Context: an optimization exercise on an open-source flow, tuned for small area and a short achievable clock period. The choices shown serve that exercise and are no tape-out recipe.
At most, simulation tests tie the RTL to the original design; equivalence was not proved.
The series may have gaps, and a smaller design here may also do less where the tests do not look.
The RTL of runs 1 to 6, 8 and 17 was laid out without a check of its function.

## flow/design.v in outline (module list and top-level ports)
// module mult_cell: 4 lines
// module mult_ha: 4 lines
// module mult_han: 4 lines
// module mult_inv: 3 lines
// module mult_nand2: 3 lines
// module mult_nor2: 3 lines
// module mult_orpn: 3 lines
// module mult_andpn: 3 lines
// module mult_aoi21b: 3 lines
// module mult_oai21b: 3 lines
// module mult_aoi21: 3 lines
// module mult_oai21: 3 lines
// module mult_man: 2066 lines
module mult_man (
  input clk, input rstn, input data_rdy,
  input [16:0] mult1_signed, input [16:0] mult2_signed,
  output [31:0] res, output [33:0] res_signed, output res_rdy, output [32:0] res_final);
  // ...
==> flow/run.sh <==
#!/bin/bash
# synth_recipe.tcl (not shown) runs the flow's synth.tcl, then flattens the netlist and writes it again
# the make line also repeats each setting of config.mk as NAME=value (left out here)
make -C /OpenROAD-flow-scripts/flow DESIGN_CONFIG=/design/flow/config.mk WORK_HOME=/design/flow/orfs CLKGATE_MAP_FILE= SYNTH_SCRIPT=/design/flow/synth_recipe.tcl finish
==> flow/config.mk <==
export PLATFORM = sky130hd
export DESIGN_NAME = mult_man
export DESIGN_NICKNAME = mult_man
export VERILOG_FILES = /design/flow/design.v
export SDC_FILE = /design/flow/constraint.sdc
export NUM_CORES = 4
export LEC_CHECK = 0
export ABC_CLOCK_PERIOD_IN_PS = 2000
export CAP_MARGIN = 20
export CORE_MARGIN = 2
export CORE_UTILIZATION = 40
export CTS_CLUSTER_DIAMETER = 60
export CTS_CLUSTER_SIZE = 30
export SETUP_SLACK_MARGIN = 2.4
export SLEW_MARGIN = 20
export SYNTH_HIERARCHICAL = 1
export TNS_END_PERCENT = 0
==> flow/constraint.sdc <==
create_clock -name core_clock -period 4.5 [get_ports {clk}]
set_input_delay 0.9000 -clock core_clock [delete_from_list [all_inputs] [get_ports {clk}]]
set_output_delay 0.9000 -clock core_clock [all_outputs]
set_load 0.01 [all_outputs]
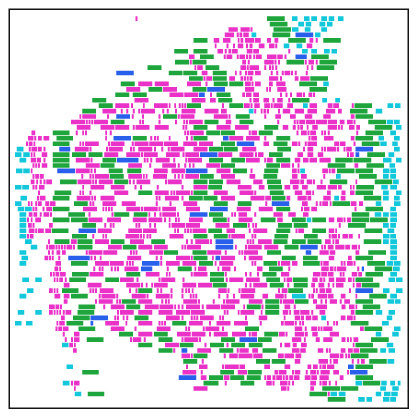
(run_1/cell_classes.png)
(2 px per µm)
cyan -> other buffers and delay cells  # cells 147, share of their area 8.0%
magenta -> all other logic  # cells 1126, share of their area 55%
green -> flip-flops  # cells 260, share of their area 33%
blue -> clock drivers and dummy loads  # cells 37, share of their area 4.4%

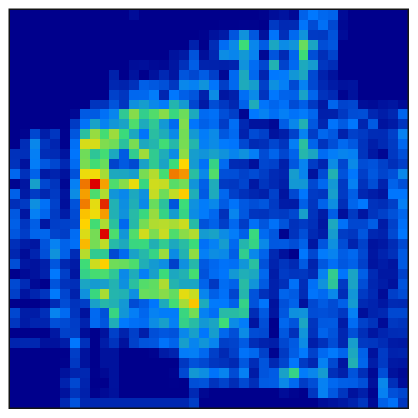
(run_1/wire_density.png)
(2 px per µm) The die is cut into 40 by 40 equal tiles; dark blue is low, red is high, scaled to the fullest tile. Values are wire area over tile area, all layers added.
nearly empty tiles = 22%
tiles over half the peak = 6.9%
emptiest ninth of the die = north-west
mean over tiles = 0.13

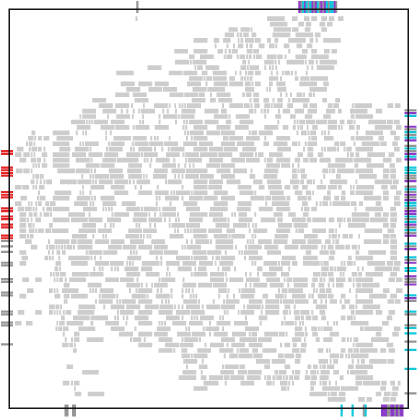
(run_1/pins.png)
(2 px per µm) Pins as bars across the die edge, other pins in gray.
purple -> res  # pins 32, direction output, edge 17 east, 8 south, 7 north
cyan -> res_signed  # pins 34, direction output, edge 24 east, 7 north, 3 south
red -> mult2_signed  # pins 17, direction input, edge west
all pins by edge = 64 east, 31 west, 22 north, 20 south

==> flow_summary.yaml, run 1 <==
status:
  status: "finished clean"
worst_hold_path:
  whs_path_depth: 0
clock_tree:
  numCtsBuffers: 21
  clk_path_buf_depth: 3
  clock_sinks: 260
global_routing:
  grt_pass1_vias: 10070
  grtUsageMet1: 0.2315
  top_usage_layer: "met2"
  use_met3: 0.03171
  grtUsageMet2: 0.2661
run:
  maxCapViolCount: 0
critical_path:
  path_cells: "nand2_1, fa_1, fa_1, fa_1"
  crit_arrival_ps: 2720
  reg2reg_setup_slack_ps: 2180
  crit_path_end_kind: "register"
  cp_num_cells: 4
  cp-start-kind: "register"
  crit_family: "adder cells"
  critPathMostFrequentCell: "fa_1"
yosys:
  ys_types: 26
  synth-seq-cells: 260
  seq_area_frac_synth: 0.3654
  synth_top_family_by_area: "adder cells"
  ys_top_cells_by_area: "fa_1, dfxtp_1, dfrtp_1"
  synth_compound_gate_area_share: 0.03627
  syn-num-nets: 1678
floorplanning:
  die_width_um: 198.8
  die_y_um: 198.8
  die_area_um2: 39520
  start_util: 0.4048
route:
  vias: 9622
  drtAntennaViolNets: 0
  wl_um: 32260
sta:
  skew_ps: 27.18
layout:
  nets: 1803
  final_common_cell: "nand2_1"
  largest_reg_flops: 33
  layout_common_cells: "nand2_1, fa_1, dfxtp_1, nor2_1, clkdlybuf4s50_1"
-- run 1: worst reg2reg max path, cell delays in order, from the launching register on --
cell	delay (ps)
dfxtp_4	510
nand2_1	150
fa_1	550
fa_1	580
fa_1	420
-- run 1: metal layers --
| metal | vias up | routed length, µm | part of all wire |
|---|---|---|---|
| met5 | - | 0 | 0 |
| met4 | 0 | 1017 | 0.032 |
| met3 | 77 | 2465 | 0.076 |
| met2 | 356 | 14360 | 0.45 |
| met1 | 4645 | 14410 | 0.45 |
| li1 | 4544 | - | - |
-- run 1: Yosys cell counts --
master	instances
and2b_2	1
inv_1	70
buf_6	2
dfrtp_1	68
nor2_1	118
o21bai_1	2
buf_2	5
nand2_1	377
buf_8	1
fa_1	198
nor3b_1	5
dfxtp_1	192
and2_1	26
conb_1	1
and3_1	1
and2b_1	10
a21oi_2	35
xnor2_1	69
o21ai_1	21
nand2b_1	44
buf_4	35
nor2b_4	50
xor2_1	74
a21boi_2	11
ha_1	12
clkbuf_1	3
-- run 1: area by class of cell --
cell class,instances,area (µm²)
Timing Repair Buffer,147,1381
Inverter,70,262.8
Multi-Input combinational cell,1056,9136
Tap cell,511,639.4
Clock inverter,15,221.5
Sequential cell,260,5663
Fill cell,3517,19660
Clock buffer,22,529.3
-- run 1: per-stage QoR --
stage,cells,util
floorplan,1431,-
global placement,2033,0.4514
global route,2081,0.4757
CTS,2080,0.4741
detailed placement,2033,0.4514
finish,2081,0.4757
-- run 1: kinds of logic after synthesis --
group,Yosys count
compound gates,69
xor+xnor,143
fa+ha+maj,210
buf+inv,116
flops,260
other cells,1
simple gates,632
-- run 1: timing repair --
action,4_1_cts,5_1_grt
endpoints found under the setup margin,199,217
gates cloned,0,1
buffers inserted,10,0
resized for setup,91,13
pin swaps,3,1
==> run_1/final_worst_path.png <==
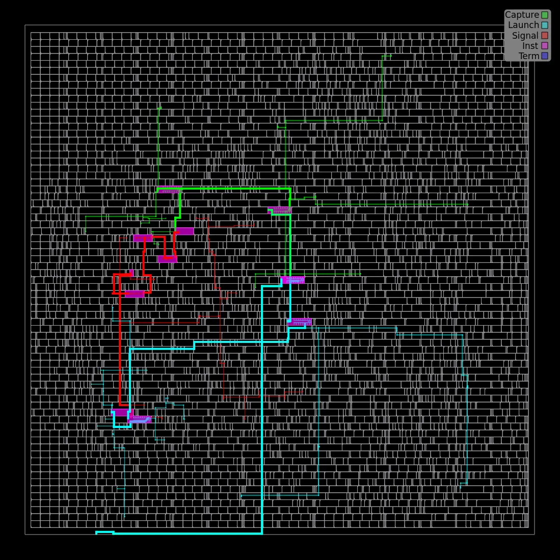

==> inputs of run 2 (changes only) <==
--- a/flow/config.mk
+++ b/flow/config.mk
@@ -9,9 +9,7 @@
 export CAP_MARGIN = 20
 export CORE_MARGIN = 2
 export CORE_UTILIZATION = 40
-export CTS_CLUSTER_DIAMETER = 60
-export CTS_CLUSTER_SIZE = 30
-export SETUP_SLACK_MARGIN = 2.4
+export SETUP_SLACK_MARGIN = 2.2
 export SLEW_MARGIN = 20
 export SYNTH_HIERARCHICAL = 1
 export TNS_END_PERCENT = 0
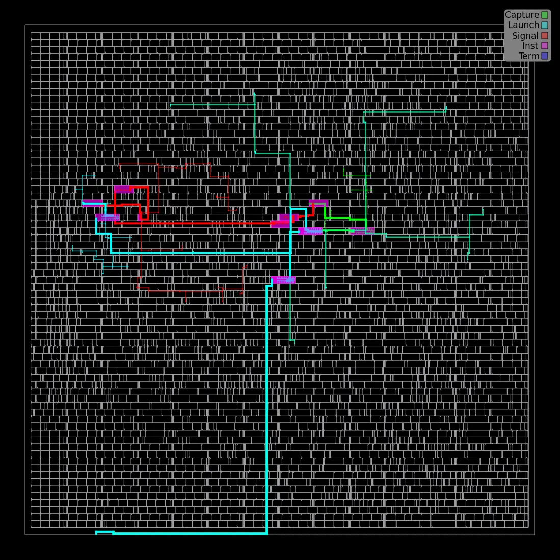
(run_2/final_worst_path.png)
minimum clock period: 2364 ps
setup TNS: 0 ps

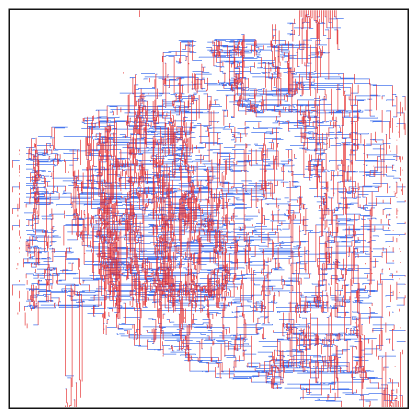
(run_2/metal_stack.png)
(2 px per µm) Only two layers are drawn.
blue -> met1  # wire length 14100 µm
red -> met2  # wire length 14200 µm

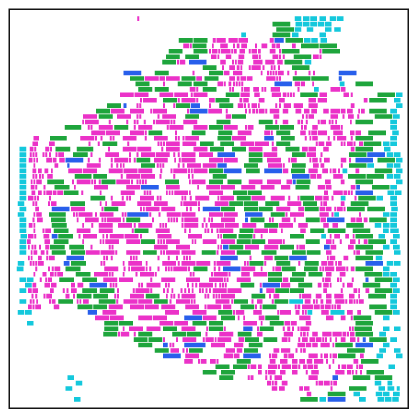
(run_2/cell_classes.png)
(2 px per µm)
blue -> clock drivers and dummy loads  # cells 53, share of their area 5.7%
green -> flip-flops  # cells 260, share of their area 32%
magenta -> all other logic  # cells 1125, share of their area 54%
cyan -> other buffers and delay cells  # cells 146, share of their area 8.4%

==> run 2 against run 1 <==
  * Clock skew down 15 ps
  * Clock-buffer cell count up 15
  * Non-clock buffer count down 1
  * Critical path depth unchanged
  * Hold slack worse by 9.3 ps
  * Maximum frequency down 1.8%
  * Largest cell class unchanged
  * Via count about the same
  * Cell count up 0.67%
  * Setup slack worse by 42 ps
==> flow_summary.yaml, run 2 <==
critical_path:
  cp_num_cells: 4
  path_cells: "nand2_1, fa_1, fa_1, fa_1"
  crit_family: "adder cells"
  crit_arrival_ps: 2780
  reg2reg_setup_slack_ps: 2140
  cp-start-kind: "register"
  critPathMostFrequentCell: "fa_1"
route:
  vias: 9630
  wl_um: 31810
  drtAntennaViolNets: 0
sta:
  skew_ps: 12.34
layout:
  layout_common_cells: "nand2_1, fa_1, dfxtp_1, clkdlybuf4s50_1, nor2_1"
  seqCellArea_um2: 5604
  final_common_cell: "nand2_1"
  fin_cells: 2095
  fill_cells: 3471
  postLayoutCoreUtil: 0.4816
  nets: 1809
  multi_input_area_um2: 9105
clock_tree:
  numCtsBuffers: 29
  clk_path_buf_depth: 3
placed_design:
  dp.cells: 2033
yosys:
  ys.flop_type: "dfxtp_1"
  async_flop_share: 0.2615
  synth_common_cells: "nand2_1, fa_1, dfxtp_1"
  ys_types: 26
global_routing:
  use_met3: 0.04764
  top_usage_layer: "met2"
  grtUsageMet2: 0.2615
floorplanning:
  start_util: 0.4048
  die_area_um2: 39520
  die_y_um: 198.8
  die_width_um: 198.8
worst_hold_path:
  whs_path_depth: 0
run:
  maxCapViolCount: 0
status:
  status: "finished clean"
==> run 2: cell count changes in the layout (fill, tap and decap cells not counted), sizes merged <==
cell,before,now
clkdlybuf4s50,77,132
dlygate4sd2,56,1
clkbuf,22,37
clkinv,3,8
inv,80,75
buf,13,12
bufinv,1,2
nor2,119,118
==> run 2: layout make-up <==
cell class,count,area share
sequential,260,0.3104
clock buffer,37,0.04636
timing repair buffer,146,0.08059
inverter,70,0.01455
tap,511,0.03541
multi-input combinational,1055,0.5043
clock inverter,16,0.008454
==> run 2: logic make-up after synthesis <==
| kind of cell | after synthesis | share of synthesized area |
|---|---|---|
| simple gates | 632 | 0.2050 |
| flops | 260 | 0.3654 |
| fa+ha+maj | 210 | 0.2711 |
| xor+xnor | 143 | 0.08252 |
| buf+inv | 116 | 0.03949 |
| compound gates | 69 | 0.03627 |
| other cells | 1 | 0.0002471 |
==> run 2: what timing repair did <==
| action | 4_1_cts | 5_1_grt |
|---|---|---|
| gates resized for setup | 36 | 17 |
| pin swaps | 3 | 0 |
| setup buffers | 9 | 0 |
| endpoints found under the setup margin | 193 | 178 |
==> run 2: worst reg2reg max path, stage by stage, from the launching register on <==
cell and delay (ps):
dfxtp_2 580, nand2_1 180, fa_1 560, fa_1 480, fa_1 440
==> run 2: layer usage <==
metal | part of all wire | wire length (µm) | up-vias
li1 | - | - | 4565
met1 | 0.44 | 14100 | 4651
met2 | 0.45 | 14160 | 377
met3 | 0.095 | 3030 | 37
met4 | 0.016 | 520 | 0
met5 | 0 | 0 | -
==> run_2/pins.png <==
(2 px per µm) Pins as bars across the die edge, other pins in gray.
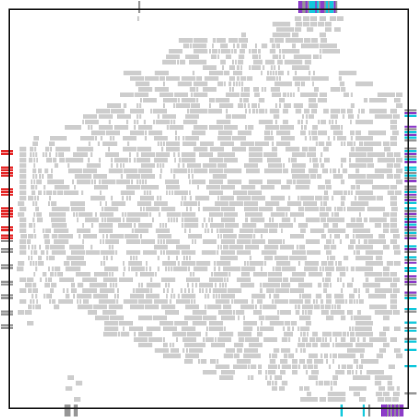

==> inputs of run 3 (changes only) <==
--- a/flow/config.mk
+++ b/flow/config.mk
@@ -9,7 +9,8 @@
 export CAP_MARGIN = 20
 export CORE_MARGIN = 2
 export CORE_UTILIZATION = 40
-export SETUP_SLACK_MARGIN = 2.2
+export GPL_TIMING_DRIVEN = 1
+export SETUP_SLACK_MARGIN = 2.4
 export SLEW_MARGIN = 20
 export SYNTH_HIERARCHICAL = 1
 export TNS_END_PERCENT = 0
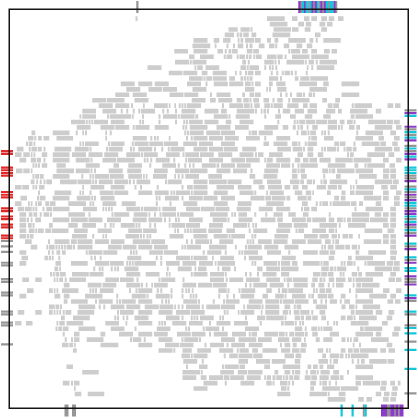
(run_3/pins.png)
(2 px per µm) Pins as bars across the die edge, other pins in gray.
purple -> res  # pins 32, direction output, edge 17 east, 8 south, 7 north
red -> mult2_signed  # pins 17, direction input, edge west
cyan -> res_signed  # pins 34, direction output, edge 24 east, 7 north, 3 south

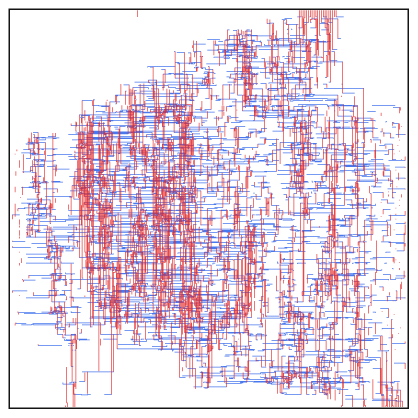
(run_3/metal_stack.png)
(2 px per µm) Only two layers are drawn.
blue -> met1  # wire length 14500 µm
red -> met2  # wire length 14600 µm

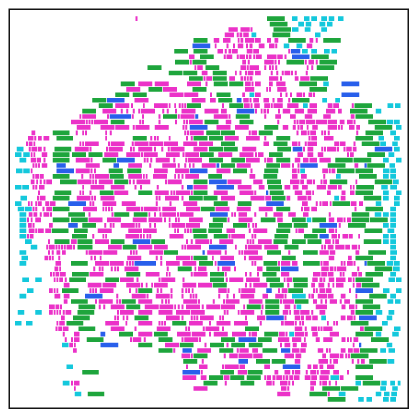
(run_3/cell_classes.png)
(2 px per µm)
blue -> clock drivers and dummy loads  # cells 52, share of their area 5.7%
green -> flip-flops  # cells 260, share of their area 32%
magenta -> all other logic  # cells 1126, share of their area 54%
cyan -> other buffers and delay cells  # cells 149, share of their area 7.8%

==> run 3 against run 2 <==
  * Maximum frequency up 2.7%
  * Setup slack better by 62 ps
  * Sequential cell count unchanged
  * Largest cell class unchanged
==> flow_summary.yaml, run 3 <==
status:
  status: "finished clean"
route:
  wl_um: 32500
  drtAntennaViolNets: 0
  vias: 9644
clock_tree:
  clock_sinks: 260
  clk_path_buf_depth: 3
  numCtsBuffers: 29
sta:
  rsz0062_at_grt: "yes"
  fin_tns_setup_ps: 0
  hold_violations: 0
  period_needed_ps: 2302
  slew-limit-headroom: 0.4513
  skew_ps: 14.72
  whs_ps: 326.7
layout:
  layout_common_cells: "nand2_1, fa_1, dfxtp_1, nor2_1, dlygate4sd2_1"
  nets: 1813
  largest_reg_flops: 33
  final_common_cell: "nand2_1"
  seqCellArea_um2: 5664
  drive_above_1_share: 0.1380
  areaGrowthSynthToFinish_pct: 19.12
  fill_cells: 3518
  multi_input_area_um2: 9156
critical_path:
  cp-start-kind: "register"
  reg2reg_setup_slack_ps: 2200
  crit_path_end_kind: "register"
  crit_arrival_ps: 2720
  cp.required_ps: 4920
  cp_max_fo: 16
yosys:
  synth_top_area_share: 0.2612
  async_flop_share: 0.2615
  synth_area_um2: 15180
  syn-num-nets: 1678
  yosysMostFrequentCell: "nand2_1"
  synth_edf_count: 0
  synth_common_cells: "nand2_1, fa_1, dfxtp_1"
  ys_types: 26
  synth-seq-cells: 260
  ys.flop_type: "dfxtp_1"
  seq_area_frac_synth: 0.3654
  ys_top_cells_by_area: "fa_1, dfxtp_1, dfrtp_1"
global_routing:
  use_met3: 0.03154
  grtUsageMet1: 0.2331
  grtUsageMet2: 0.2717
  top_usage_layer: "met2"
  grt_pass1_vias: 10250
floorplanning:
  die_width_um: 198.8
  rows: 71
  die_area_um2: 39520
  start_util: 0.4048
  io_pins: 137
  die_y_um: 198.8
placed_design:
  pre_cts_ws_ps: 1857
  gp_congestion: 0.8243
run:
  maxCapViolCount: 0
worst_hold_path:
  whs_path_depth: 0
[run 3: logic make-up after synthesis]
| group | synth area share |
|---|---|
| buffers and inverters | 0.03949 |
| other | 0.0002471 |
| AO/OA/AOI/OAI | 0.03627 |
| flip-flops | 0.3654 |
| XOR/XNOR | 0.08252 |
| adder cells (fa/ha/maj) | 0.2711 |
| AND/OR/NAND/NOR | 0.2050 |
[run 3: final cells by class]
class | instances | share of cell area
Clock buffer | 43 | 0.04865
Multi-Input combinational cell | 1056 | 0.5065
Sequential cell | 260 | 0.3133
Inverter | 70 | 0.01453
Timing Repair Buffer | 149 | 0.07551
Clock inverter | 9 | 0.006160
Tap cell | 511 | 0.03537
[run 3: routing by layer]
metal,part of all wire,up-vias
met5,0,-
met4,0.029,0
met3,0.077,75
met2,0.45,354
met1,0.45,4645
li1,-,4570
[run 3: metrics by stage]
step | instances | util
detailed placement | 2033 | 0.4514
global route | 2098 | 0.4822
CTS | 2094 | 0.4797
finish | 2098 | 0.4822
global placement | 2033 | 0.4514
floorplan | 1431 | -
[run 3: worst max-delay path, stage by stage (launching register included)]
cell     delay (ps)
dfxtp_4         490
nand2_1         140
fa_1            540
fa_1            580
fa_1            420
[run 3: what timing repair did]
action | in CTS | in global routing
endpoints found under the setup margin | 199 | 213
hold buffers | 0 | 0
pin swaps | 2 | 2
buffers inserted | 9 | 3
gates resized for setup | 119 | 14
gates cloned | 0 | 1
==> run_3/final_worst_path.png <==
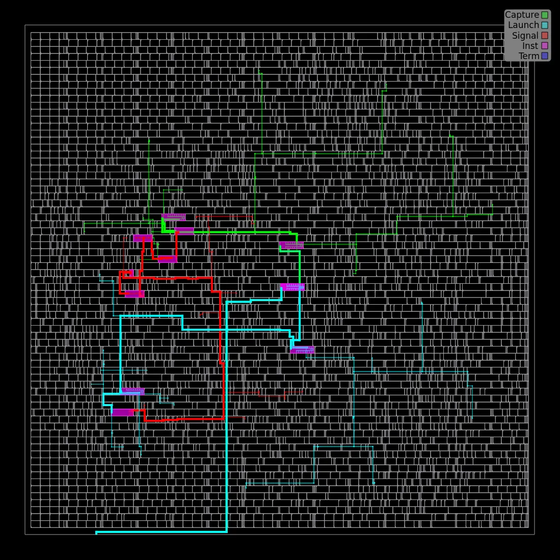

==> inputs of run 4 (changes only) <==
--- a/flow/config.mk
+++ b/flow/config.mk
@@ -8,8 +8,8 @@
 export ABC_CLOCK_PERIOD_IN_PS = 2000
 export CAP_MARGIN = 20
 export CORE_MARGIN = 2
-export CORE_UTILIZATION = 40
-export GPL_TIMING_DRIVEN = 1
+export CORE_UTILIZATION = 60
+export PLACE_DENSITY = 0.75
 export SETUP_SLACK_MARGIN = 2.4
 export SLEW_MARGIN = 20
 export SYNTH_HIERARCHICAL = 1
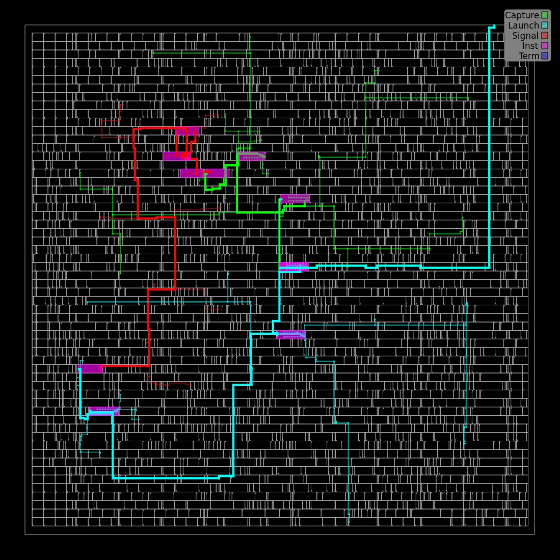
(run_4/final_worst_path.png)
post-route setup slack: 2159 ps
fin util: 0.7099
minimum clock period: 2341 ps

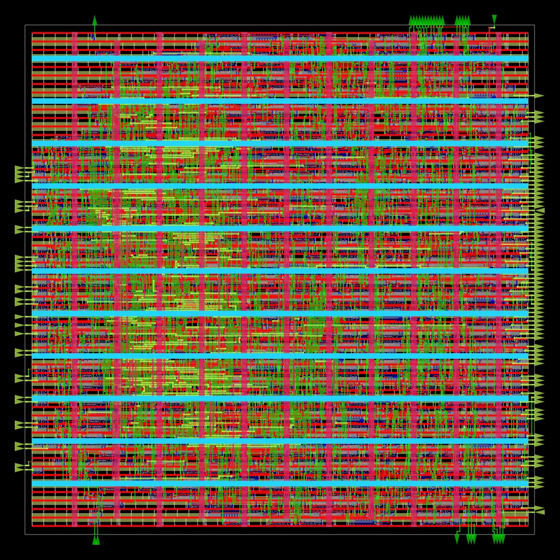
(run_4/final_all.png)
FP Rows: 58
full die area: 26580 µm²
Non-Filler Instances: 1909
wirelength, routed: 30820 µm

==> run 4 against run 3 <==
  * Synthesized cell count stayed put
  * Cell count down 9.0%
  * Die area decreased by 33%
  * Via count rose by 1.6%
  * Register-to-register slack got worse by 40 ps
  * Maximum frequency down 1.6%
  * Wire length decreased by 5.2%
  * Synthesized area unchanged
  * Hold slack about the same
  * Critical path type unchanged
  * Largest cell class unchanged
  * Highest routed layer unchanged
==> flow_summary.yaml, run 4 <==
worst_hold_path:
  whs_path_depth: 0
status:
  status: "finished clean"
yosys:
  seq_area_frac_synth: 0.3654
  synth_top_area_share: 0.2612
  ys.flop_type: "dfxtp_1"
  synth_common_cells: "nand2_1, fa_1, dfxtp_1"
  synth_area_um2: 15180
  synth_edf_count: 0
  yosysMostFrequentCell: "nand2_1"
  async_flop_share: 0.2615
clock_tree:
  clock_sinks: 260
  clk_path_buf_depth: 3
  numCtsBuffers: 27
floorplanning:
  die_width_um: 163.0
  io_pins: 137
  start_util: 0.6062
placed_design:
  gp_congestion: 0.8357
layout:
  drive_above_1_share: 0.1279
  layout_common_cells: "nand2_1, fa_1, dfxtp_1, nor2_1, clkdlybuf4s50_1"
  final_common_cell: "nand2_1"
critical_path:
  crit_arrival_ps: 2750
  critPathMostFrequentCell: "fa_1"
  reg2reg_setup_slack_ps: 2160
  crit_path_end_kind: "register"
route:
  vias: 9803
sta:
  fin_tns_setup_ps: 0
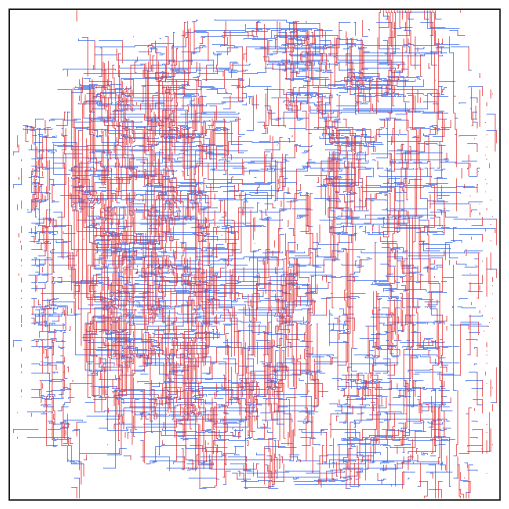
(run_4/metal_stack.png)
(3 px per µm) Only two layers are drawn.
red -> met2  # wire length 14600 µm
blue -> met1  # wire length 12800 µm

==> run 4: per-layer routing <==
| layer | GRT usage | share of wire | vias up |
|---|---|---|---|
| li1 | - | - | 4564 |
| met1 | 0.3193 | 0.42 | 4681 |
| met2 | 0.3995 | 0.47 | 478 |
| met3 | 0.04901 | 0.086 | 80 |
| met4 | 0.07039 | 0.025 | 0 |
| met5 | 0 | 0 | - |
==> run 4: worst max-delay path, delay by kind of cell, from the launching register on <==
family	cells	cell delay (ps)
and+or+nand+nor	1	170
adders and majority gates	3	1440
DFF	1	600
==> run 4: metrics by stage <==
step	hold slack, ps	area [µm²]	utilization	setup WS, ps	std cells
3_5_place_dp	313.6	16720	0.6677	1898	1852
4_1_cts	328.3	17690	0.7066	2177	1907
6_report	327.1	17770	0.7099	2159	1909
5_1_grt	331.0	17770	0.7099	2131	1909
2_1_floorplan	309.5	15260	-	2351	1431
3_3_place_gp	311.5	16690	0.6666	1917	1851
==> run 4: layout make-up <==
type                            count  area (µm²)  share of cell area
Inverter                           70       262.8             0.01478
Multi-Input combinational cell   1056        9141              0.5143
Sequential cell                   260        5652              0.3180
Timing Repair Buffer              144        1400             0.07877
Clock inverter                     14       180.2             0.01014
Clock buffer                       35       725.7             0.04083
Tap cell                          330       412.9             0.02323
==> run 4: cell families (layout without fill, tap and decap cells) <==
family                   Yosys count  after routing  share of synthesized area
AO/OA/AOI/OAI                     69             69                    0.03627
adder cells (fa/ha/maj)          210            210                     0.2711
buffers and inverters            116            263                    0.03949
flip-flops                       260            260                     0.3654
other                              1              1                  0.0002471
XOR/XNOR                         143            143                    0.08252
AND/OR/NAND/NOR                  632            633                     0.2050
==> run 4: what timing repair did <==
action / in CTS / in global routing
buffers inserted: 6 / 1
gates resized for setup: 75 / 18
gates cloned: 0 / 1
hold buffers: 0 / 0
setup endpoints to repair: 196 / 212
pin swaps: 2 / 2
==> run_4/cell_classes.png <==
(3 px per µm)
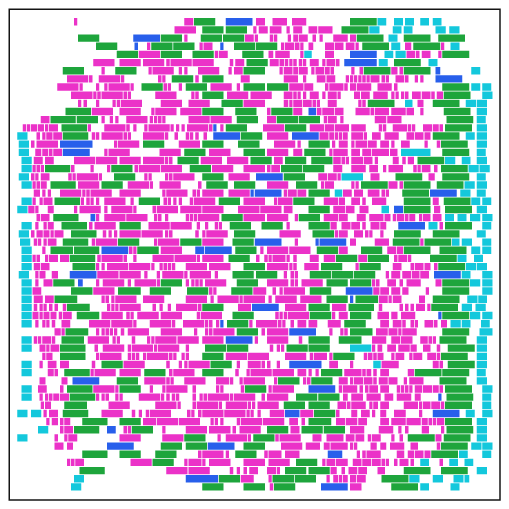

==> inputs of run 5 (changes only) <==
==> flow/flow/run.sh (new file) <==
#!/bin/bash
# The standard layout (standard.sh), with one change: the port buffers that buffer_ports
# inserts are sky130_fd_sc_hd__buf_2 cells (later resized as needed) instead of the delay cell
# buffer_ports picks by itself. Every input and output port still gets its buffer.
set -euo pipefail
bash standard.sh 'BUFFER_PORTS_ARGS=-buffer_cell sky130_fd_sc_hd__buf_2' finish > standard_flow.log 2>&1
==> flow/standard.sh (new file) <==
#!/bin/bash
# synth_recipe.tcl (not shown) runs the flow's synth.tcl, then flattens the netlist and writes it again
# the make line also repeats each setting of config.mk as NAME=value (left out here)
make -C /OpenROAD-flow-scripts/flow DESIGN_CONFIG=/design/flow/config.mk WORK_HOME=/design/flow/orfs CLKGATE_MAP_FILE= SYNTH_SCRIPT=/design/flow/synth_recipe.tcl "${@:-finish}"
--- a/flow/config.mk
+++ b/flow/config.mk
@@ -8,8 +8,7 @@
 export ABC_CLOCK_PERIOD_IN_PS = 2000
 export CAP_MARGIN = 20
 export CORE_MARGIN = 2
-export CORE_UTILIZATION = 60
-export PLACE_DENSITY = 0.75
+export CORE_UTILIZATION = 40
 export SETUP_SLACK_MARGIN = 2.4
 export SLEW_MARGIN = 20
 export SYNTH_HIERARCHICAL = 1
removed: flow/run.sh
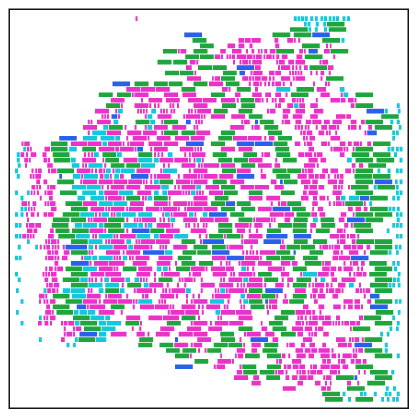
(run_5/cell_classes.png)
(2 px per µm)
blue -> clock drivers and dummy loads  # cells 49, share of their area 5.3%
green -> flip-flops  # cells 260, share of their area 31%
cyan -> other buffers and delay cells  # cells 258, share of their area 12%
magenta -> all other logic  # cells 1126, share of their area 52%

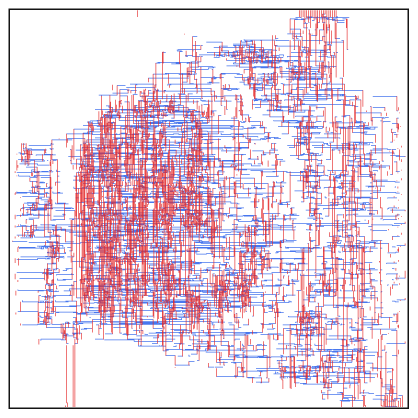
(run_5/metal_stack.png)
(2 px per µm) Only two layers are drawn.
red -> met2  # wire length 15700 µm
blue -> met1  # wire length 15400 µm

==> run 5 against run 4 <==
  * Still clean on timing, DRC and antenna
  * Utilization is 20 points lower
  * Clock skew is 0.54 ps higher
  * Sequential share of layout area is 1.9 points lower
  * Synthesized area stayed put
  * Largest cell class unchanged
==> flow_summary.yaml, run 5 <==
clock_tree:
  postCtsHoldBufs: 0
  clock_sinks: 260
  clk_path_buf_depth: 3
sta:
  rsz0062_at_grt: "yes"
  fin_tns_setup_ps: 0
  skew_ps: 9.005
  hold_violations: 0
floorplanning:
  io_pins: 137
  die_width_um: 198.8
  start_util: 0.4048
  die_y_um: 198.8
layout:
  drive_above_1_share: 0.2906
  layout_common_cells: "nand2_1, fa_1, dfxtp_1, buf_2, nor2_1"
  final_common_cell: "nand2_1"
  areaGrowthSynthToFinish_pct: 25.00
  fin_cells: 2204
  largest_reg_flops: 33
critical_path:
  cp-start-kind: "register"
  crit_slowest_cell: "fa_1"
  critPathMostFrequentCell: "fa_1"
  cp_num_buf_inv: 2
  crit_path_end_kind: "register"
  cp.required_ps: 4910
  reg2reg_setup_slack_ps: 2280
  crit_arrival_ps: 2630
  crit_family: "adder cells"
placed_design:
  placed_area_um2: 16250
  dp.cells: 2033
yosys:
  ys_types: 26
  synth-seq-cells: 260
  synth_top_area_share: 0.2612
  synth_area_um2: 15180
  seq_area_frac_synth: 0.3654
  ys.flop_type: "dfxtp_1"
  synth_edf_count: 0
  yosysMostFrequentCell: "nand2_1"
  ys_top_cells_by_area: "fa_1, dfxtp_1, dfrtp_1"
  async_flop_share: 0.2615
  synth_common_cells: "nand2_1, fa_1, dfxtp_1"
  syn-num-nets: 1678
run:
  maxCapViolCount: 0
route:
  drtAntennaViolNets: 0
  vias: 10270
worst_hold_path:
  whs_path_depth: 0
status:
  status: "finished clean"
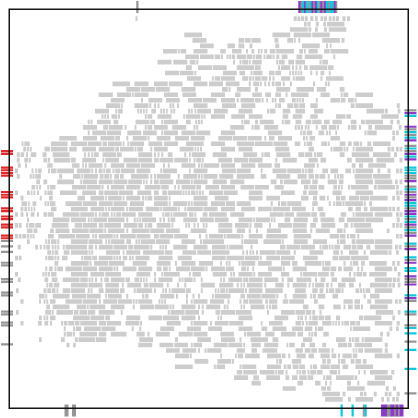
(run_5/pins.png)
(2 px per µm) Pins as bars across the die edge, other pins in gray.
red -> mult2_signed  # pins 17, direction input, edge west
purple -> res  # pins 32, direction output, edge 17 east, 8 south, 7 north
cyan -> res_signed  # pins 34, direction output, edge 24 east, 7 north, 3 south
all pins by edge = 64 east, 31 west, 22 north, 20 south

==> run 5: layer usage <==
metal	GRT usage	vias up	wire length, µm
met1	0.2567	4912	15390
met5	0	-	0
met2	0.2865	484	15700
met4	0.05666	0	1059
li1	-	4794	-
met3	0.04069	84	3373
==> run 5: cell families (layout without fill, tap and decap cells) <==
| logic type | after synthesis | after routing | synth area share |
|---|---|---|---|
| AOI/OAI and AO/OA | 69 | 69 | 0.03627 |
| xor gates and xnor gates | 143 | 143 | 0.08252 |
| adders and majority gates | 210 | 210 | 0.2711 |
| buffers and inverters | 116 | 377 | 0.03949 |
| DFF | 260 | 260 | 0.3654 |
| other | 1 | 1 | 0.0002471 |
| and+or+nand+nor | 632 | 633 | 0.2050 |
==> run 5: area by class of cell <==
class | count | area [µm²]
clock buffer | 35 | 787.0
clock inverter | 14 | 183.9
fill | 3344 | 18520
inverter | 70 | 262.8
multi-input combinational | 1056 | 9253
sequential | 260 | 5675
tap | 511 | 639.4
timing repair buffer | 258 | 2171
==> run 5: through the flow <==
step,utilization,worst slack [ps]
floorplan,-,2351
global placement,0.4335,2017
detailed placement,0.4335,1947
CTS,0.4999,2325
global route,0.5061,2223
finish,0.5061,2282
==> run 5: repair_timing <==
action / CTS / global route
setup endpoints to repair: 97 / 86
pin swaps: 21 / 11
resized for setup: 95 / 19
buffers inserted: 110 / 10
gates cloned: 1 / 0
==> run 5: worst register-to-register path, cell delays in order, from the launching register on <==
cell and delay (ps):
dfxtp_4 370, buf_4 140, buf_4 130, nand2_1 70
fa_1 400, fa_1 570, fa_1 410
==> run_5/final_worst_path.png <==
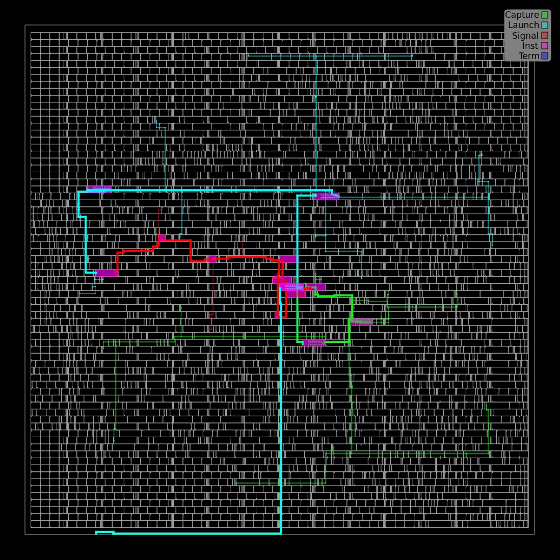

==> inputs of run 6 (changes only) <==
--- a/flow/config.mk
+++ b/flow/config.mk
@@ -9,7 +9,7 @@
 export CAP_MARGIN = 20
 export CORE_MARGIN = 2
 export CORE_UTILIZATION = 40
-export SETUP_SLACK_MARGIN = 2.4
+export SETUP_SLACK_MARGIN = 2.3
 export SLEW_MARGIN = 20
 export SYNTH_HIERARCHICAL = 1
 export TNS_END_PERCENT = 0
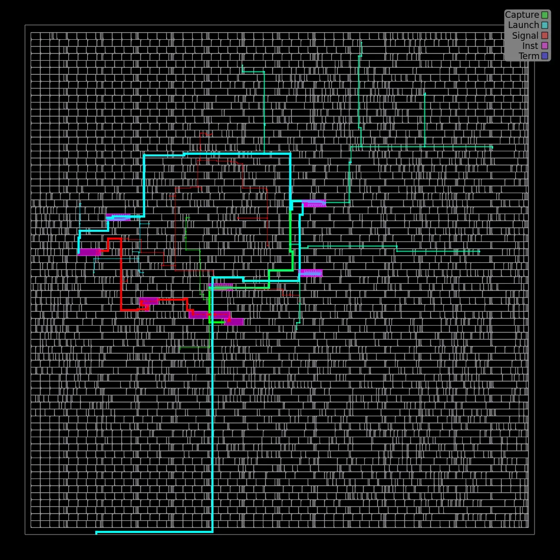
(run_6/final_worst_path.png)
fin util: 0.4702
Non-Filler Instances: 2103

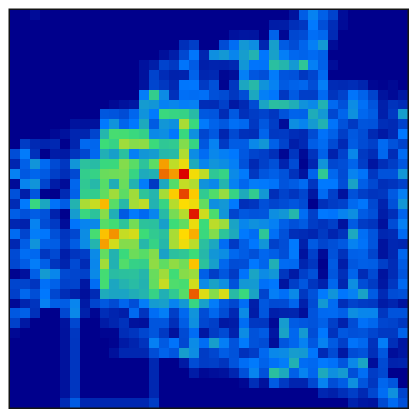
(run_6/wire_density.png)
(2 px per µm) The die is cut into 40 by 40 equal tiles; dark blue is low, red is high, scaled to the fullest tile. Values are wire area over tile area, all layers added.
nearly empty tiles = 25%
fullest tile = 0.75
tiles over half the peak = 6.6%
emptiest ninth of the die = north-west
mean over tiles = 0.13

==> run 6 against run 5 <==
  * Still clean
  * Global-route usage shrank 1.6 points
  * Non-clock buffer count shrank 103
  * First-iteration DRC count shrank 27%
  * Cell count shrank 4.6%
  * Critical path depth shrank 2
  * Sequential share of layout area grew 2.2 points
  * Die area is the same
  * Synthesized cell count is the same
  * Sequential cell count is the same
  * Clock-buffer cell count shrank 3
  * Cell area shrank 7.1%
==> flow_summary.yaml, run 6 <==
route:
  wl_um: 32280
  drtAntennaViolNets: 0
layout:
  largest_reg_flops: 33
  drive_above_1_share: 0.2230
  fill_cells: 3529
  nets: 1817
  layout_common_cells: "nand2_1, fa_1, dfxtp_1, buf_2, nor2_1"
yosys:
  ys_types: 26
  yosysMostFrequentCell: "nand2_1"
  synth_edf_count: 0
  yosys.area_share.simple: 0.2050
  synth-adder-area-share: 0.2711
  ys.flop_type: "dfxtp_1"
  synth.area.mux_share: 0
  synth-seq-cells: 260
  async_flop_share: 0.2615
  synth_area_um2: 15180
  syn-num-nets: 1678
  synth_top_area_share: 0.2612
  seq_area_frac_synth: 0.3654
status:
  status: "finished clean"
clock_tree:
  postCtsHoldBufs: 0
  clk_path_buf_depth: 3
  clock_sinks: 260
worst_hold_path:
  whs_path_depth: 0
sta:
  skew_ps: 15.40
  slew-limit-headroom: 0.4604
  fin_tns_setup_ps: 0
floorplanning:
  io_pins: 137
  start_util: 0.4048
  rows: 71
  die_area_um2: 39520
  die_width_um: 198.8
  die_y_um: 198.8
critical_path:
  cp.required_ps: 4940
  cp-start-kind: "register"
  crit_path_end_kind: "register"
placed_design:
  pre_cts_ws_ps: 1706
  gp_congestion: 0.8296
run:
  maxCapViolCount: 0
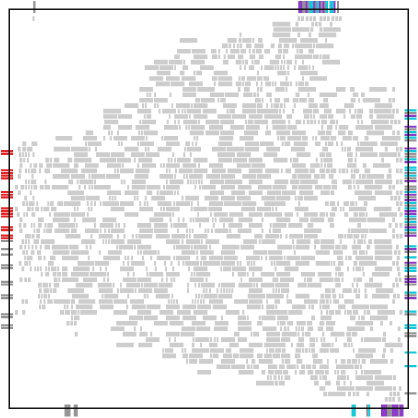
(run_6/pins.png)
(2 px per µm) Pins as bars across the die edge, other pins in gray.
purple -> res  # pins 32, direction output, edge 17 east, 8 south, 7 north
cyan -> res_signed  # pins 34, direction output, edge 25 east, 6 north, 3 south
red -> mult2_signed  # pins 17, direction input, edge west
all pins by edge = 65 east, 30 west, 21 south, 21 north

[run 6: cell counts after synthesis]
Identical to the previous run, type by type.
[run 6: layout make-up]
type	instances	area (µm²)	area share
Sequential cell	260	5665	0.3214
Multi-Input combinational cell	1055	9110	0.5169
Inverter	70	262.8	0.01491
Clock buffer	32	789.5	0.04479
Clock inverter	20	266.5	0.01512
Tap cell	511	639.4	0.03627
Timing Repair Buffer	155	892.1	0.05061
[run 6: cell families (layout without fill, tap and decap cells)]
family                     count (synthesis)  in the layout
other                                      1              1
buffers and inverters                    116            277
and+or+nand+nor                          632            632
adders and majority gates                210            210
AOI/OAI and AO/OA                         69             69
xor gates and xnor gates                 143            143
DFF                                      260            260
[run 6: critical path, cell delays in order, from the launching register on]
cell and delay, ps:
dfxtp_4 500, nand2_1 130, fa_1 600, fa_1 450, fa_1 450
[run 6: stage by stage]
step,area [µm²],utilization
detailed placement,16210,0.4323
global placement,16210,0.4323
CTS,17620,0.4700
finish,17630,0.4702
global route,17630,0.4702
floorplan,15210,-
[run 6: routing by layer]
metal,track usage,up-vias,wire [µm],part of all wire
met5,0,-,0,0
met4,0.04284,0,680,0.021
met3,0.03561,55,2927,0.091
met2,0.2643,391,14030,0.43
met1,0.2358,4642,14640,0.45
li1,-,4593,-,-
[run 6: repair_timing]
action | CTS | global route
setup endpoints to repair | 102 | 52
setup buffers | 18 | 0
resized for setup | 77 | 3
pin swaps | 3 | 0
==> inputs of run 7 (changes only) <==
--- a/flow/design.v
+++ b/flow/design.v
@@ -10,6 +10,9 @@
    assign s  = a ^ b;
    assign co = ~(a | b);
 endmodule
+module mult_buf (input a, output y);
+   assign y = a;
+endmodule
 module mult_inv (input a, output y);
    assign y = ~a;
 endmodule
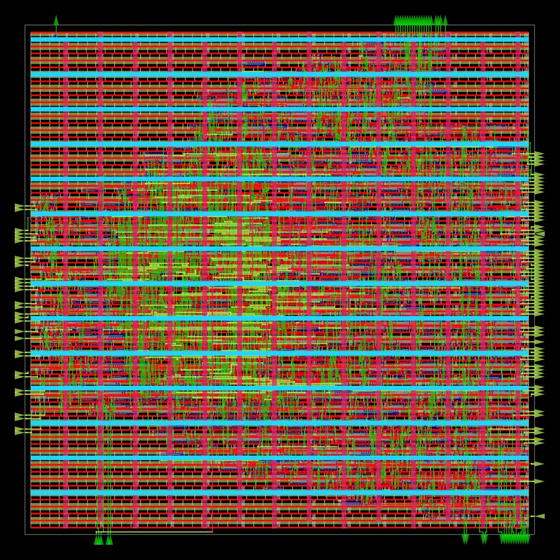
(run_7/final_all.png)
IO Pins: 137
final instance area: 17630 µm²
FP Rows: 71
die height: 198.8 µm
die span in x: 198.8 µm

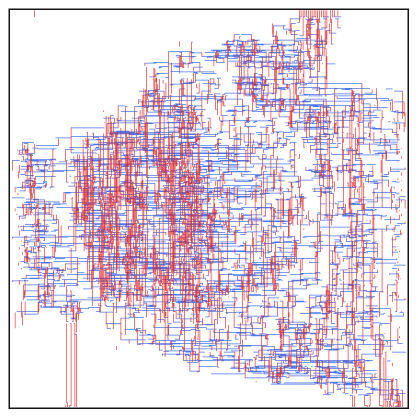
(run_7/metal_stack.png)
(2 px per µm) Only two layers are drawn.
blue -> met1  # wire length 14600 µm
red -> met2  # wire length 14000 µm

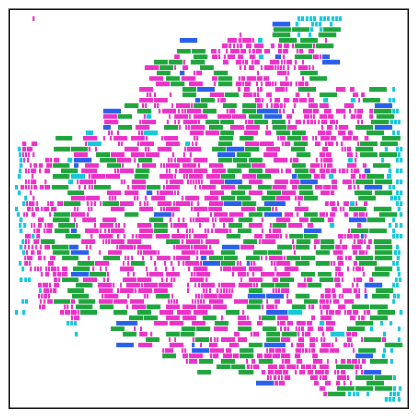
(run_7/cell_classes.png)
(2 px per µm)
green -> flip-flops  # cells 260, share of their area 33%
blue -> clock drivers and dummy loads  # cells 52, share of their area 6.2%
magenta -> all other logic  # cells 1125, share of their area 55%
cyan -> other buffers and delay cells  # cells 155, share of their area 5.3%

==> run 7 against run 6 <==
  * Still clean on timing, DRC and antenna
  * Sequential cell count unchanged
  * Setup slack did not move
  * Via count unchanged
  * Hold slack did not move
  * Die area unchanged
  * Synthesized area unchanged
  * Clock-buffer cell count unchanged
  * Critical path depth unchanged
  * Global-route usage did not move
  * Non-clock buffer count unchanged
  * Critical path type unchanged
  * Critical endpoint unchanged
  * Largest cell class unchanged
==> flow_summary.yaml, run 7 <==
status:
  status: "finished clean"
clock_tree:
  numCtsBuffers: 28
  clk_path_buf_depth: 3
critical_path:
  path_cells: "nand2_1, fa_1, fa_1, fa_1"
  cp-start-kind: "register"
  cp_slowest_stage_delay_ps: 600
  crit_family: "adder cells"
  crit_slowest_cell: "fa_1"
  cp.required_ps: 4940
  reg2reg_setup_slack_ps: 2250
  crit_path_end_kind: "register"
  crit_arrival_ps: 2680
  critPathMostFrequentCell: "fa_1"
route:
  top_layer_used: "met4"
  wl_met2_um: 14030
  wl_um: 32280
  drtAntennaViolNets: 0
  route.met3.wl_um: 2927
sta:
  period_needed_ps: 2246
  hold_violations: 0
  rsz0062_at_grt: "yes"
  slew-limit-headroom: 0.4604
  finalWorstSetupSlack_ps: 2254
yosys:
  seq_area_frac_synth: 0.3654
  synth_top_area_share: 0.2612
  syn-num-nets: 1678
  synth-seq-cells: 260
  ys.flop_type: "dfxtp_1"
  async_flop_share: 0.2615
  yosysMostFrequentCell: "nand2_1"
  ys_top_cells_by_area: "fa_1, dfxtp_1, dfrtp_1"
  synth_edf_count: 0
  ys_types: 26
  synth_common_cells: "nand2_1, fa_1, dfxtp_1"
layout:
  drive_above_1_share: 0.2230
  fill_cells: 3529
  final_common_cell: "nand2_1"
  layout_common_cells: "nand2_1, fa_1, dfxtp_1, buf_2, nor2_1"
  areaGrowthSynthToFinish_pct: 16.13
  largest_reg_flops: 33
placed_design:
  pre_cts_ws_ps: 1706
  dp.cells: 2033
  gp_congestion: 0.8296
  placed_area_um2: 16210
floorplanning:
  start_util: 0.4048
  die_area_um2: 39520
worst_hold_path:
  whs_path_depth: 0
global_routing:
  grt_pass1_vias: 10180
## run 7: worst register-to-register path: cells and delay by family, from the launching register on
kind	cells	cell delay (ps)
adders and majority gates	3	1500
DFF	1	500
and+or+nand+nor	1	130
## run 7: final cells by class
class,instances,area (µm²),area share
Clock inverter,20,266.5,0.01512
Tap cell,511,639.4,0.03627
Timing Repair Buffer,155,892.1,0.05061
Multi-Input combinational cell,1055,9110,0.5169
Clock buffer,32,789.5,0.04479
Sequential cell,260,5665,0.3214
Inverter,70,262.8,0.01491
## run 7: metrics by stage
stage,hold slack (ps),util
after floorplan,309.6,-
after global placement,311.6,0.4323
after detailed placement,312.1,0.4323
after CTS,328.2,0.4700
after global routing,331.2,0.4702
final,328.3,0.4702
## run 7: logic make-up (layout without fill, tap and decap cells)
| logic type | Yosys count | after routing | share of synthesized area |
|---|---|---|---|
| compound gates | 69 | 69 | 0.03627 |
| xor+xnor | 143 | 143 | 0.08252 |
| fa+ha+maj | 210 | 210 | 0.2711 |
| buf+inv | 116 | 277 | 0.03949 |
| flops | 260 | 260 | 0.3654 |
| other cells | 1 | 1 | 0.0002471 |
| simple gates | 632 | 632 | 0.2050 |
## run 7: timing repair
item                                    4_1_cts  5_1_grt
endpoints found under the setup margin      102       52
gates cloned                                  0        0
gates resized for setup                      77        3
hold buffers                                  0        0
setup buffers                                18        0
pin swaps                                     3        0
## run 7: routing by layer
layer,vias up,GRT usage
li1,4593,-
met1,4642,0.2358
met2,391,0.2643
met3,55,0.03561
met4,0,0.04284
met5,-,0
==> inputs of run 8 (changes only) <==
--- a/flow/design.v
+++ b/flow/design.v
@@ -10,9 +10,6 @@
    assign s  = a ^ b;
    assign co = ~(a | b);
 endmodule
-module mult_buf (input a, output y);
-   assign y = a;
-endmodule
 module mult_inv (input a, output y);
    assign y = ~a;
 endmodule
==> flow/flow/run.sh (replaced) <==
#!/bin/bash
# The standard layout (standard.sh), with one change: the port buffers that buffer_ports
# inserts are sky130_fd_sc_hd__buf_4 cells (later resized as needed) instead of the delay cell
# buffer_ports picks by itself. Every input and output port still gets its buffer.
set -euo pipefail
bash standard.sh 'BUFFER_PORTS_ARGS=-buffer_cell sky130_fd_sc_hd__buf_4' finish > standard_flow.log 2>&1
--- a/flow/config.mk
+++ b/flow/config.mk
@@ -9,7 +9,7 @@
 export CAP_MARGIN = 20
 export CORE_MARGIN = 2
 export CORE_UTILIZATION = 40
-export SETUP_SLACK_MARGIN = 2.3
+export SETUP_SLACK_MARGIN = 2.4
 export SLEW_MARGIN = 20
 export SYNTH_HIERARCHICAL = 1
 export TNS_END_PERCENT = 0
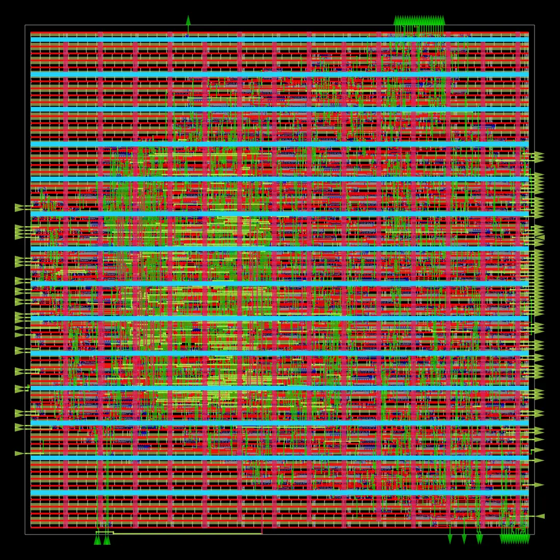
(run_8/final_all.png)
fin util: 0.5091
wirelength, routed: 34830 µm
Non-Filler Instances: 2184
full die area: 39520 µm²

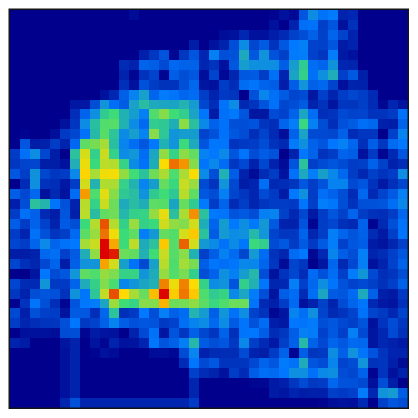
(run_8/wire_density.png)
(2 px per µm) The die is cut into 40 by 40 equal tiles; dark blue is low, red is high, scaled to the fullest tile. Values are wire area over tile area, all layers added.
emptiest ninth of the die = north-west
nearly empty tiles = 22%
mean over tiles = 0.15
tiles over half the peak = 8.6%
fullest tile = 0.78

==> run 8 against run 7 <==
  * Clock skew rose by 2.5 ps
  * Setup slack better by 14 ps
  * Hold slack got worse by 2.4 ps
  * Via count grew 4.3%
  * Synthesized area did not move
  * Largest cell class unchanged
  * Synthesized cell count unchanged
  * Utilization up 3.9 points
  * Critical path type unchanged
  * Critical endpoint is now p2_c18_3$_DFF_P_
==> flow_summary.yaml, run 8 <==
route:
  vias: 10100
yosys:
  ys_top_cells_by_area: "fa_1, dfxtp_1, dfrtp_1"
  syn-num-nets: 1678
  yosys.area_share.simple: 0.2050
  ys_types: 26
  synth-adder-area-share: 0.2711
  synth.area.mux_share: 0
  synth-seq-cells: 260
  yosysMostFrequentCell: "nand2_1"
  ys.flop_type: "dfxtp_1"
  synth_compound_gate_area_share: 0.03627
  synth_edf_count: 0
  synthXorXnorAreaFrac: 0.08252
layout:
  layout_common_cells: "nand2_1, buf_4, fa_1, dfxtp_1, nor2_1"
  final_common_cell: "nand2_1"
  largest_reg_flops: 33
  multi_input_area_um2: 9264
  nets: 1897
  drive_above_1_share: 0.2851
  areaGrowthSynthToFinish_pct: 25.75
  seqCellArea_um2: 5680
global_routing:
  use_met3: 0.03713
  top_usage_layer: "met2"
  grtUsageMet2: 0.2867
  grtUsageMet1: 0.2517
  grt_pass1_vias: 10660
sta:
  slew-limit-headroom: 0.4513
  period_needed_ps: 2232
  skew_ps: 17.86
  whs_ps: 325.9
critical_path:
  critPathMostFrequentCell: "fa_1"
  reg2reg_setup_slack_ps: 2270
  crit_arrival_ps: 2650
  cp-start-kind: "register"
  cp.required_ps: 4920
  cp_max_fo: 12
  cp_slowest_stage_delay_ps: 580
  crit_family: "adder cells"
  crit_slowest_cell: "fa_1"
  cp_num_buf_inv: 0
  cp_num_cells: 4
floorplanning:
  die_y_um: 198.8
  start_util: 0.4048
  die_width_um: 198.8
  rows: 71
status:
  status: "finished clean"
clock_tree:
  postCtsHoldBufs: 0
placed_design:
  placed_area_um2: 16570
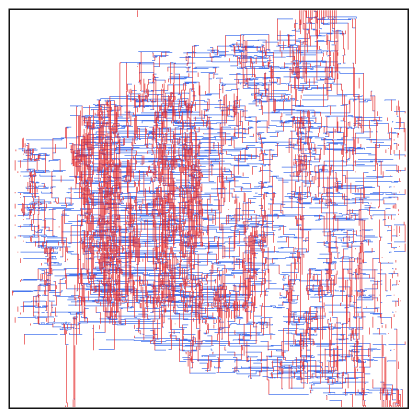
(run_8/metal_stack.png)
(2 px per µm) Only two layers are drawn.
red -> met2  # wire length 15300 µm
blue -> met1  # wire length 15400 µm

==> run 8: cell count changes in the layout (fill, tap and decap cells not counted), moves of 9 or more <==
cell | previous run | this run
buf_12 | 5 | 36
buf_4 | 14 | 188
fa_2 | 1 | 22
fa_1 | 197 | 176
buf_2 | 135 | 0
dfxtp_1 | 157 | 148
==> run 8: cell families after synthesis <==
kind of cell | Yosys count
flip-flops | 260
buffers and inverters | 116
AO/OA/AOI/OAI | 69
adder cells (fa/ha/maj) | 210
other | 1
XOR/XNOR | 143
AND/OR/NAND/NOR | 632
==> run 8: layer usage <==
| metal | vias up | share of wire | routed length [µm] |
|---|---|---|---|
| met3 | 83 | 0.084 | 2921 |
| met2 | 445 | 0.44 | 15340 |
| met4 | 0 | 0.033 | 1142 |
| met1 | 4828 | 0.44 | 15420 |
| li1 | 4744 | - | - |
| met5 | - | 0 | 0 |
==> run 8: final cells by class <==
class,instances,area share
clock buffers,41,0.04458
clock inverters,13,0.006752
inverters,70,0.01377
multi-input cells,1055,0.4854
flip-flops and latches,260,0.2976
well taps,511,0.03350
repair buffers,234,0.1184
==> run 8: timing repair <==
item | in CTS | in global routing
resized for setup | 88 | 25
pin swaps | 16 | 6
cloned | 0 | 0
setup buffers | 99 | 0
setup endpoints to repair | 97 | 83
==> run 8: worst reg2reg max path, delay by kind of cell, from the launching register on <==
kind | cells | cell delay [ps]
adders and majority gates | 3 | 1490
DFF | 1 | 480
and+or+nand+nor | 1 | 130
==> run 8: metrics by stage <==
stage	setup slack [ps]	cells	utilization
final	2268	2184	0.5091
after global routing	2241	2184	0.5091
after global placement	1984	2031	0.4421
after CTS	2319	2184	0.5064
after floorplan	2351	1431	-
after detailed placement	1937	2031	0.4421
==> run_8/pins.png <==
(2 px per µm) Pins as bars across the die edge, other pins in gray.
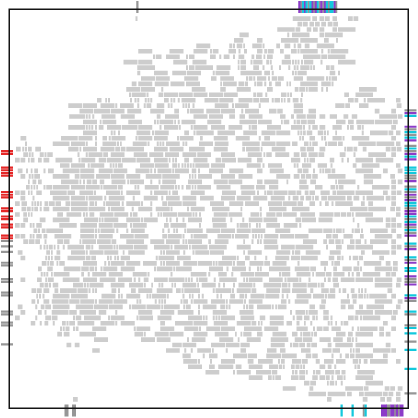

==> inputs of run 9 (changes only) <==
--- a/flow/design.v
+++ b/flow/design.v
@@ -6,9 +6,8 @@
    assign s  = a ^ b;
    assign co = a & b;
 endmodule
-module mult_han (input a, input b, output s, output co);              
-   assign s  = a ^ b;
-   assign co = ~(a | b);
+module mult_buf (input a, output y);
+   assign y = a;
 endmodule
 module mult_inv (input a, output y);
    assign y = ~a;
@@ -1163,21 +1162,27 @@
   reg p2_n_0; always @(posedge clk) p2_n_0 <= p1_n_0;
   reg v2; always @(posedge clk or negedge rstn) if (!rstn) v2 <= 1'b0; else v2 <= v1;
   wire s1142, c1143;
-  mult_han u1144 (.a(p2_c11_0), .b(p2_c11_1), .s(s1142), .co(c1143));
+  assign s1142 = p2_c11_0 ^ p2_c11_1;
+  mult_nor2 u1144 (.a(p2_c11_0), .b(p2_c11_1), .y(c1143));
   wire s1145, c1146;
-  mult_han u1147 (.a(p2_c12_0), .b(p2_c12_1), .s(s1145), .co(c1146));
+  assign s1145 = p2_c12_0 ^ p2_c12_1;
+  mult_nor2 u1147 (.a(p2_c12_0), .b(p2_c12_1), .y(c1146));
   wire s1148, c1149;
-  mult_han u1150 (.a(p2_c13_0), .b(p2_c13_1), .s(s1148), .co(c1149));
+  assign s1148 = p2_c13_0 ^ p2_c13_1;
+  mult_nor2 u1150 (.a(p2_c13_0), .b(p2_c13_1), .y(c1149));
   wire s1151, c1152;
-  mult_han u1153 (.a(p2_c14_0), .b(p2_c14_1), .s(s1151), .co(c1152));
+  assign s1151 = p2_c14_0 ^ p2_c14_1;
+  mult_nor2 u1153 (.a(p2_c14_0), .b(p2_c14_1), .y(c1152));
   wire s1154, c1155;
   mult_cell u1156 (.a(p2_c15_0), .b(p2_c15_1), .ci(p2_c15_2), .s(s1154), .co(c1155));
   wire s1157, c1158;
-  mult_han u1159 (.a(p2_c15_3), .b(p2_c15_4), .s(s1157), .co(c1158));
+  assign s1157 = p2_c15_3 ^ p2_c15_4;
+  mult_nor2 u1159 (.a(p2_c15_3), .b(p2_c15_4), .y(c1158));
   wire s1160, c1161;
   mult_cell u1162 (.a(p2_c16_0), .b(p2_c16_1), .ci(p2_c16_2), .s(s1160), .co(c1161));
   wire s1163, c1164;
-  mult_han u1165 (.a(p2_c16_3), .b(p2_c16_4), .s(s1163), .co(c1164));
+  assign s1163 = p2_c16_3 ^ p2_c16_4;
+  mult_nor2 u1165 (.a(p2_c16_3), .b(p2_c16_4), .y(c1164));
   wire s1166, c1167;
   mult_cell u1168 (.a(p2_c17_0), .b(p2_c17_1), .ci(p2_c17_2), .s(s1166), .co(c1167));
   wire s1169, c1170;
@@ -1189,11 +1194,14 @@
   wire s1178, c1179;
   mult_cell u1180 (.a(p2_c20_0), .b(p2_c20_1), .ci(p2_c20_2), .s(s1178), .co(c1179));
   wire s1181, c1182;
-  mult_han u1183 (.a(p2_c8_0), .b(p2_c8_1), .s(s1181), .co(c1182));
+  assign s1181 = p2_c8_0 ^ p2_c8_1;
+  mult_nor2 u1183 (.a(p2_c8_0), .b(p2_c8_1), .y(c1182));
   wire s1184, c1185;
-  mult_han u1186 (.a(p2_c9_0), .b(p2_c9_1), .s(s1184), .co(c1185));
+  assign s1184 = p2_c9_0 ^ p2_c9_1;
+  mult_nor2 u1186 (.a(p2_c9_0), .b(p2_c9_1), .y(c1185));
   wire s1187, c1188;
-  mult_han u1189 (.a(p2_c10_0), .b(p2_c10_1), .s(s1187), .co(c1188));
+  assign s1187 = p2_c10_0 ^ p2_c10_1;
+  mult_nor2 u1189 (.a(p2_c10_0), .b(p2_c10_1), .y(c1188));
   wire s1190, c1191;
   mult_cell u1192 (.a(p2_c11_2), .b(p2_c11_3), .ci(p2_c11_4), .s(s1190), .co(c1191));
   wire i1193;
@@ -1233,11 +1241,14 @@
   wire s1239, c1240;
   mult_cell u1241 (.a(p2_c24_0), .b(p2_c24_1), .ci(p2_c24_2), .s(s1239), .co(c1240));
   wire s1242, c1243;
-  mult_han u1244 (.a(p2_c5_0), .b(p2_c5_1), .s(s1242), .co(c1243));
+  assign s1242 = p2_c5_0 ^ p2_c5_1;
+  mult_nor2 u1244 (.a(p2_c5_0), .b(p2_c5_1), .y(c1243));
   wire s1245, c1246;
-  mult_han u1247 (.a(p2_c6_0), .b(p2_c6_1), .s(s1245), .co(c1246));
+  assign s1245 = p2_c6_0 ^ p2_c6_1;
+  mult_nor2 u1247 (.a(p2_c6_0), .b(p2_c6_1), .y(c1246));
   wire s1248, c1249;
-  mult_han u1250 (.a(p2_c7_0), .b(p2_c7_1), .s(s1248), .co(c1249));
+  assign s1248 = p2_c7_0 ^ p2_c7_1;
+  mult_nor2 u1250 (.a(p2_c7_0), .b(p2_c7_1), .y(c1249));
   wire i1251;
   mult_inv u1252 (.a(s1181), .y(i1251));
   wire s1253, c1254;
==> flow/flow/run.sh (replaced) <==
#!/bin/bash
# The standard layout (standard.sh), with one change: the port buffers that buffer_ports
# inserts are sky130_fd_sc_hd__buf_2 cells (later resized as needed) instead of the delay cell
# buffer_ports picks by itself. Every input and output port still gets its buffer.
set -euo pipefail
bash standard.sh 'BUFFER_PORTS_ARGS=-buffer_cell sky130_fd_sc_hd__buf_2' finish > standard_flow.log 2>&1
--- a/flow/config.mk
+++ b/flow/config.mk
@@ -5,11 +5,12 @@
 export SDC_FILE = /design/flow/constraint.sdc
 export NUM_CORES = 4
 export LEC_CHECK = 0
+export ABC_AREA = 1
 export ABC_CLOCK_PERIOD_IN_PS = 2000
 export CAP_MARGIN = 20
 export CORE_MARGIN = 2
 export CORE_UTILIZATION = 40
-export SETUP_SLACK_MARGIN = 2.4
+export SETUP_SLACK_MARGIN = 2.3
 export SLEW_MARGIN = 20
 export SYNTH_HIERARCHICAL = 1
 export TNS_END_PERCENT = 0
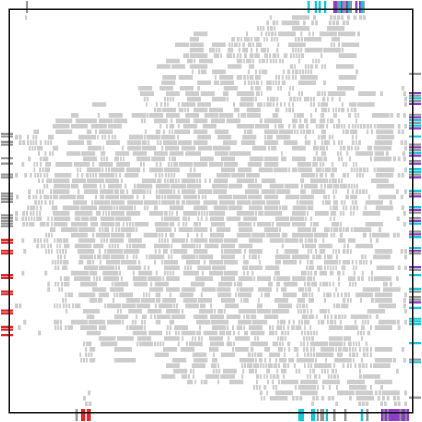
(run_9/pins.png)
(2 px per µm) Pins as bars across the die edge, other pins in gray.
red -> mult2_signed  # pins 17, direction input, edge 13 west, 4 south
purple -> res  # pins 32, direction output, edge 15 east, 11 south, 6 north
cyan -> res_signed  # pins 34, direction output, edge 20 east, 7 south, 7 north
all pins by edge = 55 east, 33 south, 30 west, 19 north

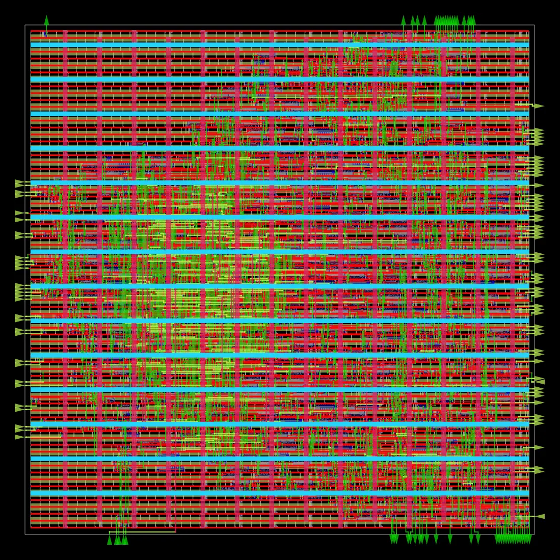
(run_9/final_all.png)
fin util: 0.4855
final instance area: 18680 µm²
die span in x: 201.0 µm
full die area: 40380 µm²

==> run 9 against run 8 <==
  * Cell area is 2.1% lower
  * Via count rose by 11%
  * Sequential cell count did not move
  * Synthesized area rose by 2.2%
  * Register-to-register slack worse by 40 ps
  * Utilization is 2.4 points lower
  * Die area grew 2.2%
  * First-iteration DRC count up 9.9%
  * Global-route usage down 1.0 points
  * Setup slack lost 37 ps
  * Largest cell class unchanged
==> flow_summary.yaml, run 9 <==
yosys:
  synth_area_um2: 15520
  ys_top_cells_by_area: "fa_1, dfxtp_1, nand2_1"
  yosysMostFrequentCell: "nand2_1"
  async_flop_share: 0.2615
  ys_types: 25
  ys.flop_type: "dfxtp_1"
  synth-seq-cells: 260
  seq_area_frac_synth: 0.3574
  synth_common_cells: "nand2_1, inv_1, fa_1"
  synth_edf_count: 0
route:
  wl_um: 36020
  drc: 0
  vias: 11250
  drtAntennaViolNets: 0
layout:
  areaGrowthSynthToFinish_pct: 20.37
  seqCellArea_um2: 5672
  largest_reg_flops: 33
  final_common_cell: "nand2_1"
  nets: 2156
  layout_common_cells: "nand2_1, inv_1, fa_1, nor2_1, dfxtp_1"
  multi_input_area_um2: 8902
  drive_above_1_share: 0.2347
run:
  maxCapViolCount: 0
worst_hold_path:
  whs_path_depth: 0
clock_tree:
  clock_sinks: 260
  postCtsHoldBufs: 0
  clk_path_buf_depth: 3
  cts.htree.levels: 1
  numCtsBuffers: 28
critical_path:
  crit_path_end_kind: "register"
  reg2reg_depth: 4
  crit_arrival_ps: 2700
  cp.required_ps: 4930
  cp-start-kind: "register"
  cp_max_fo: 13
  reg2reg_setup_slack_ps: 2230
sta:
  hold_violations: 0
  slew-limit-headroom: 0.3317
  fin_tns_setup_ps: 0
  rsz0062_at_grt: "yes"
  skew_ps: 15.05
  clock.fmax_mhz: 440.7
  period_needed_ps: 2269
floorplanning:
  io_pins: 137
  rows: 72
  start_util: 0.4034
global_routing:
  grt_pass1_vias: 11050
  overflow: 0
status:
  status: "finished clean"
placed_design:
  gp_congestion: 0.8590
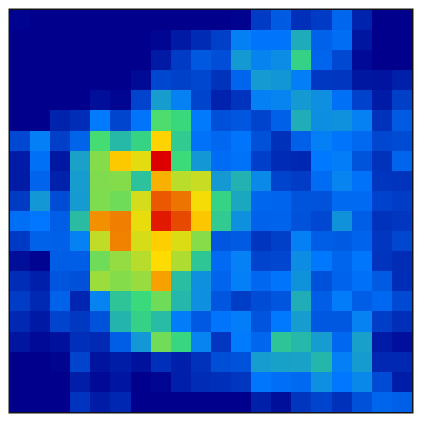
(run_9/wire_density.png)
(2 px per µm) The die is cut into 20 by 20 equal tiles; dark blue is low, red is high, scaled to the fullest tile. Values are wire area over tile area, all layers added.
emptiest ninth of the die = north-west
tiles over half the peak = 10%
densest ninth of the die = center
mean over tiles = 0.15
nearly empty tiles = 16%
fullest tile = 0.67

## run 9: kinds of logic (layout without fill, tap and decap cells)
logic type / count (synthesis) / in the layout / synth area share
AOI/OAI and AO/OA: 99 / 99 / 0.04355
xor gates and xnor gates: 98 / 98 / 0.05532
adders and majority gates: 198 / 198 / 0.2555
buffers and inverters: 275 / 491 / 0.07975
DFF: 260 / 260 / 0.3574
other: 1 / 1 / 0.0002417
and+or+nand+nor: 796 / 796 / 0.2083
## run 9: metal layers
layer | global-route usage | routed length [µm] | share of wire | vias to the layer above
met5 | 0 | 0 | 0 | -
met4 | 0.05397 | 884 | 0.025 | 0
met3 | 0.04269 | 3437 | 0.095 | 73
met2 | 0.2666 | 15370 | 0.43 | 454
met1 | 0.2404 | 16330 | 0.45 | 5244
li1 | - | - | - | 5479
## run 9: worst max-delay path, stage by stage, from the launching register on
cell,delay [ps]
dfxtp_4,470
nand2_1,140
fa_1,550
fa_1,580
fa_1,400
## run 9: timing repair
item	in CTS	in global routing
setup endpoints to repair	101	62
pin swaps	3	9
gates resized for setup	64	80
gates cloned	0	0
setup buffers	15	60
## run 9: per-stage QoR
step | setup slack [ps] | cells | area, µm²
after floorplan | 2235 | 1727 | 15540
after detailed placement | 1708 | 2334 | 16500
after global placement | 1821 | 2334 | 16500
final | 2231 | 2461 | 18680
after CTS | 2260 | 2401 | 17820
after global routing | 2205 | 2461 | 18680
## run 9: area by class of cell
| cell class | count | area share |
|---|---|---|
| Multi-Input combinational cell | 1192 | 0.4767 |
| Sequential cell | 260 | 0.3037 |
| Timing Repair Buffer | 212 | 0.08354 |
| Inverter | 227 | 0.04602 |
| Clock buffer | 37 | 0.04549 |
| Tap cell | 518 | 0.03470 |
| Clock inverter | 15 | 0.009915 |
==> run_9/final_worst_path.png <==
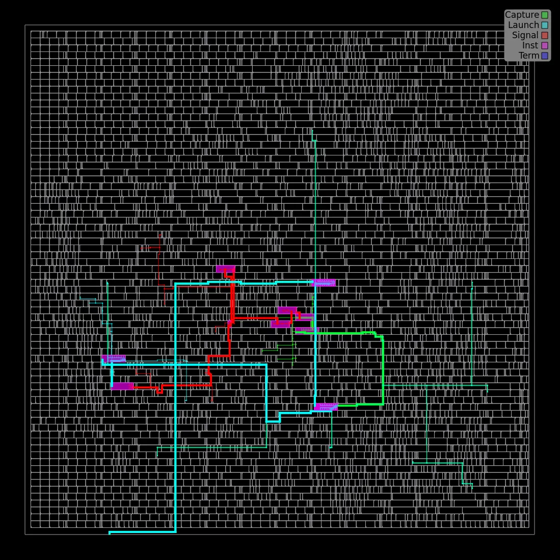

==> inputs of run 10 (changes only) <==
--- a/flow/config.mk
+++ b/flow/config.mk
@@ -5,7 +5,6 @@
 export SDC_FILE = /design/flow/constraint.sdc
 export NUM_CORES = 4
 export LEC_CHECK = 0
-export ABC_AREA = 1
 export ABC_CLOCK_PERIOD_IN_PS = 2000
 export CAP_MARGIN = 20
 export CORE_MARGIN = 2
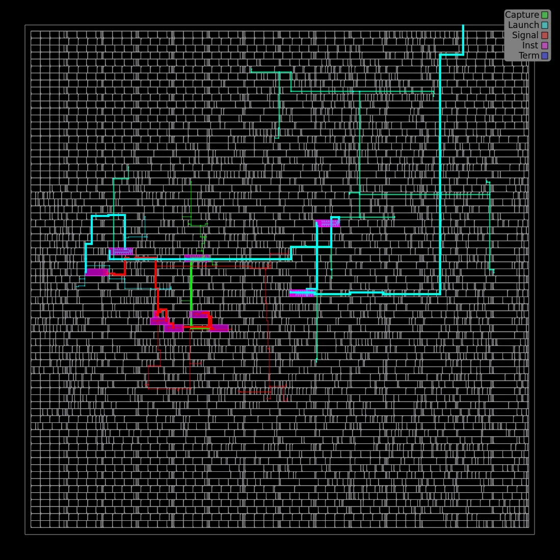
(run_10/final_worst_path.png)
fin util: 0.4776
post-route setup slack: 2245 ps
minimum clock period: 2255 ps
Non-Filler Instances: 2122

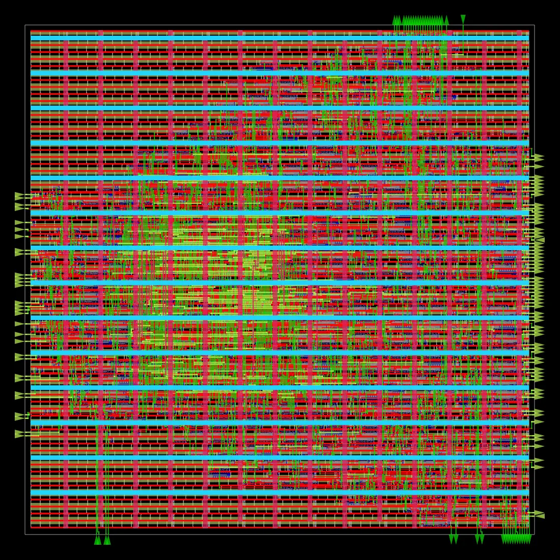
(run_10/final_all.png)
die span in x: 198.2 µm
final instance area: 17860 µm²
wirelength, routed: 33260 µm
full die area: 39290 µm²

==> run 10 against run 9 <==
  * Maximum frequency up 0.64%
  * Cell count down 14%
  * Hold slack worse by 3.1 ps
  * Setup slack better by 14 ps
  * Synthesized cell count decreased by 18%
  * Die area is 2.7% lower
  * Cell area down 4.4%
  * Non-clock buffer count decreased by 26
  * Highest routed layer unchanged
==> flow_summary.yaml, run 10 <==
layout:
  largest_reg_flops: 33
  layout_common_cells: "nand2_1, fa_1, dfxtp_1, buf_2, nor2_1"
  nets: 1824
  final_common_cell: "nand2_1"
  drive_above_1_share: 0.2464
status:
  status: "finished clean"
global_routing:
  grtUsageMet2: 0.2622
  top_usage_layer: "met2"
  grt_pass1_vias: 10120
  use_met3: 0.04480
  overflow: 0
  grtUsageMet1: 0.2307
critical_path:
  cp_max_fo: 16
  crit_path_end_kind: "register"
  cp-start-kind: "register"
  crit_arrival_ps: 2680
  reg2reg_depth: 4
  cp.required_ps: 4930
  reg2reg_setup_slack_ps: 2250
yosys:
  async_flop_share: 0.2615
  synth_common_cells: "nand2_1, fa_1, dfxtp_1"
  ys_types: 25
  synth_edf_count: 0
  syn-num-nets: 1654
  ys.flop_type: "dfxtp_1"
  ys_top_cells_by_area: "fa_1, dfxtp_1, dfrtp_1"
  synth-seq-cells: 260
  synth_top_area_share: 0.2627
  synth_area_um2: 15090
  yosysMostFrequentCell: "nand2_1"
  seq_area_frac_synth: 0.3676
route:
  drtAntennaViolNets: 0
  drc: 0
  vias: 9799
floorplanning:
  rows: 71
  start_util: 0.4034
  io_pins: 137
placed_design:
  placed_area_um2: 16120
  dp.cells: 2021
  gp_congestion: 0.8535
  pre_cts_ws_ps: 1767
sta:
  slew-limit-headroom: 0.3850
  whs_ps: 323.8
  fin_tns_setup_ps: 0
  clock.fmax_mhz: 443.5
  rsz0062_at_grt: "yes"
  skew_ps: 25.77
clock_tree:
  cts.htree.levels: 1
  clk_path_buf_depth: 3
  postCtsHoldBufs: 0
worst_hold_path:
  whs_path_depth: 0
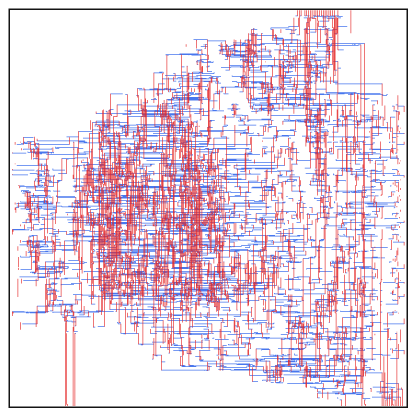
(run_10/metal_stack.png)
(2 px per µm) Only two layers are drawn.
blue -> met1  # wire length 14600 µm
red -> met2  # wire length 14500 µm

## run 10: critical path, stage by stage, from the launching register on
cell,delay (ps)
dfxtp_4,510
nand2_1,140
fa_1,510
fa_1,550
fa_1,410
## run 10: final cells by class
type                    instances  area (µm²)  share of cell area
inverters                      46       172.7            0.009666
flip-flops and latches        260        5673              0.3176
clock buffers                  42       867.1             0.04854
clock inverters                10       87.58            0.004903
well taps                     511       639.4             0.03579
multi-input cells            1067        9191              0.5145
repair buffers                186        1232             0.06899
## run 10: logic make-up (layout without fill, tap and decap cells)
family | Yosys count | after routing | share of synthesized area
AOI/OAI and AO/OA | 69 | 69 | 0.03649
xor gates and xnor gates | 155 | 155 | 0.08998
adders and majority gates | 198 | 198 | 0.2627
buffers and inverters | 92 | 284 | 0.03375
DFF | 260 | 260 | 0.3676
other | 1 | 1 | 0.0002486
and+or+nand+nor | 644 | 644 | 0.2092
## run 10: repair_timing
item                                    in CTS  in global routing
gates resized for setup                     72                 51
pin swaps                                    3                 10
setup buffers                                9                 40
endpoints found under the hold margin        0                  0
cloned                                       0                  0
endpoints found under the setup margin     101                 59
## run 10: metal layers
metal	share of wire	up-vias
met1	0.44	4694
met3	0.099	68
met4	0.026	0
li1	-	4621
met2	0.44	416
met5	0	-
==> inputs of run 11 (changes only) <==
--- a/flow/config.mk
+++ b/flow/config.mk
@@ -5,7 +5,6 @@
 export SDC_FILE = /design/flow/constraint.sdc
 export NUM_CORES = 4
 export LEC_CHECK = 0
-export ABC_CLOCK_PERIOD_IN_PS = 2000
 export CAP_MARGIN = 20
 export CORE_MARGIN = 2
 export CORE_UTILIZATION = 40
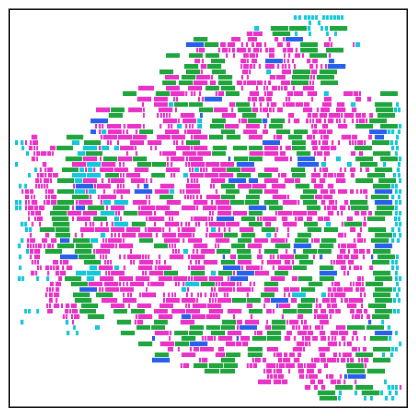
(run_11/cell_classes.png)
(2 px per µm)
magenta -> all other logic  # cells 1113, share of their area 54%
blue -> clock drivers and dummy loads  # cells 52, share of their area 5.5%
green -> flip-flops  # cells 260, share of their area 33%
cyan -> other buffers and delay cells  # cells 186, share of their area 7.2%

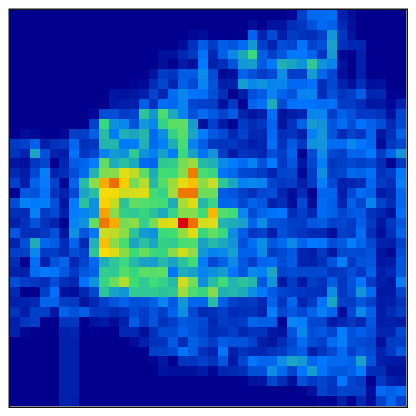
(run_11/wire_density.png)
(2 px per µm) The die is cut into 40 by 40 equal tiles; dark blue is low, red is high, scaled to the fullest tile. Values are wire area over tile area, all layers added.
nearly empty tiles = 25%
fullest tile = 0.85
densest ninth of the die = center

==> run 11 against run 10 <==
  * Still clean on timing, DRC and antenna
  * Via count unchanged
  * Maximum frequency unchanged
  * Global-route usage unchanged
  * Non-clock buffer count unchanged
  * First-iteration DRC count unchanged
  * Register-to-register slack about the same
  * Sequential share of layout area unchanged
==> flow_summary.yaml, run 11 <==
status:
  status: "finished clean"
critical_path:
  path_cells: "nand2_1, fa_1, fa_1, fa_1"
  crit_slowest_cell: "fa_1"
  cp_slowest_stage_delay_ps: 550
  cp_num_buf_inv: 0
  reg2reg_setup_slack_ps: 2250
  cp.required_ps: 4930
  cp_max_fo: 16
layout:
  design_area_um2: 17860
  postLayoutCoreUtil: 0.4776
  nets: 1824
  areaGrowthSynthToFinish_pct: 18.40
  seqCellArea_um2: 5673
  final_common_cell: "nand2_1"
  fill_cells: 3454
route:
  wl_um: 33260
  drc: 0
sta:
  skew_ps: 25.77
  hold_violations: 0
  rsz0062_at_grt: "yes"
yosys:
  ys.flop_type: "dfxtp_1"
  ys_types: 25
  synth-adder-area-share: 0.2627
  syn-num-nets: 1654
  synth_area_um2: 15090
  synthXorXnorAreaFrac: 0.08998
  synth_edf_count: 0
  yosysMostFrequentCell: "nand2_1"
  async_flop_share: 0.2615
  ys_top_cells_by_area: "fa_1, dfxtp_1, dfrtp_1"
  synth_top_family_by_area: "adder cells"
floorplanning:
  rows: 71
  die_width_um: 198.2
global_routing:
  grt_pass1_vias: 10120
clock_tree:
  clock_sinks: 260
  numCtsBuffers: 28
  clk_path_buf_depth: 3
placed_design:
  placed_area_um2: 16120
  gp_congestion: 0.8535
worst_hold_path:
  whs_path_depth: 0
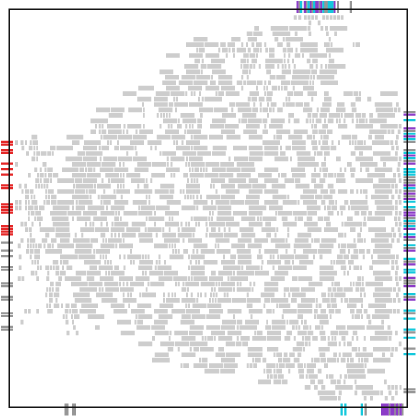
(run_11/pins.png)
(2 px per µm) Pins as bars across the die edge, other pins in gray.
purple -> res  # pins 32, direction output, edge 17 east, 8 south, 7 north
red -> mult2_signed  # pins 17, direction input, edge west
cyan -> res_signed  # pins 34, direction output, edge 24 east, 7 north, 3 south
all pins by edge = 65 east, 30 west, 22 north, 20 south

run 11: cell counts in the layout (fill, tap and decap cells not counted):
Identical to the previous run, type by type.
run 11: kinds of logic (layout without fill, tap and decap cells):
kind of cell	after synthesis	in the layout
AOI/OAI and AO/OA	69	69
xor gates and xnor gates	155	155
adders and majority gates	198	198
buffers and inverters	92	284
DFF	260	260
other	1	1
and+or+nand+nor	644	644
run 11: final cells by class:
class / instances / share of cell area
multi-input combinational: 1067 / 0.5145
sequential: 260 / 0.3176
clock buffer: 42 / 0.04854
inverter: 46 / 0.009666
tap: 511 / 0.03579
clock inverter: 10 / 0.004903
timing repair buffer: 186 / 0.06899
run 11: timing repair:
item / 4_1_cts / 5_1_grt
endpoints found under the hold margin: 0 / 0
buffers inserted: 9 / 40
gates resized for setup: 72 / 51
setup endpoints to repair: 101 / 59
pin swaps: 3 / 10
run 11: worst reg2reg max path, cell delays in order, from the launching register on:
cell and delay, ps:
dfxtp_4 510, nand2_1 140, fa_1 510, fa_1 550, fa_1 410
run 11: per-layer routing:
metal / wire length (µm) / share of wire / global-route usage / up-vias
li1: - / - / - / 4621
met4: 850 / 0.026 / 0.04483 / 0
met5: 0 / 0 / 0 / -
met3: 3296 / 0.099 / 0.04480 / 68
met1: 14590 / 0.44 / 0.2307 / 4694
met2: 14530 / 0.44 / 0.2622 / 416
run 11: through the flow:
step,hold WS (ps),cells,setup WS [ps]
after floorplan,309.6,1419,2229
after global placement,310.8,2021,1787
after detailed placement,312.1,2021,1767
after CTS,326.4,2082,2243
after global routing,327.8,2122,2211
final,323.8,2122,2245
==> inputs of run 12 (changes only) <==
==> flow/flow/run.sh (replaced) <==
#!/bin/bash
# The standard layout (standard.sh) with two changes:
# - the port buffers that buffer_ports inserts are sky130_fd_sc_hd__buf_2 cells (resized later as
#   needed) instead of the delay cell buffer_ports picks by itself; every port still gets one;
# - ABC maps the design's small gate modules for a 1 fF load instead of 5 fF, so that it does
#   not pick x2/x4 drive strengths for single gates (the resizer upsizes where timing needs it).
set -euo pipefail
bash standard.sh 'BUFFER_PORTS_ARGS=-buffer_cell sky130_fd_sc_hd__buf_2' ABC_LOAD_IN_FF=1 finish > standard_flow.log 2>&1
--- a/flow/config.mk
+++ b/flow/config.mk
@@ -5,6 +5,7 @@
 export SDC_FILE = /design/flow/constraint.sdc
 export NUM_CORES = 4
 export LEC_CHECK = 0
+export ABC_CLOCK_PERIOD_IN_PS = 2000
 export CAP_MARGIN = 20
 export CORE_MARGIN = 2
 export CORE_UTILIZATION = 40
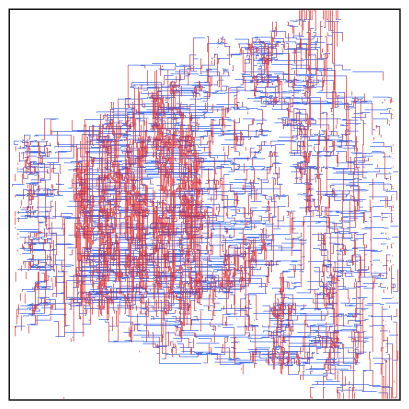
(run_12/metal_stack.png)
(2 px per µm) Only two layers are drawn.
blue -> met1  # wire length 14700 µm
red -> met2  # wire length 14500 µm

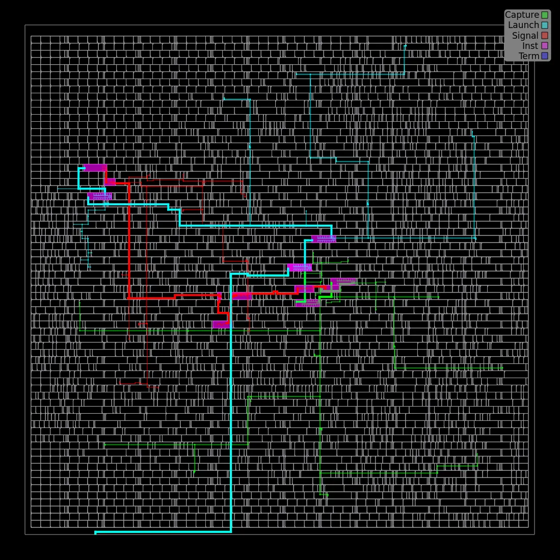
(run_12/final_worst_path.png)
Non-Filler Instances: 2118
minimum clock period: 2269 ps

==> run 12 against run 11 <==
  * Synthesized area is 3.6% lower
  * Register-to-register slack hardly changed
  * Wire length is 1.3% higher
  * Hold slack better by 3.4 ps
  * Cell count is 0.19% lower
  * Clock-buffer cell count is 6 lower
  * Maximum frequency is 0.62% lower
  * Die area is 3.6% lower
  * Via count is 1.5% higher
  * Non-clock buffer count is 46 higher
  * Critical path type unchanged
  * Highest routed layer unchanged
==> flow_summary.yaml, run 12 <==
critical_path:
  critPathMostFrequentCell: "fa_1"
  crit_path_end_kind: "register"
  crit_family: "adder cells"
  reg2reg_setup_slack_ps: 2230
  crit_slowest_cell: "fa_1"
  cp.required_ps: 4930
  cp_max_fo: 9
  path_cells: "buf_6, nand2_1, fa_1, fa_1, fa_1"
  crit_arrival_ps: 2700
  cp-start-kind: "register"
  cp_num_cells: 5
  cp_slowest_stage_delay_ps: 480
  cp_num_buf_inv: 1
sta:
  setup_viol: 0
  fin_tns_setup_ps: 0
  hold_violations: 0
  whs_ps: 327.2
  rsz0062_at_grt: "yes"
  slew-limit-headroom: 0.3603
yosys:
  synth_top_area_share: 0.2727
  syn-num-nets: 1654
  synth_area_per_cell_um2: 10.24
  yosysMostFrequentCell: "nand2_1"
  ys.flop_type: "dfxtp_1"
  ys_top_cells_by_area: "fa_1, dfxtp_1, dfrtp_1"
  async_flop_share: 0.2615
  seq_area_frac_synth: 0.3815
  ys_types: 24
  synth_edf_count: 0
  synth-seq-cells: 260
  synth_common_cells: "nand2_1, fa_1, dfxtp_1"
floorplanning:
  start_util: 0.4077
  io_pins: 137
  rows: 69
route:
  drc: 0
  wl_per_cell_um: 15.90
  drtAntennaViolNets: 0
placed_design:
  gp_congestion: 0.8308
layout:
  final_common_cell: "nand2_1"
  nets: 1870
  drive_above_1_share: 0.2100
  postLayoutCoreUtil: 0.4998
  layout_common_cells: "nand2_1, fa_1, dfxtp_1, buf_2, nor2_1"
  largest_reg_flops: 33
run:
  maxCapViolCount: 0
worst_hold_path:
  whs_path_depth: 0
clock_tree:
  postCtsHoldBufs: 0
  clock_sinks: 260
  clk_path_buf_depth: 3
  cts.htree.levels: 1
global_routing:
  overflow: 0
  grt_pass1_vias: 9734
status:
  status: "finished clean"
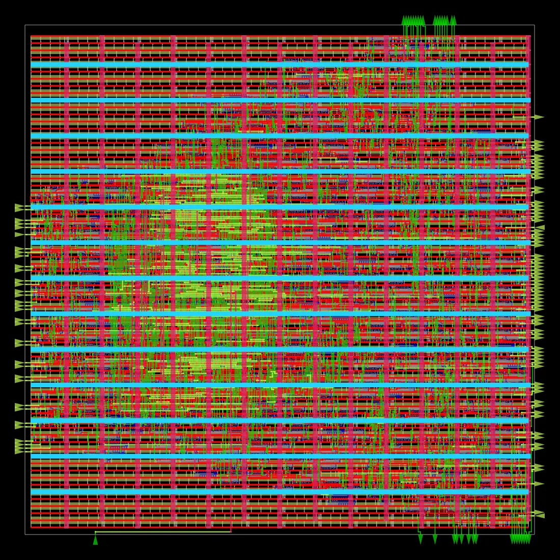
(run_12/final_all.png)
die span in x: 194.6 µm
final instance area: 17820 µm²
die height: 194.6 µm
wirelength, routed: 33680 µm
full die area: 37880 µm²

## run 12: cell types whose count changed after synthesis, moves of 3 or more
cell	before	now
nor2b_1	0	54
nor2b_4	50	0
a21oi_1	0	35
a21oi_2	35	0
and2_0	0	26
and2_1	26	0
a21boi_1	0	11
a21boi_2	11	0
and2b_1	10	7
## run 12: kinds of logic after synthesis
kind of cell               after synthesis  share of synthesized area
AOI/OAI and AO/OA                       69                    0.02599
xor gates and xnor gates               155                    0.09391
adders and majority gates              198                     0.2727
buffers and inverters                   92                    0.03477
DFF                                    260                     0.3815
other                                    1                  0.0002580
and+or+nand+nor                        644                     0.1909
## run 12: repair_timing
action,4_1_cts,5_1_grt
setup endpoints to repair,102,73
gates resized for setup,67,65
buffers inserted,4,91
endpoints found under the hold margin,0,0
pin swaps,3,5
## run 12: cell type report
type	instances	area, µm²
Clock inverter	16	206.4
Timing Repair Buffer	232	1772
Tap cell	461	576.8
Sequential cell	260	5675
Clock buffer	36	802.0
Inverter	46	172.7
Multi-Input combinational cell	1067	8615
Fill cell	3264	17840
## run 12: through the flow
step                cells  instance area [µm²]
floorplan            1419                14550
global placement     1970                15480
detailed placement   1971                15510
CTS                  2027                16690
global route         2118                17820
finish               2118                17820
## run 12: per-layer routing
metal / vias to the layer above / part of all wire / track usage
met5: - / 0 / 0
met2: 473 / 0.43 / 0.2539
li1: 4713 / - / -
met4: 0 / 0.028 / 0.03960
met1: 4693 / 0.44 / 0.2382
met3: 67 / 0.11 / 0.03956
==> run_12/cell_classes.png <==
(2 px per µm)
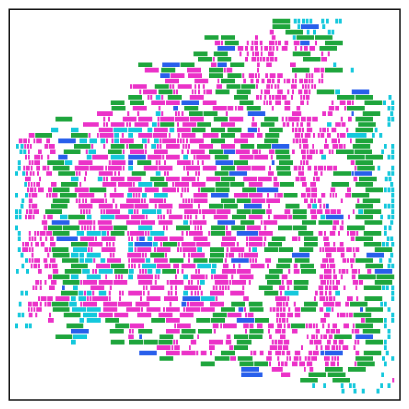

==> inputs of run 13 (changes only) <==
==> flow/config.mk (replaced) <==
export PLATFORM = sky130hd
export DESIGN_NAME = mult_man
export DESIGN_NICKNAME = mult_man
export VERILOG_FILES = /design/flow/design.v
export SDC_FILE = /design/flow/constraint.sdc
export NUM_CORES = 4
export LEC_CHECK = 0
export CAP_MARGIN = 20
export CORE_MARGIN = 2
export CORE_UTILIZATION = 40
export SETUP_SLACK_MARGIN = 2.15
export SLEW_MARGIN = 20
export SYNTH_HIERARCHICAL = 1
export TNS_END_PERCENT = 0
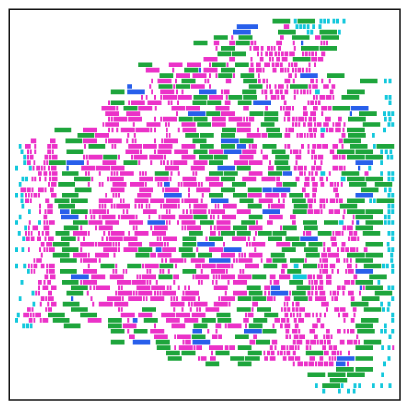
(run_13/cell_classes.png)
(2 px per µm)
cyan -> other buffers and delay cells  # cells 142, share of their area 4.6%
green -> flip-flops  # cells 260, share of their area 35%
blue -> clock drivers and dummy loads  # cells 50, share of their area 5.9%
magenta -> all other logic  # cells 1113, share of their area 54%

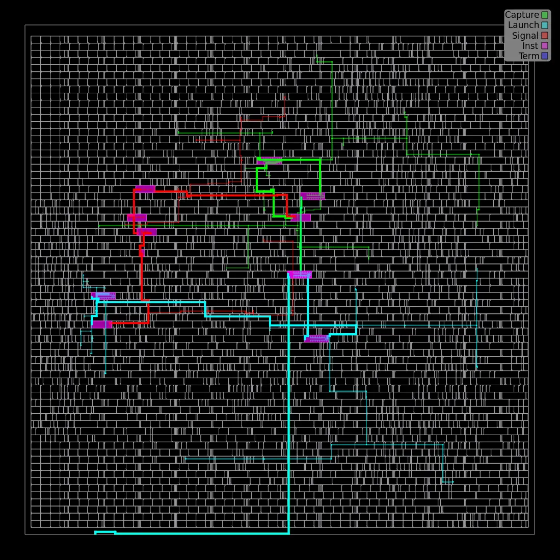
(run_13/final_worst_path.png)
post-route setup slack: 2172 ps
Non-Filler Instances: 2026

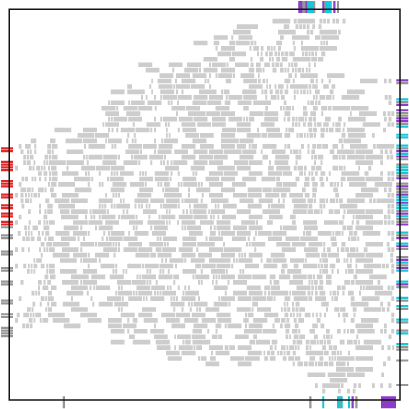
(run_13/pins.png)
(2 px per µm) Pins as bars across the die edge, other pins in gray.
purple -> res  # pins 32, direction output, edge 18 east, 9 south, 5 north
red -> mult2_signed  # pins 17, direction input, edge west
cyan -> res_signed  # pins 34, direction output, edge 24 east, 6 north, 4 south

==> run 13 against run 12 <==
  * Still clean on timing, DRC and antenna
  * Die area is the same
  * First-iteration DRC count shrank 15%
  * Cell count shrank 4.3%
  * Cell area shrank 6.7%
  * Utilization shrank 3.3 points
  * Synthesized area is the same
  * Setup slack lost 59 ps
  * Critical endpoint is now p2_c20_4$_DFF_P_
==> flow_summary.yaml, run 13 <==
status:
  status: "finished clean"
clock_tree:
  clk_path_buf_depth: 3
  numCtsBuffers: 28
  clock_sinks: 260
  cts.htree.levels: 1
  postCtsHoldBufs: 0
route:
  vias: 9447
  drc: 0
  drtAntennaViolNets: 0
  wl_um: 30970
global_routing:
  grt_pass1_vias: 9785
  overflow: 0
sta:
  slew-limit-headroom: 0.3324
  setup_viol: 0
  hold_violations: 0
  rsz0062_at_grt: "yes"
  period_needed_ps: 2328
yosys:
  synth_area_um2: 14540
  yosysMostFrequentCell: "nand2_1"
  synth-seq-cells: 260
  seq_area_frac_synth: 0.3815
  synth_edf_count: 0
  ys.flop_type: "dfxtp_1"
  synth_area_per_cell_um2: 10.24
  ys_types: 24
  syn-num-nets: 1654
  async_flop_share: 0.2615
  ys_top_cells_by_area: "fa_1, dfxtp_1, dfrtp_1"
  synth_common_cells: "nand2_1, fa_1, dfxtp_1"
  synth_top_area_share: 0.2727
critical_path:
  crit_path_end_kind: "register"
  cp-start-kind: "register"
  crit_arrival_ps: 2720
  reg2reg_depth: 4
layout:
  design_area_um2: 16630
  nets: 1780
  areaGrowthSynthToFinish_pct: 14.39
  layout_common_cells: "nand2_1, fa_1, dfxtp_1, buf_2, nor2_1"
  final_common_cell: "nand2_1"
  largest_reg_flops: 33
floorplanning:
  rows: 69
  io_pins: 137
  die_y_um: 194.6
  die_area_um2: 37880
  start_util: 0.4077
placed_design:
  gp_congestion: 0.8250
  placed_area_um2: 15470
run:
  maxCapViolCount: 0
worst_hold_path:
  whs_path_depth: 0
[run 13: cell counts after synthesis]
Identical to the previous run, type by type.
[run 13: logic make-up after synthesis]
| logic type | Yosys count | share of synthesized area |
|---|---|---|
| flip-flops | 260 | 0.3815 |
| XOR/XNOR | 155 | 0.09391 |
| buffers and inverters | 92 | 0.03477 |
| adder cells (fa/ha/maj) | 198 | 0.2727 |
| AND/OR/NAND/NOR | 644 | 0.1909 |
| AO/OA/AOI/OAI | 69 | 0.02599 |
| other | 1 | 0.0002580 |
[run 13: routing by layer]
| metal | up-vias | track usage | routed length [µm] |
|---|---|---|---|
| met5 | - | 0 | 0 |
| met4 | 0 | 0.04245 | 591 |
| met3 | 56 | 0.04407 | 2836 |
| met2 | 383 | 0.2571 | 13330 |
| met1 | 4478 | 0.2300 | 14210 |
| li1 | 4530 | - | - |
[run 13: timing repair]
action / CTS / global route
pin swaps: 2 / 2
endpoints found under the setup margin: 96 / 53
setup buffers: 4 / 1
gates resized for setup: 42 / 31
[run 13: cell type report]
cell class	instances	area (µm²)
tap	461	576.8
inverter	46	172.7
sequential	260	5657
timing repair buffer	142	740.7
multi-input combinational	1067	8536
clock buffer	43	848.3
fill	3347	19030
clock inverter	7	97.59
[run 13: critical path, cell delays in order, from the launching register on]
cell and delay, ps:
dfxtp_2 610, nand2_1 150, fa_1 420, fa_1 470, fa_1 530
[run 13: stage by stage]
step	utilization	instances	worst slack (ps)
2_1_floorplan	-	1419	2180
3_3_place_gp	0.4340	1971	1638
3_5_place_dp	0.4340	1971	1579
4_1_cts	0.4638	2025	2126
5_1_grt	0.4664	2026	2110
6_report	0.4664	2026	2172
==> run_13/final_all.png <==
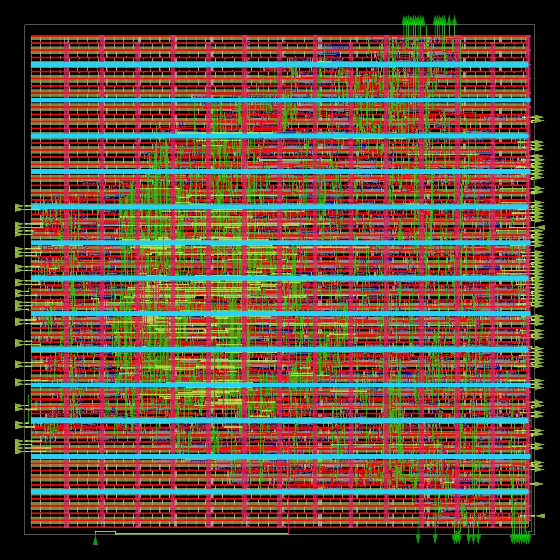

==> inputs of run 14 (changes only) <==
--- a/flow/config.mk
+++ b/flow/config.mk
@@ -8,7 +8,7 @@
 export CAP_MARGIN = 20
 export CORE_MARGIN = 2
 export CORE_UTILIZATION = 40
-export SETUP_SLACK_MARGIN = 2.15
+export SETUP_SLACK_MARGIN = 2.25
 export SLEW_MARGIN = 20
 export SYNTH_HIERARCHICAL = 1
 export TNS_END_PERCENT = 0
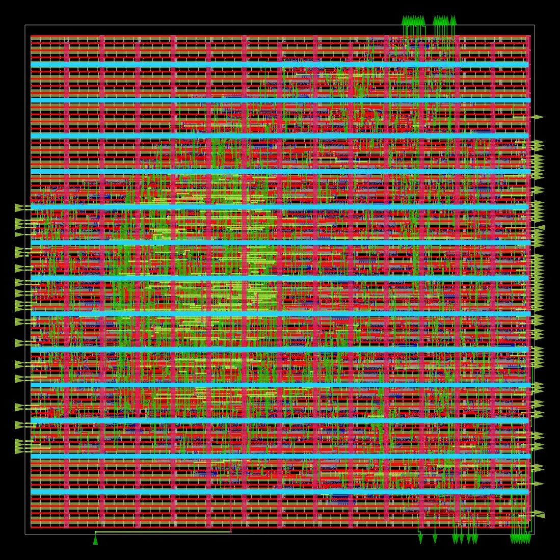
(run_14/final_all.png)
final instance area: 17250 µm²
wirelength, routed: 31500 µm

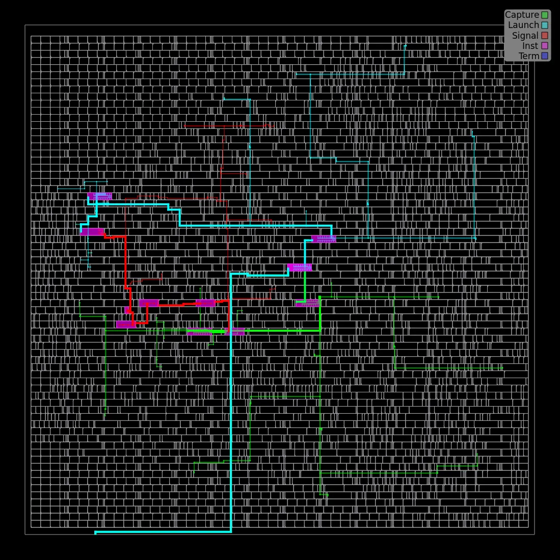
(run_14/final_worst_path.png)
Non-Filler Instances: 2073
minimum clock period: 2260 ps
post-route setup slack: 2240 ps
fin util: 0.4837

==> run 14 against run 13 <==
  * Register-to-register slack gained 70 ps
  * Global-route usage barely moved
  * Highest routed layer unchanged
  * Cell count increased by 2.3%
  * Cell area increased by 3.7%
  * Via count up 2.3%
  * Still clean on timing, DRC and antenna
  * Critical path type unchanged
  * Critical path depth did not move
  * Sequential cell count did not move
  * Clock-buffer cell count shrank 7
==> flow_summary.yaml, run 14 <==
global_routing:
  overflow: 0
yosys:
  synth_top_cell_by_area: "fa_1"
  yosysMostFrequentCell: "nand2_1"
  ys_types: 24
  synth_area_um2: 14540
  ys_top_cells_by_area: "fa_1, dfxtp_1, dfrtp_1"
  synth_common_cells: "nand2_1, fa_1, dfxtp_1"
  synth_top_area_share: 0.2727
  ys.flop_type: "dfxtp_1"
  syn-num-nets: 1654
  async_flop_share: 0.2615
  synth_edf_count: 0
floorplanning:
  start_util: 0.4077
  rows: 69
  die_area_um2: 37880
  die_y_um: 194.6
  io_pins: 137
critical_path:
  cp_slowest_stage_delay_ps: 590
  crit_path_end_kind: "register"
  cp_num_cells: 4
  cp_num_buf_inv: 0
  cp_max_fo: 16
  reg2reg_depth: 4
  crit_family: "adder cells"
  cp.required_ps: 4930
  path_cells: "nand2_1, fa_1, fa_1, fa_1"
  cp-start-kind: "register"
  crit_slowest_cell: "fa_1"
  reg2reg_setup_slack_ps: 2240
  critPathMostFrequentCell: "fa_1"
layout:
  nets: 1825
  areaGrowthSynthToFinish_pct: 18.63
  largest_reg_flops: 33
  fill_cells: 3325
  final_common_cell: "nand2_1"
  drive_above_1_share: 0.1849
  seqCellArea_um2: 5672
  multi_input_area_um2: 8589
sta:
  slew-limit-headroom: 0.3583
  worstMarginPinSlew_ps: 961.2
  clock.fmax_mhz: 442.5
  hold_violations: 0
  setup_viol: 0
  skew_ps: 27.80
  fin_tns_setup_ps: 0
  whs_ps: 327.2
worst_hold_path:
  whs_path_depth: 0
clock_tree:
  clk_path_buf_depth: 3
  numCtsBuffers: 28
  cts.htree.levels: 1
route:
  drc: 0
  vias: 9662
  drtAntennaViolNets: 0
  wl_per_cell_um: 15.20
run:
  maxCapViolCount: 0
placed_design:
  pre_cts_ws_ps: 1751
  placed_area_um2: 15510
status:
  status: "finished clean"
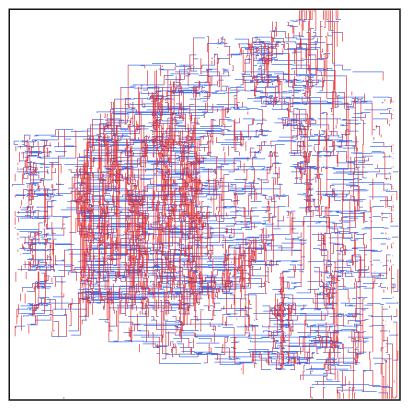
(run_14/metal_stack.png)
(2 px per µm) Only two layers are drawn.
red -> met2  # wire length 13800 µm
blue -> met1  # wire length 14300 µm

[run 14: metrics by stage]
step | util | instances
CTS | 0.4682 | 2027
finish | 0.4837 | 2073
detailed placement | 0.4349 | 1971
global route | 0.4837 | 2073
floorplan | - | 1419
global placement | 0.4341 | 1970
[run 14: cell type report]
| class | count | area share |
|---|---|---|
| clock inverter | 16 | 0.01197 |
| multi-input combinational | 1067 | 0.4981 |
| tap | 461 | 0.03345 |
| sequential | 260 | 0.3289 |
| inverter | 46 | 0.01001 |
| clock buffer | 36 | 0.04651 |
| timing repair buffer | 187 | 0.07110 |
[run 14: cell families after synthesis]
kind of cell	share of synthesized area
simple gates	0.1909
flops	0.3815
fa+ha+maj	0.2727
xor+xnor	0.09391
buf+inv	0.03477
compound gates	0.02599
other cells	0.0002580
[run 14: repair_timing]
item / 4_1_cts / 5_1_grt
endpoints found under the setup margin: 95 / 44
hold buffers: 0 / 0
pin swaps: 3 / 4
setup buffers: 4 / 46
hold endpoints to repair: 0 / 0
gates resized for setup: 66 / 37
gates cloned: 0 / 0
[run 14: per-layer routing]
layer	vias up	global-route usage	wire, µm
li1	4621	-	-
met1	4580	0.2382	14290
met2	417	0.2541	13770
met3	44	0.03956	2873
met4	0	0.03960	570
met5	-	0	0
==> run_14/pins.png <==
(2 px per µm) Pins as bars across the die edge, other pins in gray.
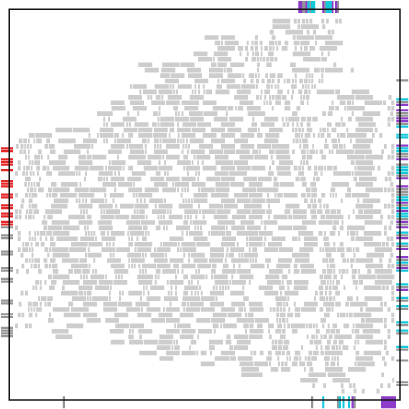

==> inputs of run 15 (changes only) <==
--- a/flow/config.mk
+++ b/flow/config.mk
@@ -8,7 +8,7 @@
 export CAP_MARGIN = 20
 export CORE_MARGIN = 2
 export CORE_UTILIZATION = 40
-export SETUP_SLACK_MARGIN = 2.25
+export SETUP_SLACK_MARGIN = 2.2
 export SLEW_MARGIN = 20
 export SYNTH_HIERARCHICAL = 1
 export TNS_END_PERCENT = 0
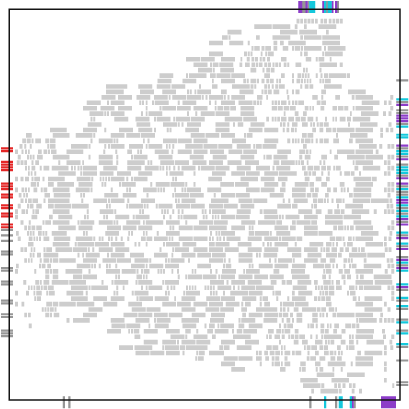
(run_15/pins.png)
(2 px per µm) Pins as bars across the die edge, other pins in gray.
red -> mult2_signed  # pins 17, direction input, edge west
cyan -> res_signed  # pins 34, direction output, edge 24 east, 6 north, 4 south
purple -> res  # pins 32, direction output, edge 17 east, 9 south, 6 north

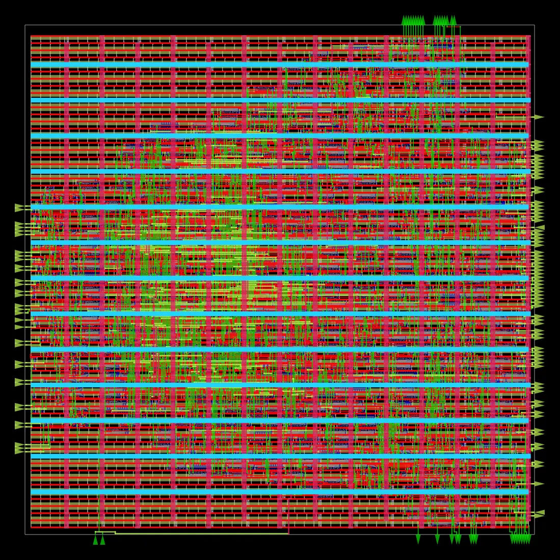
(run_15/final_all.png)
wirelength, routed: 30890 µm
final instance area: 16810 µm²
FP Rows: 69

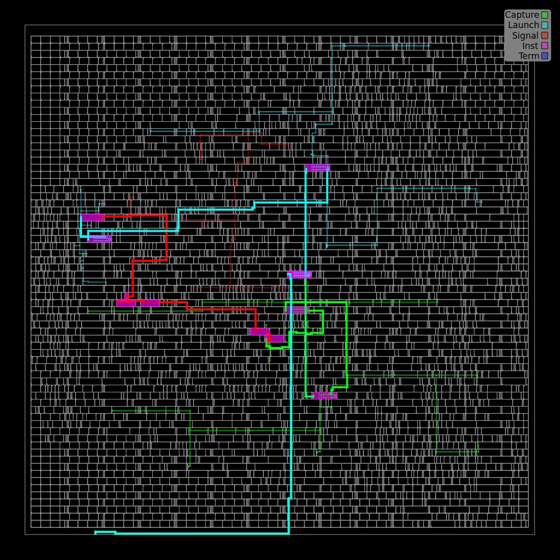
(run_15/final_worst_path.png)
minimum clock period: 2240 ps
Non-Filler Instances: 2035
fin util: 0.4714
post-route setup slack: 2260 ps

==> run 15 against run 14 <==
  * Still clean
  * Hold slack worse by 2.0 ps
  * Synthesized area stayed put
  * Cell count down 1.8%
  * Critical path type unchanged
  * Critical endpoint unchanged
  * Highest routed layer unchanged
==> flow_summary.yaml, run 15 <==
clock_tree:
  numCtsBuffers: 29
  cts.htree.levels: 1
critical_path:
  crit_slowest_cell: "fa_1"
  reg2reg_depth: 4
  path_cells: "nand2_1, fa_1, fa_1, fa_1"
  cp.required_ps: 4930
  cp_max_fo: 16
  crit_path_end_kind: "register"
yosys:
  ys.flop_type: "dfxtp_1"
  synth_top_cell_by_area: "fa_1"
  ys_top_cells_by_area: "fa_1, dfxtp_1, dfrtp_1"
  synth_top_area_share: 0.2727
  synth_common_cells: "nand2_1, fa_1, dfxtp_1"
  synth_edf_count: 0
  seq_area_frac_synth: 0.3815
sta:
  fin_tns_setup_ps: 0
  worstMarginPinSlew_ps: 969.5
  skew_ps: 16.38
  whs_ps: 325.2
global_routing:
  grtUsageMet2: 0.2578
  top_usage_layer: "met2"
route:
  vias: 9483
floorplanning:
  io_pins: 137
  die_width_um: 194.6
  die_y_um: 194.6
  start_util: 0.4077
  die_area_um2: 37880
layout:
  areaGrowthSynthToFinish_pct: 15.62
placed_design:
  gp_congestion: 0.8350
status:
  status: "finished clean"
## run 15: cell counts after synthesis
No cell type changed its count.
## run 15: kinds of logic (layout without fill, tap and decap cells)
family,Yosys count,after routing,share of synthesized area
other,1,1,0.0002580
DFF,260,260,0.3815
and+or+nand+nor,644,645,0.1909
xor gates and xnor gates,155,155,0.09391
AOI/OAI and AO/OA,69,69,0.02599
buffers and inverters,92,246,0.03477
adders and majority gates,198,198,0.2727
## run 15: area by class of cell
class	count	area [µm²]
fillers	3283	18850
multi-input cells	1068	8563
flip-flops and latches	260	5663
clock buffers	39	835.8
repair buffers	147	803.3
well taps	461	576.8
clock inverters	14	192.7
inverters	46	172.7
## run 15: per-layer routing
| metal | part of all wire | routed length [µm] |
|---|---|---|
| met1 | 0.46 | 14160 |
| met2 | 0.43 | 13390 |
| met3 | 0.091 | 2820 |
| met4 | 0.017 | 523 |
| met5 | 0 | 0 |
## run 15: critical path, delay by kind of cell, from the launching register on
family | cells | cell delay (ps)
fa+ha+maj | 3 | 1530
flops | 1 | 490
simple gates | 1 | 120
## run 15: what timing repair did
| item | in CTS | in global routing |
|---|---|---|
| hold buffers | 0 | 0 |
| gates cloned | 0 | 1 |
| setup buffers | 1 | 9 |
| setup endpoints to repair | 96 | 71 |
| pin swaps | 1 | 3 |
| resized for setup | 39 | 43 |
## run 15: stage by stage
step | util | setup slack, ps | area, µm² | std cells
6_report | 0.4714 | 2260 | 16810 | 2035
3_3_place_gp | 0.4342 | 1757 | 15480 | 1971
2_1_floorplan | - | 2246 | 14550 | 1419
5_1_grt | 0.4714 | 2178 | 16810 | 2035
3_5_place_dp | 0.4342 | 1687 | 15480 | 1971
4_1_cts | 0.4655 | 2130 | 16600 | 2025
==> run_15/metal_stack.png <==
(2 px per µm) Only two layers are drawn.
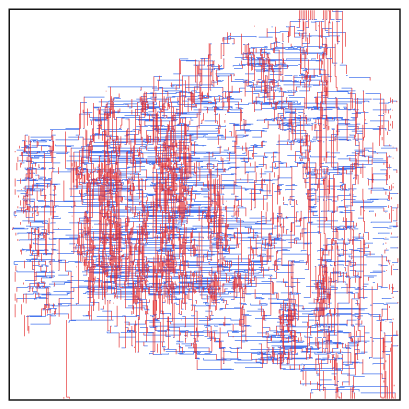

==> inputs of run 16 (changes only) <==
--- a/flow/config.mk
+++ b/flow/config.mk
@@ -8,6 +8,8 @@
 export CAP_MARGIN = 20
 export CORE_MARGIN = 2
 export CORE_UTILIZATION = 40
+export CTS_BUF_LIST = sky130_fd_sc_hd__clkbuf_4 sky130_fd_sc_hd__clkbuf_8
+export CTS_CLUSTER_SIZE = 30
 export SETUP_SLACK_MARGIN = 2.2
 export SLEW_MARGIN = 20
 export SYNTH_HIERARCHICAL = 1
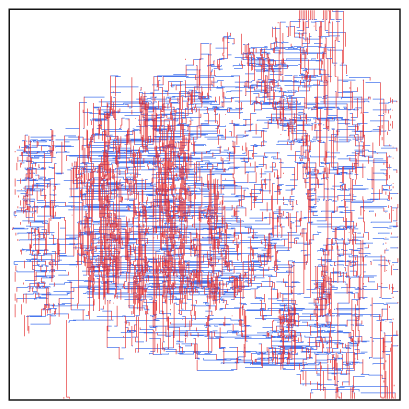
(run_16/metal_stack.png)
(2 px per µm) Only two layers are drawn.
red -> met2  # wire length 13300 µm
blue -> met1  # wire length 14200 µm

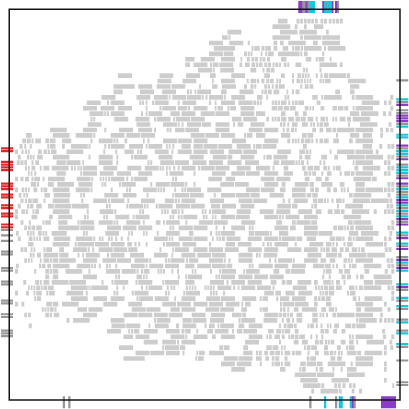
(run_16/pins.png)
(2 px per µm) Pins as bars across the die edge, other pins in gray.
cyan -> res_signed  # pins 34, direction output, edge 24 east, 6 north, 4 south
purple -> res  # pins 32, direction output, edge 17 east, 9 south, 6 north
red -> mult2_signed  # pins 17, direction input, edge west

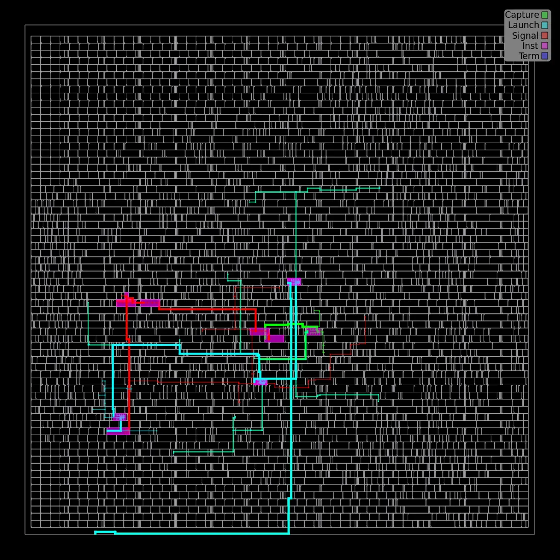
(run_16/final_worst_path.png)
fin util: 0.4717
Non-Filler Instances: 2060
post-route setup slack: 2259 ps

==> run 16 against run 15 <==
  * Still clean
  * Sequential cell count unchanged
  * Critical path depth unchanged
  * Register-to-register slack hardly changed
  * Non-clock buffer count fell by 2
  * Wire length rose by 0.36%
  * Hold slack worse by 1.0 ps
  * Via count grew 0.90%
  * First-iteration DRC count increased by 5.3%
  * Critical endpoint unchanged
  * Largest cell class unchanged
  * Highest routed layer unchanged
==> flow_summary.yaml, run 16 <==
status:
  status: "finished clean"
yosys:
  synth_top_area_share: 0.2727
  synth-seq-cells: 260
  syn-num-nets: 1654
  ys.flop_type: "dfxtp_1"
  yosysMostFrequentCell: "nand2_1"
  ys_types: 24
  async_flop_share: 0.2615
layout:
  multi_input_area_um2: 8552
  nets: 1800
  layout_common_cells: "nand2_1, fa_1, dfxtp_1, buf_2, nor2_1"
  drive_above_1_share: 0.1726
  final_common_cell: "nand2_1"
  fill_cells: 3306
critical_path:
  cp_slowest_stage_delay_ps: 560
  cp_num_buf_inv: 0
  crit_family: "adder cells"
  crit_path_end_kind: "register"
  crit_arrival_ps: 2680
  critPathMostFrequentCell: "fa_1"
sta:
  setup_viol: 0
  worstMarginPinSlew_ps: 966.4
  clock.fmax_mhz: 446.3
  hold_violations: 0
  period_needed_ps: 2241
  skew_ps: 21.96
  whs_ps: 324.2
  slew-limit-headroom: 0.3548
placed_design:
  pre_cts_ws_ps: 1687
  gp_congestion: 0.8350
  dp.cells: 1971
clock_tree:
  numCtsBuffers: 45
  cts.htree.levels: 2
worst_hold_path:
  whs_path_depth: 0
floorplanning:
  die_area_um2: 37880
  io_pins: 137
  rows: 69
global_routing:
  grt_pass1_vias: 10170
route:
  top_layer_used: "met4"
-- run 16: cell counts after synthesis --
No cell type changed its count.
-- run 16: kinds of logic (layout without fill, tap and decap cells) --
| family | after synthesis | after routing | synth area share |
|---|---|---|---|
| fa+ha+maj | 198 | 198 | 0.2727 |
| other cells | 1 | 1 | 0.0002580 |
| compound gates | 69 | 69 | 0.02599 |
| flops | 260 | 260 | 0.3815 |
| xor+xnor | 155 | 155 | 0.09391 |
| simple gates | 644 | 644 | 0.1909 |
| buf+inv | 92 | 272 | 0.03477 |
-- run 16: area by class of cell --
| class | instances | area share |
|---|---|---|
| timing repair buffer | 145 | 0.04613 |
| sequential | 260 | 0.3368 |
| clock buffer | 66 | 0.04992 |
| multi-input combinational | 1067 | 0.5085 |
| tap | 461 | 0.03430 |
| clock inverter | 15 | 0.01406 |
| inverter | 46 | 0.01027 |
-- run 16: worst reg2reg max path, stage by stage, from the launching register on --
cell and delay, ps:
dfxtp_4 490, nand2_1 120, fa_1 470, fa_1 560
fa_1 480
-- run 16: what timing repair did --
item	CTS	global route
setup endpoints to repair	96	72
endpoints found under the hold margin	0	0
setup buffers	3	5
cloned	0	0
pin swaps	2	3
gates resized for setup	41	39
-- run 16: layer usage --
metal	global-route usage	vias up
met5	0	-
met4	0.05527	0
met3	0.04789	73
met2	0.2587	381
met1	0.2331	4534
li1	-	4580
==> run_16/wire_density.png <==
(2 px per µm) The die is cut into 39 by 39 equal tiles; dark blue is low, red is high, scaled to the fullest tile. Values are wire area over tile area, all layers added.
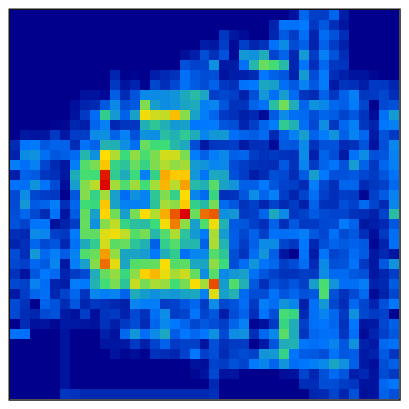

## Run 17: large edit since run 16, in outline
flow/design.v: 2116 -> 2106 lines; modules unchanged: 12
  mult_man: edited, 2078 -> 2068 lines
--- a/flow/config.mk
+++ b/flow/config.mk
@@ -9,5 +9,6 @@
 export CORE_MARGIN = 2
 export CORE_UTILIZATION = 40
-export CTS_BUF_LIST = sky130_fd_sc_hd__clkbuf_4 sky130_fd_sc_hd__clkbuf_8
+export CTS_BUF_LIST = sky130_fd_sc_hd__clkbuf_16
+export CTS_CLUSTER_DIAMETER = 80
 export CTS_CLUSTER_SIZE = 30
 export SETUP_SLACK_MARGIN = 2.2
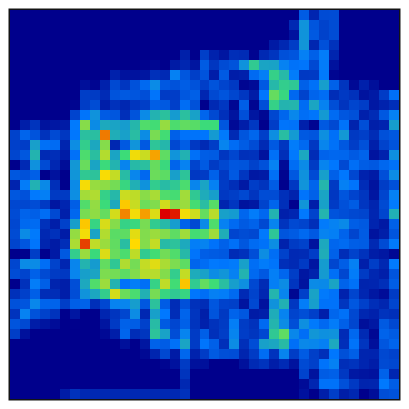
(run_17/wire_density.png)
(2 px per µm) The die is cut into 39 by 39 equal tiles; dark blue is low, red is high, scaled to the fullest tile. Values are wire area over tile area, all layers added.
nearly empty tiles = 25%
fullest tile = 0.73
tiles over half the peak = 8.3%

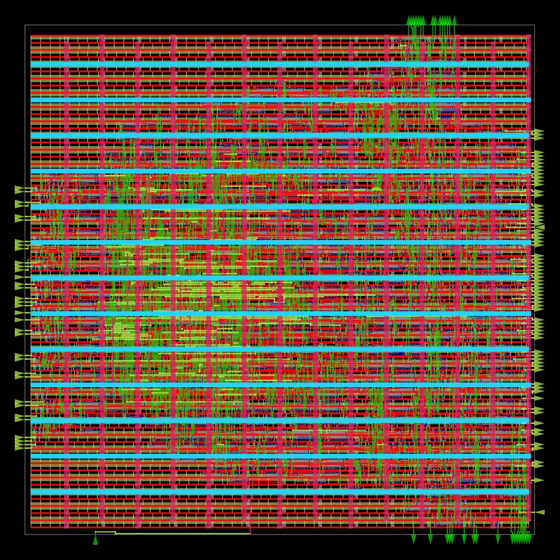
(run_17/final_all.png)
full die area: 37830 µm²
Non-Filler Instances: 2013
fin util: 0.4578
die span in x: 194.5 µm
wirelength, routed: 30670 µm

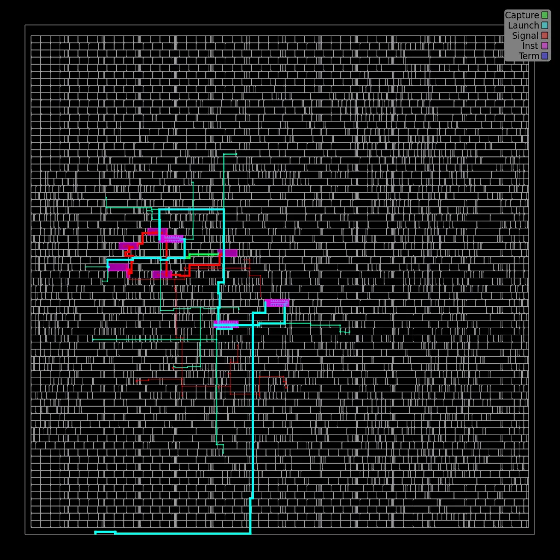
(run_17/final_worst_path.png)
minimum clock period: 2305 ps
post-route setup slack: 2195 ps

==> run 17 against run 16 <==
  * Still clean
  * First-iteration DRC count shrank 3.0%
  * Non-clock buffer count grew 13
  * Cell area shrank 2.9%
  * Critical path depth is the same
  * Register-to-register slack lost 60 ps
  * Critical path type unchanged
  * Largest cell class unchanged
==> flow_summary.yaml, run 17 <==
status:
  status: "finished clean"
layout:
  drive_above_1_share: 0.1527
  nets: 1779
  largest_reg_flops: 33
  areaGrowthSynthToFinish_pct: 12.44
  final_common_cell: "nand2_1"
critical_path:
  cp_slowest_stage_delay_ps: 590
  reg2reg_setup_slack_ps: 2190
  cp_max_fo: 16
  path_cells: "nand2_1, fa_1, fa_1, fa_1"
  cp-start-kind: "register"
  crit_slowest_cell: "dfxtp_2"
  critPathMostFrequentCell: "fa_1"
  crit_arrival_ps: 2680
yosys:
  ys.flop_type: "dfxtp_1"
  syn-num-nets: 1649
  synth.area.mux_share: 0
  synth_top_cell_by_area: "fa_1"
  synth-seq-cells: 260
  yosys.area_share.simple: 0.1912
  synth_area_per_cell_um2: 10.27
  ys_types: 24
  synth_area_um2: 14520
  ys_top_cells_by_area: "fa_1, dfxtp_1, dfrtp_1"
  synth_top_family_by_area: "adder cells"
  synthXorXnorAreaFrac: 0.09403
  yosysMostFrequentCell: "nand2_1"
  async_flop_share: 0.2615
  synth_compound_gate_area_share: 0.02603
  synth_top_area_share: 0.2730
  synth_common_cells: "nand2_1, fa_1, dfxtp_1"
clock_tree:
  cts.htree.levels: 1
  clk_path_buf_depth: 3
  clock_sinks: 260
  numCtsBuffers: 15
route:
  wl_per_cell_um: 15.23
  drc: 0
  drtAntennaViolNets: 0
  vias: 9455
placed_design:
  pre_cts_ws_ps: 1675
  gp_congestion: 0.8205
  dp.cells: 1965
sta:
  worstMarginPinSlew_ps: 881.1
  rsz0062_at_grt: "yes"
  clock.fmax_mhz: 433.8
  fin_tns_setup_ps: 0
  hold_violations: 0
  setup_viol: 0
global_routing:
  grt_pass1_vias: 9808
  overflow: 0
floorplanning:
  start_util: 0.4072
run:
  maxCapViolCount: 0
==> run 17: cell count changes after synthesis, sizes merged <==
| cell | delta |
|---|---|
| inv | -5 |
==> run 17: kinds of logic (layout without fill, tap and decap cells) <==
logic type	Yosys count	count (layout)
xor+xnor	155	155
other cells	1	1
simple gates	644	645
fa+ha+maj	198	198
buf+inv	87	224
flops	260	260
compound gates	69	69
==> run 17: area by class of cell <==
type                    count  area (µm²)
inverters                  41       153.9
repair buffers            158       885.9
clock inverters            10       92.59
well taps                 461       576.8
flip-flops and latches    260        5664
multi-input cells        1068        8574
clock buffers              15       375.4
fillers                  3401       19330
==> run 17: metal layers <==
metal,track usage,share of wire
met5,0,0
met3,0.03765,0.078
met2,0.2551,0.44
met1,0.2345,0.46
met4,0.04046,0.022
==> run 17: metrics by stage <==
stage          instance area (µm²)  hold slack [ps]
2_1_floorplan                14530            309.6
3_3_place_gp                 15460            313.6
3_5_place_dp                 15460            317.8
4_1_cts                      16030            320.3
5_1_grt                      16320            343.2
6_report                     16320            328.8
==> run 17: timing repair <==
item / 4_1_cts / 5_1_grt
cloned: 0 / 1
endpoints found under the setup margin: 96 / 78
pin swaps: 1 / 4
hold buffers: 0 / 0
setup buffers: 5 / 17
resized for setup: 35 / 50
==> run 17: critical path, delay by kind of cell, from the launching register on <==
family | cells | cell delay, ps
simple gates | 1 | 150
fa+ha+maj | 3 | 1440
flops | 1 | 590

## afterwards: timing with drivers on the ports
How much do the figures lean on ideal ports? The routed layouts below were timed once more, with nothing changed but the port constraints. Step 1: set_driving_cell puts a clkbuf_16 on clk and a buf_2 on each other input, an assumption about the parent block. Step 2 moves the port delays by t, midway between the first and last clock arrival at a register: inputs arrive t later, outputs are due t later. That takes back most of the time a late clock gives input paths. a / b / c = ideal ports / drivers / drivers and shift; a / b = the first two.
| run | shift t [ns] | setup slack, ns | worst slew at a driven data input, ns | pins driven straight from the clock port |
|---|---|---|---|---|
| run 1 | 0.566 | 2.178 / 2.153 / 1.960 | 0.04 | 1 |
| run 2 | 0.583 | 2.136 / 2.099 / 1.882 | 0.03 | 1 |
| run 3 | 0.583 | 2.198 / 2.161 / 1.965 | 0.04 | 1 |
| run 4 | 0.573 | 2.159 / 2.150 / 1.990 | 0.03 | 1 |
| run 5 | 0.576 | 2.282 / 2.282 / 2.259 | 0.04 | 1 |
| run 6 | 0.598 | 2.254 / 2.254 / 2.254 | 0.04 | 1 |
| run 7 | 0.598 | 2.254 / 2.254 / 2.254 | 0.04 | 1 |
| run 8 | 0.593 | 2.268 / 2.268 / 2.268 | 0.04 | 1 |
| run 9 | 0.603 | 2.231 / 2.231 / 2.231 | 0.03 | 1 |
| run 10 | 0.589 | 2.245 / 2.245 / 2.245 | 0.05 | 1 |
| run 11 | 0.589 | 2.245 / 2.245 / 2.245 | 0.05 | 1 |
| run 12 | 0.594 | 2.231 / 2.231 / 2.231 | 0.03 | 1 |
| run 13 | 0.585 | 2.172 / 2.172 / 2.172 | 0.03 | 1 |
| run 14 | 0.595 | 2.240 / 2.240 / 2.240 | 0.03 | 1 |
| run 15 | 0.596 | 2.260 / 2.260 / 2.260 | 0.04 | 1 |
| run 16 | 0.597 | 2.259 / 2.259 / 2.259 | 0.04 | 1 |
| run 17 | 0.545 | 2.195 / 2.195 / 2.195 | 0.03 | 1 |
After both steps every run listed still meets setup and hold. For run 2, which loses most, drivers alone change the setup slack by -0.037 ns; drivers and shift together by -0.254 ns.
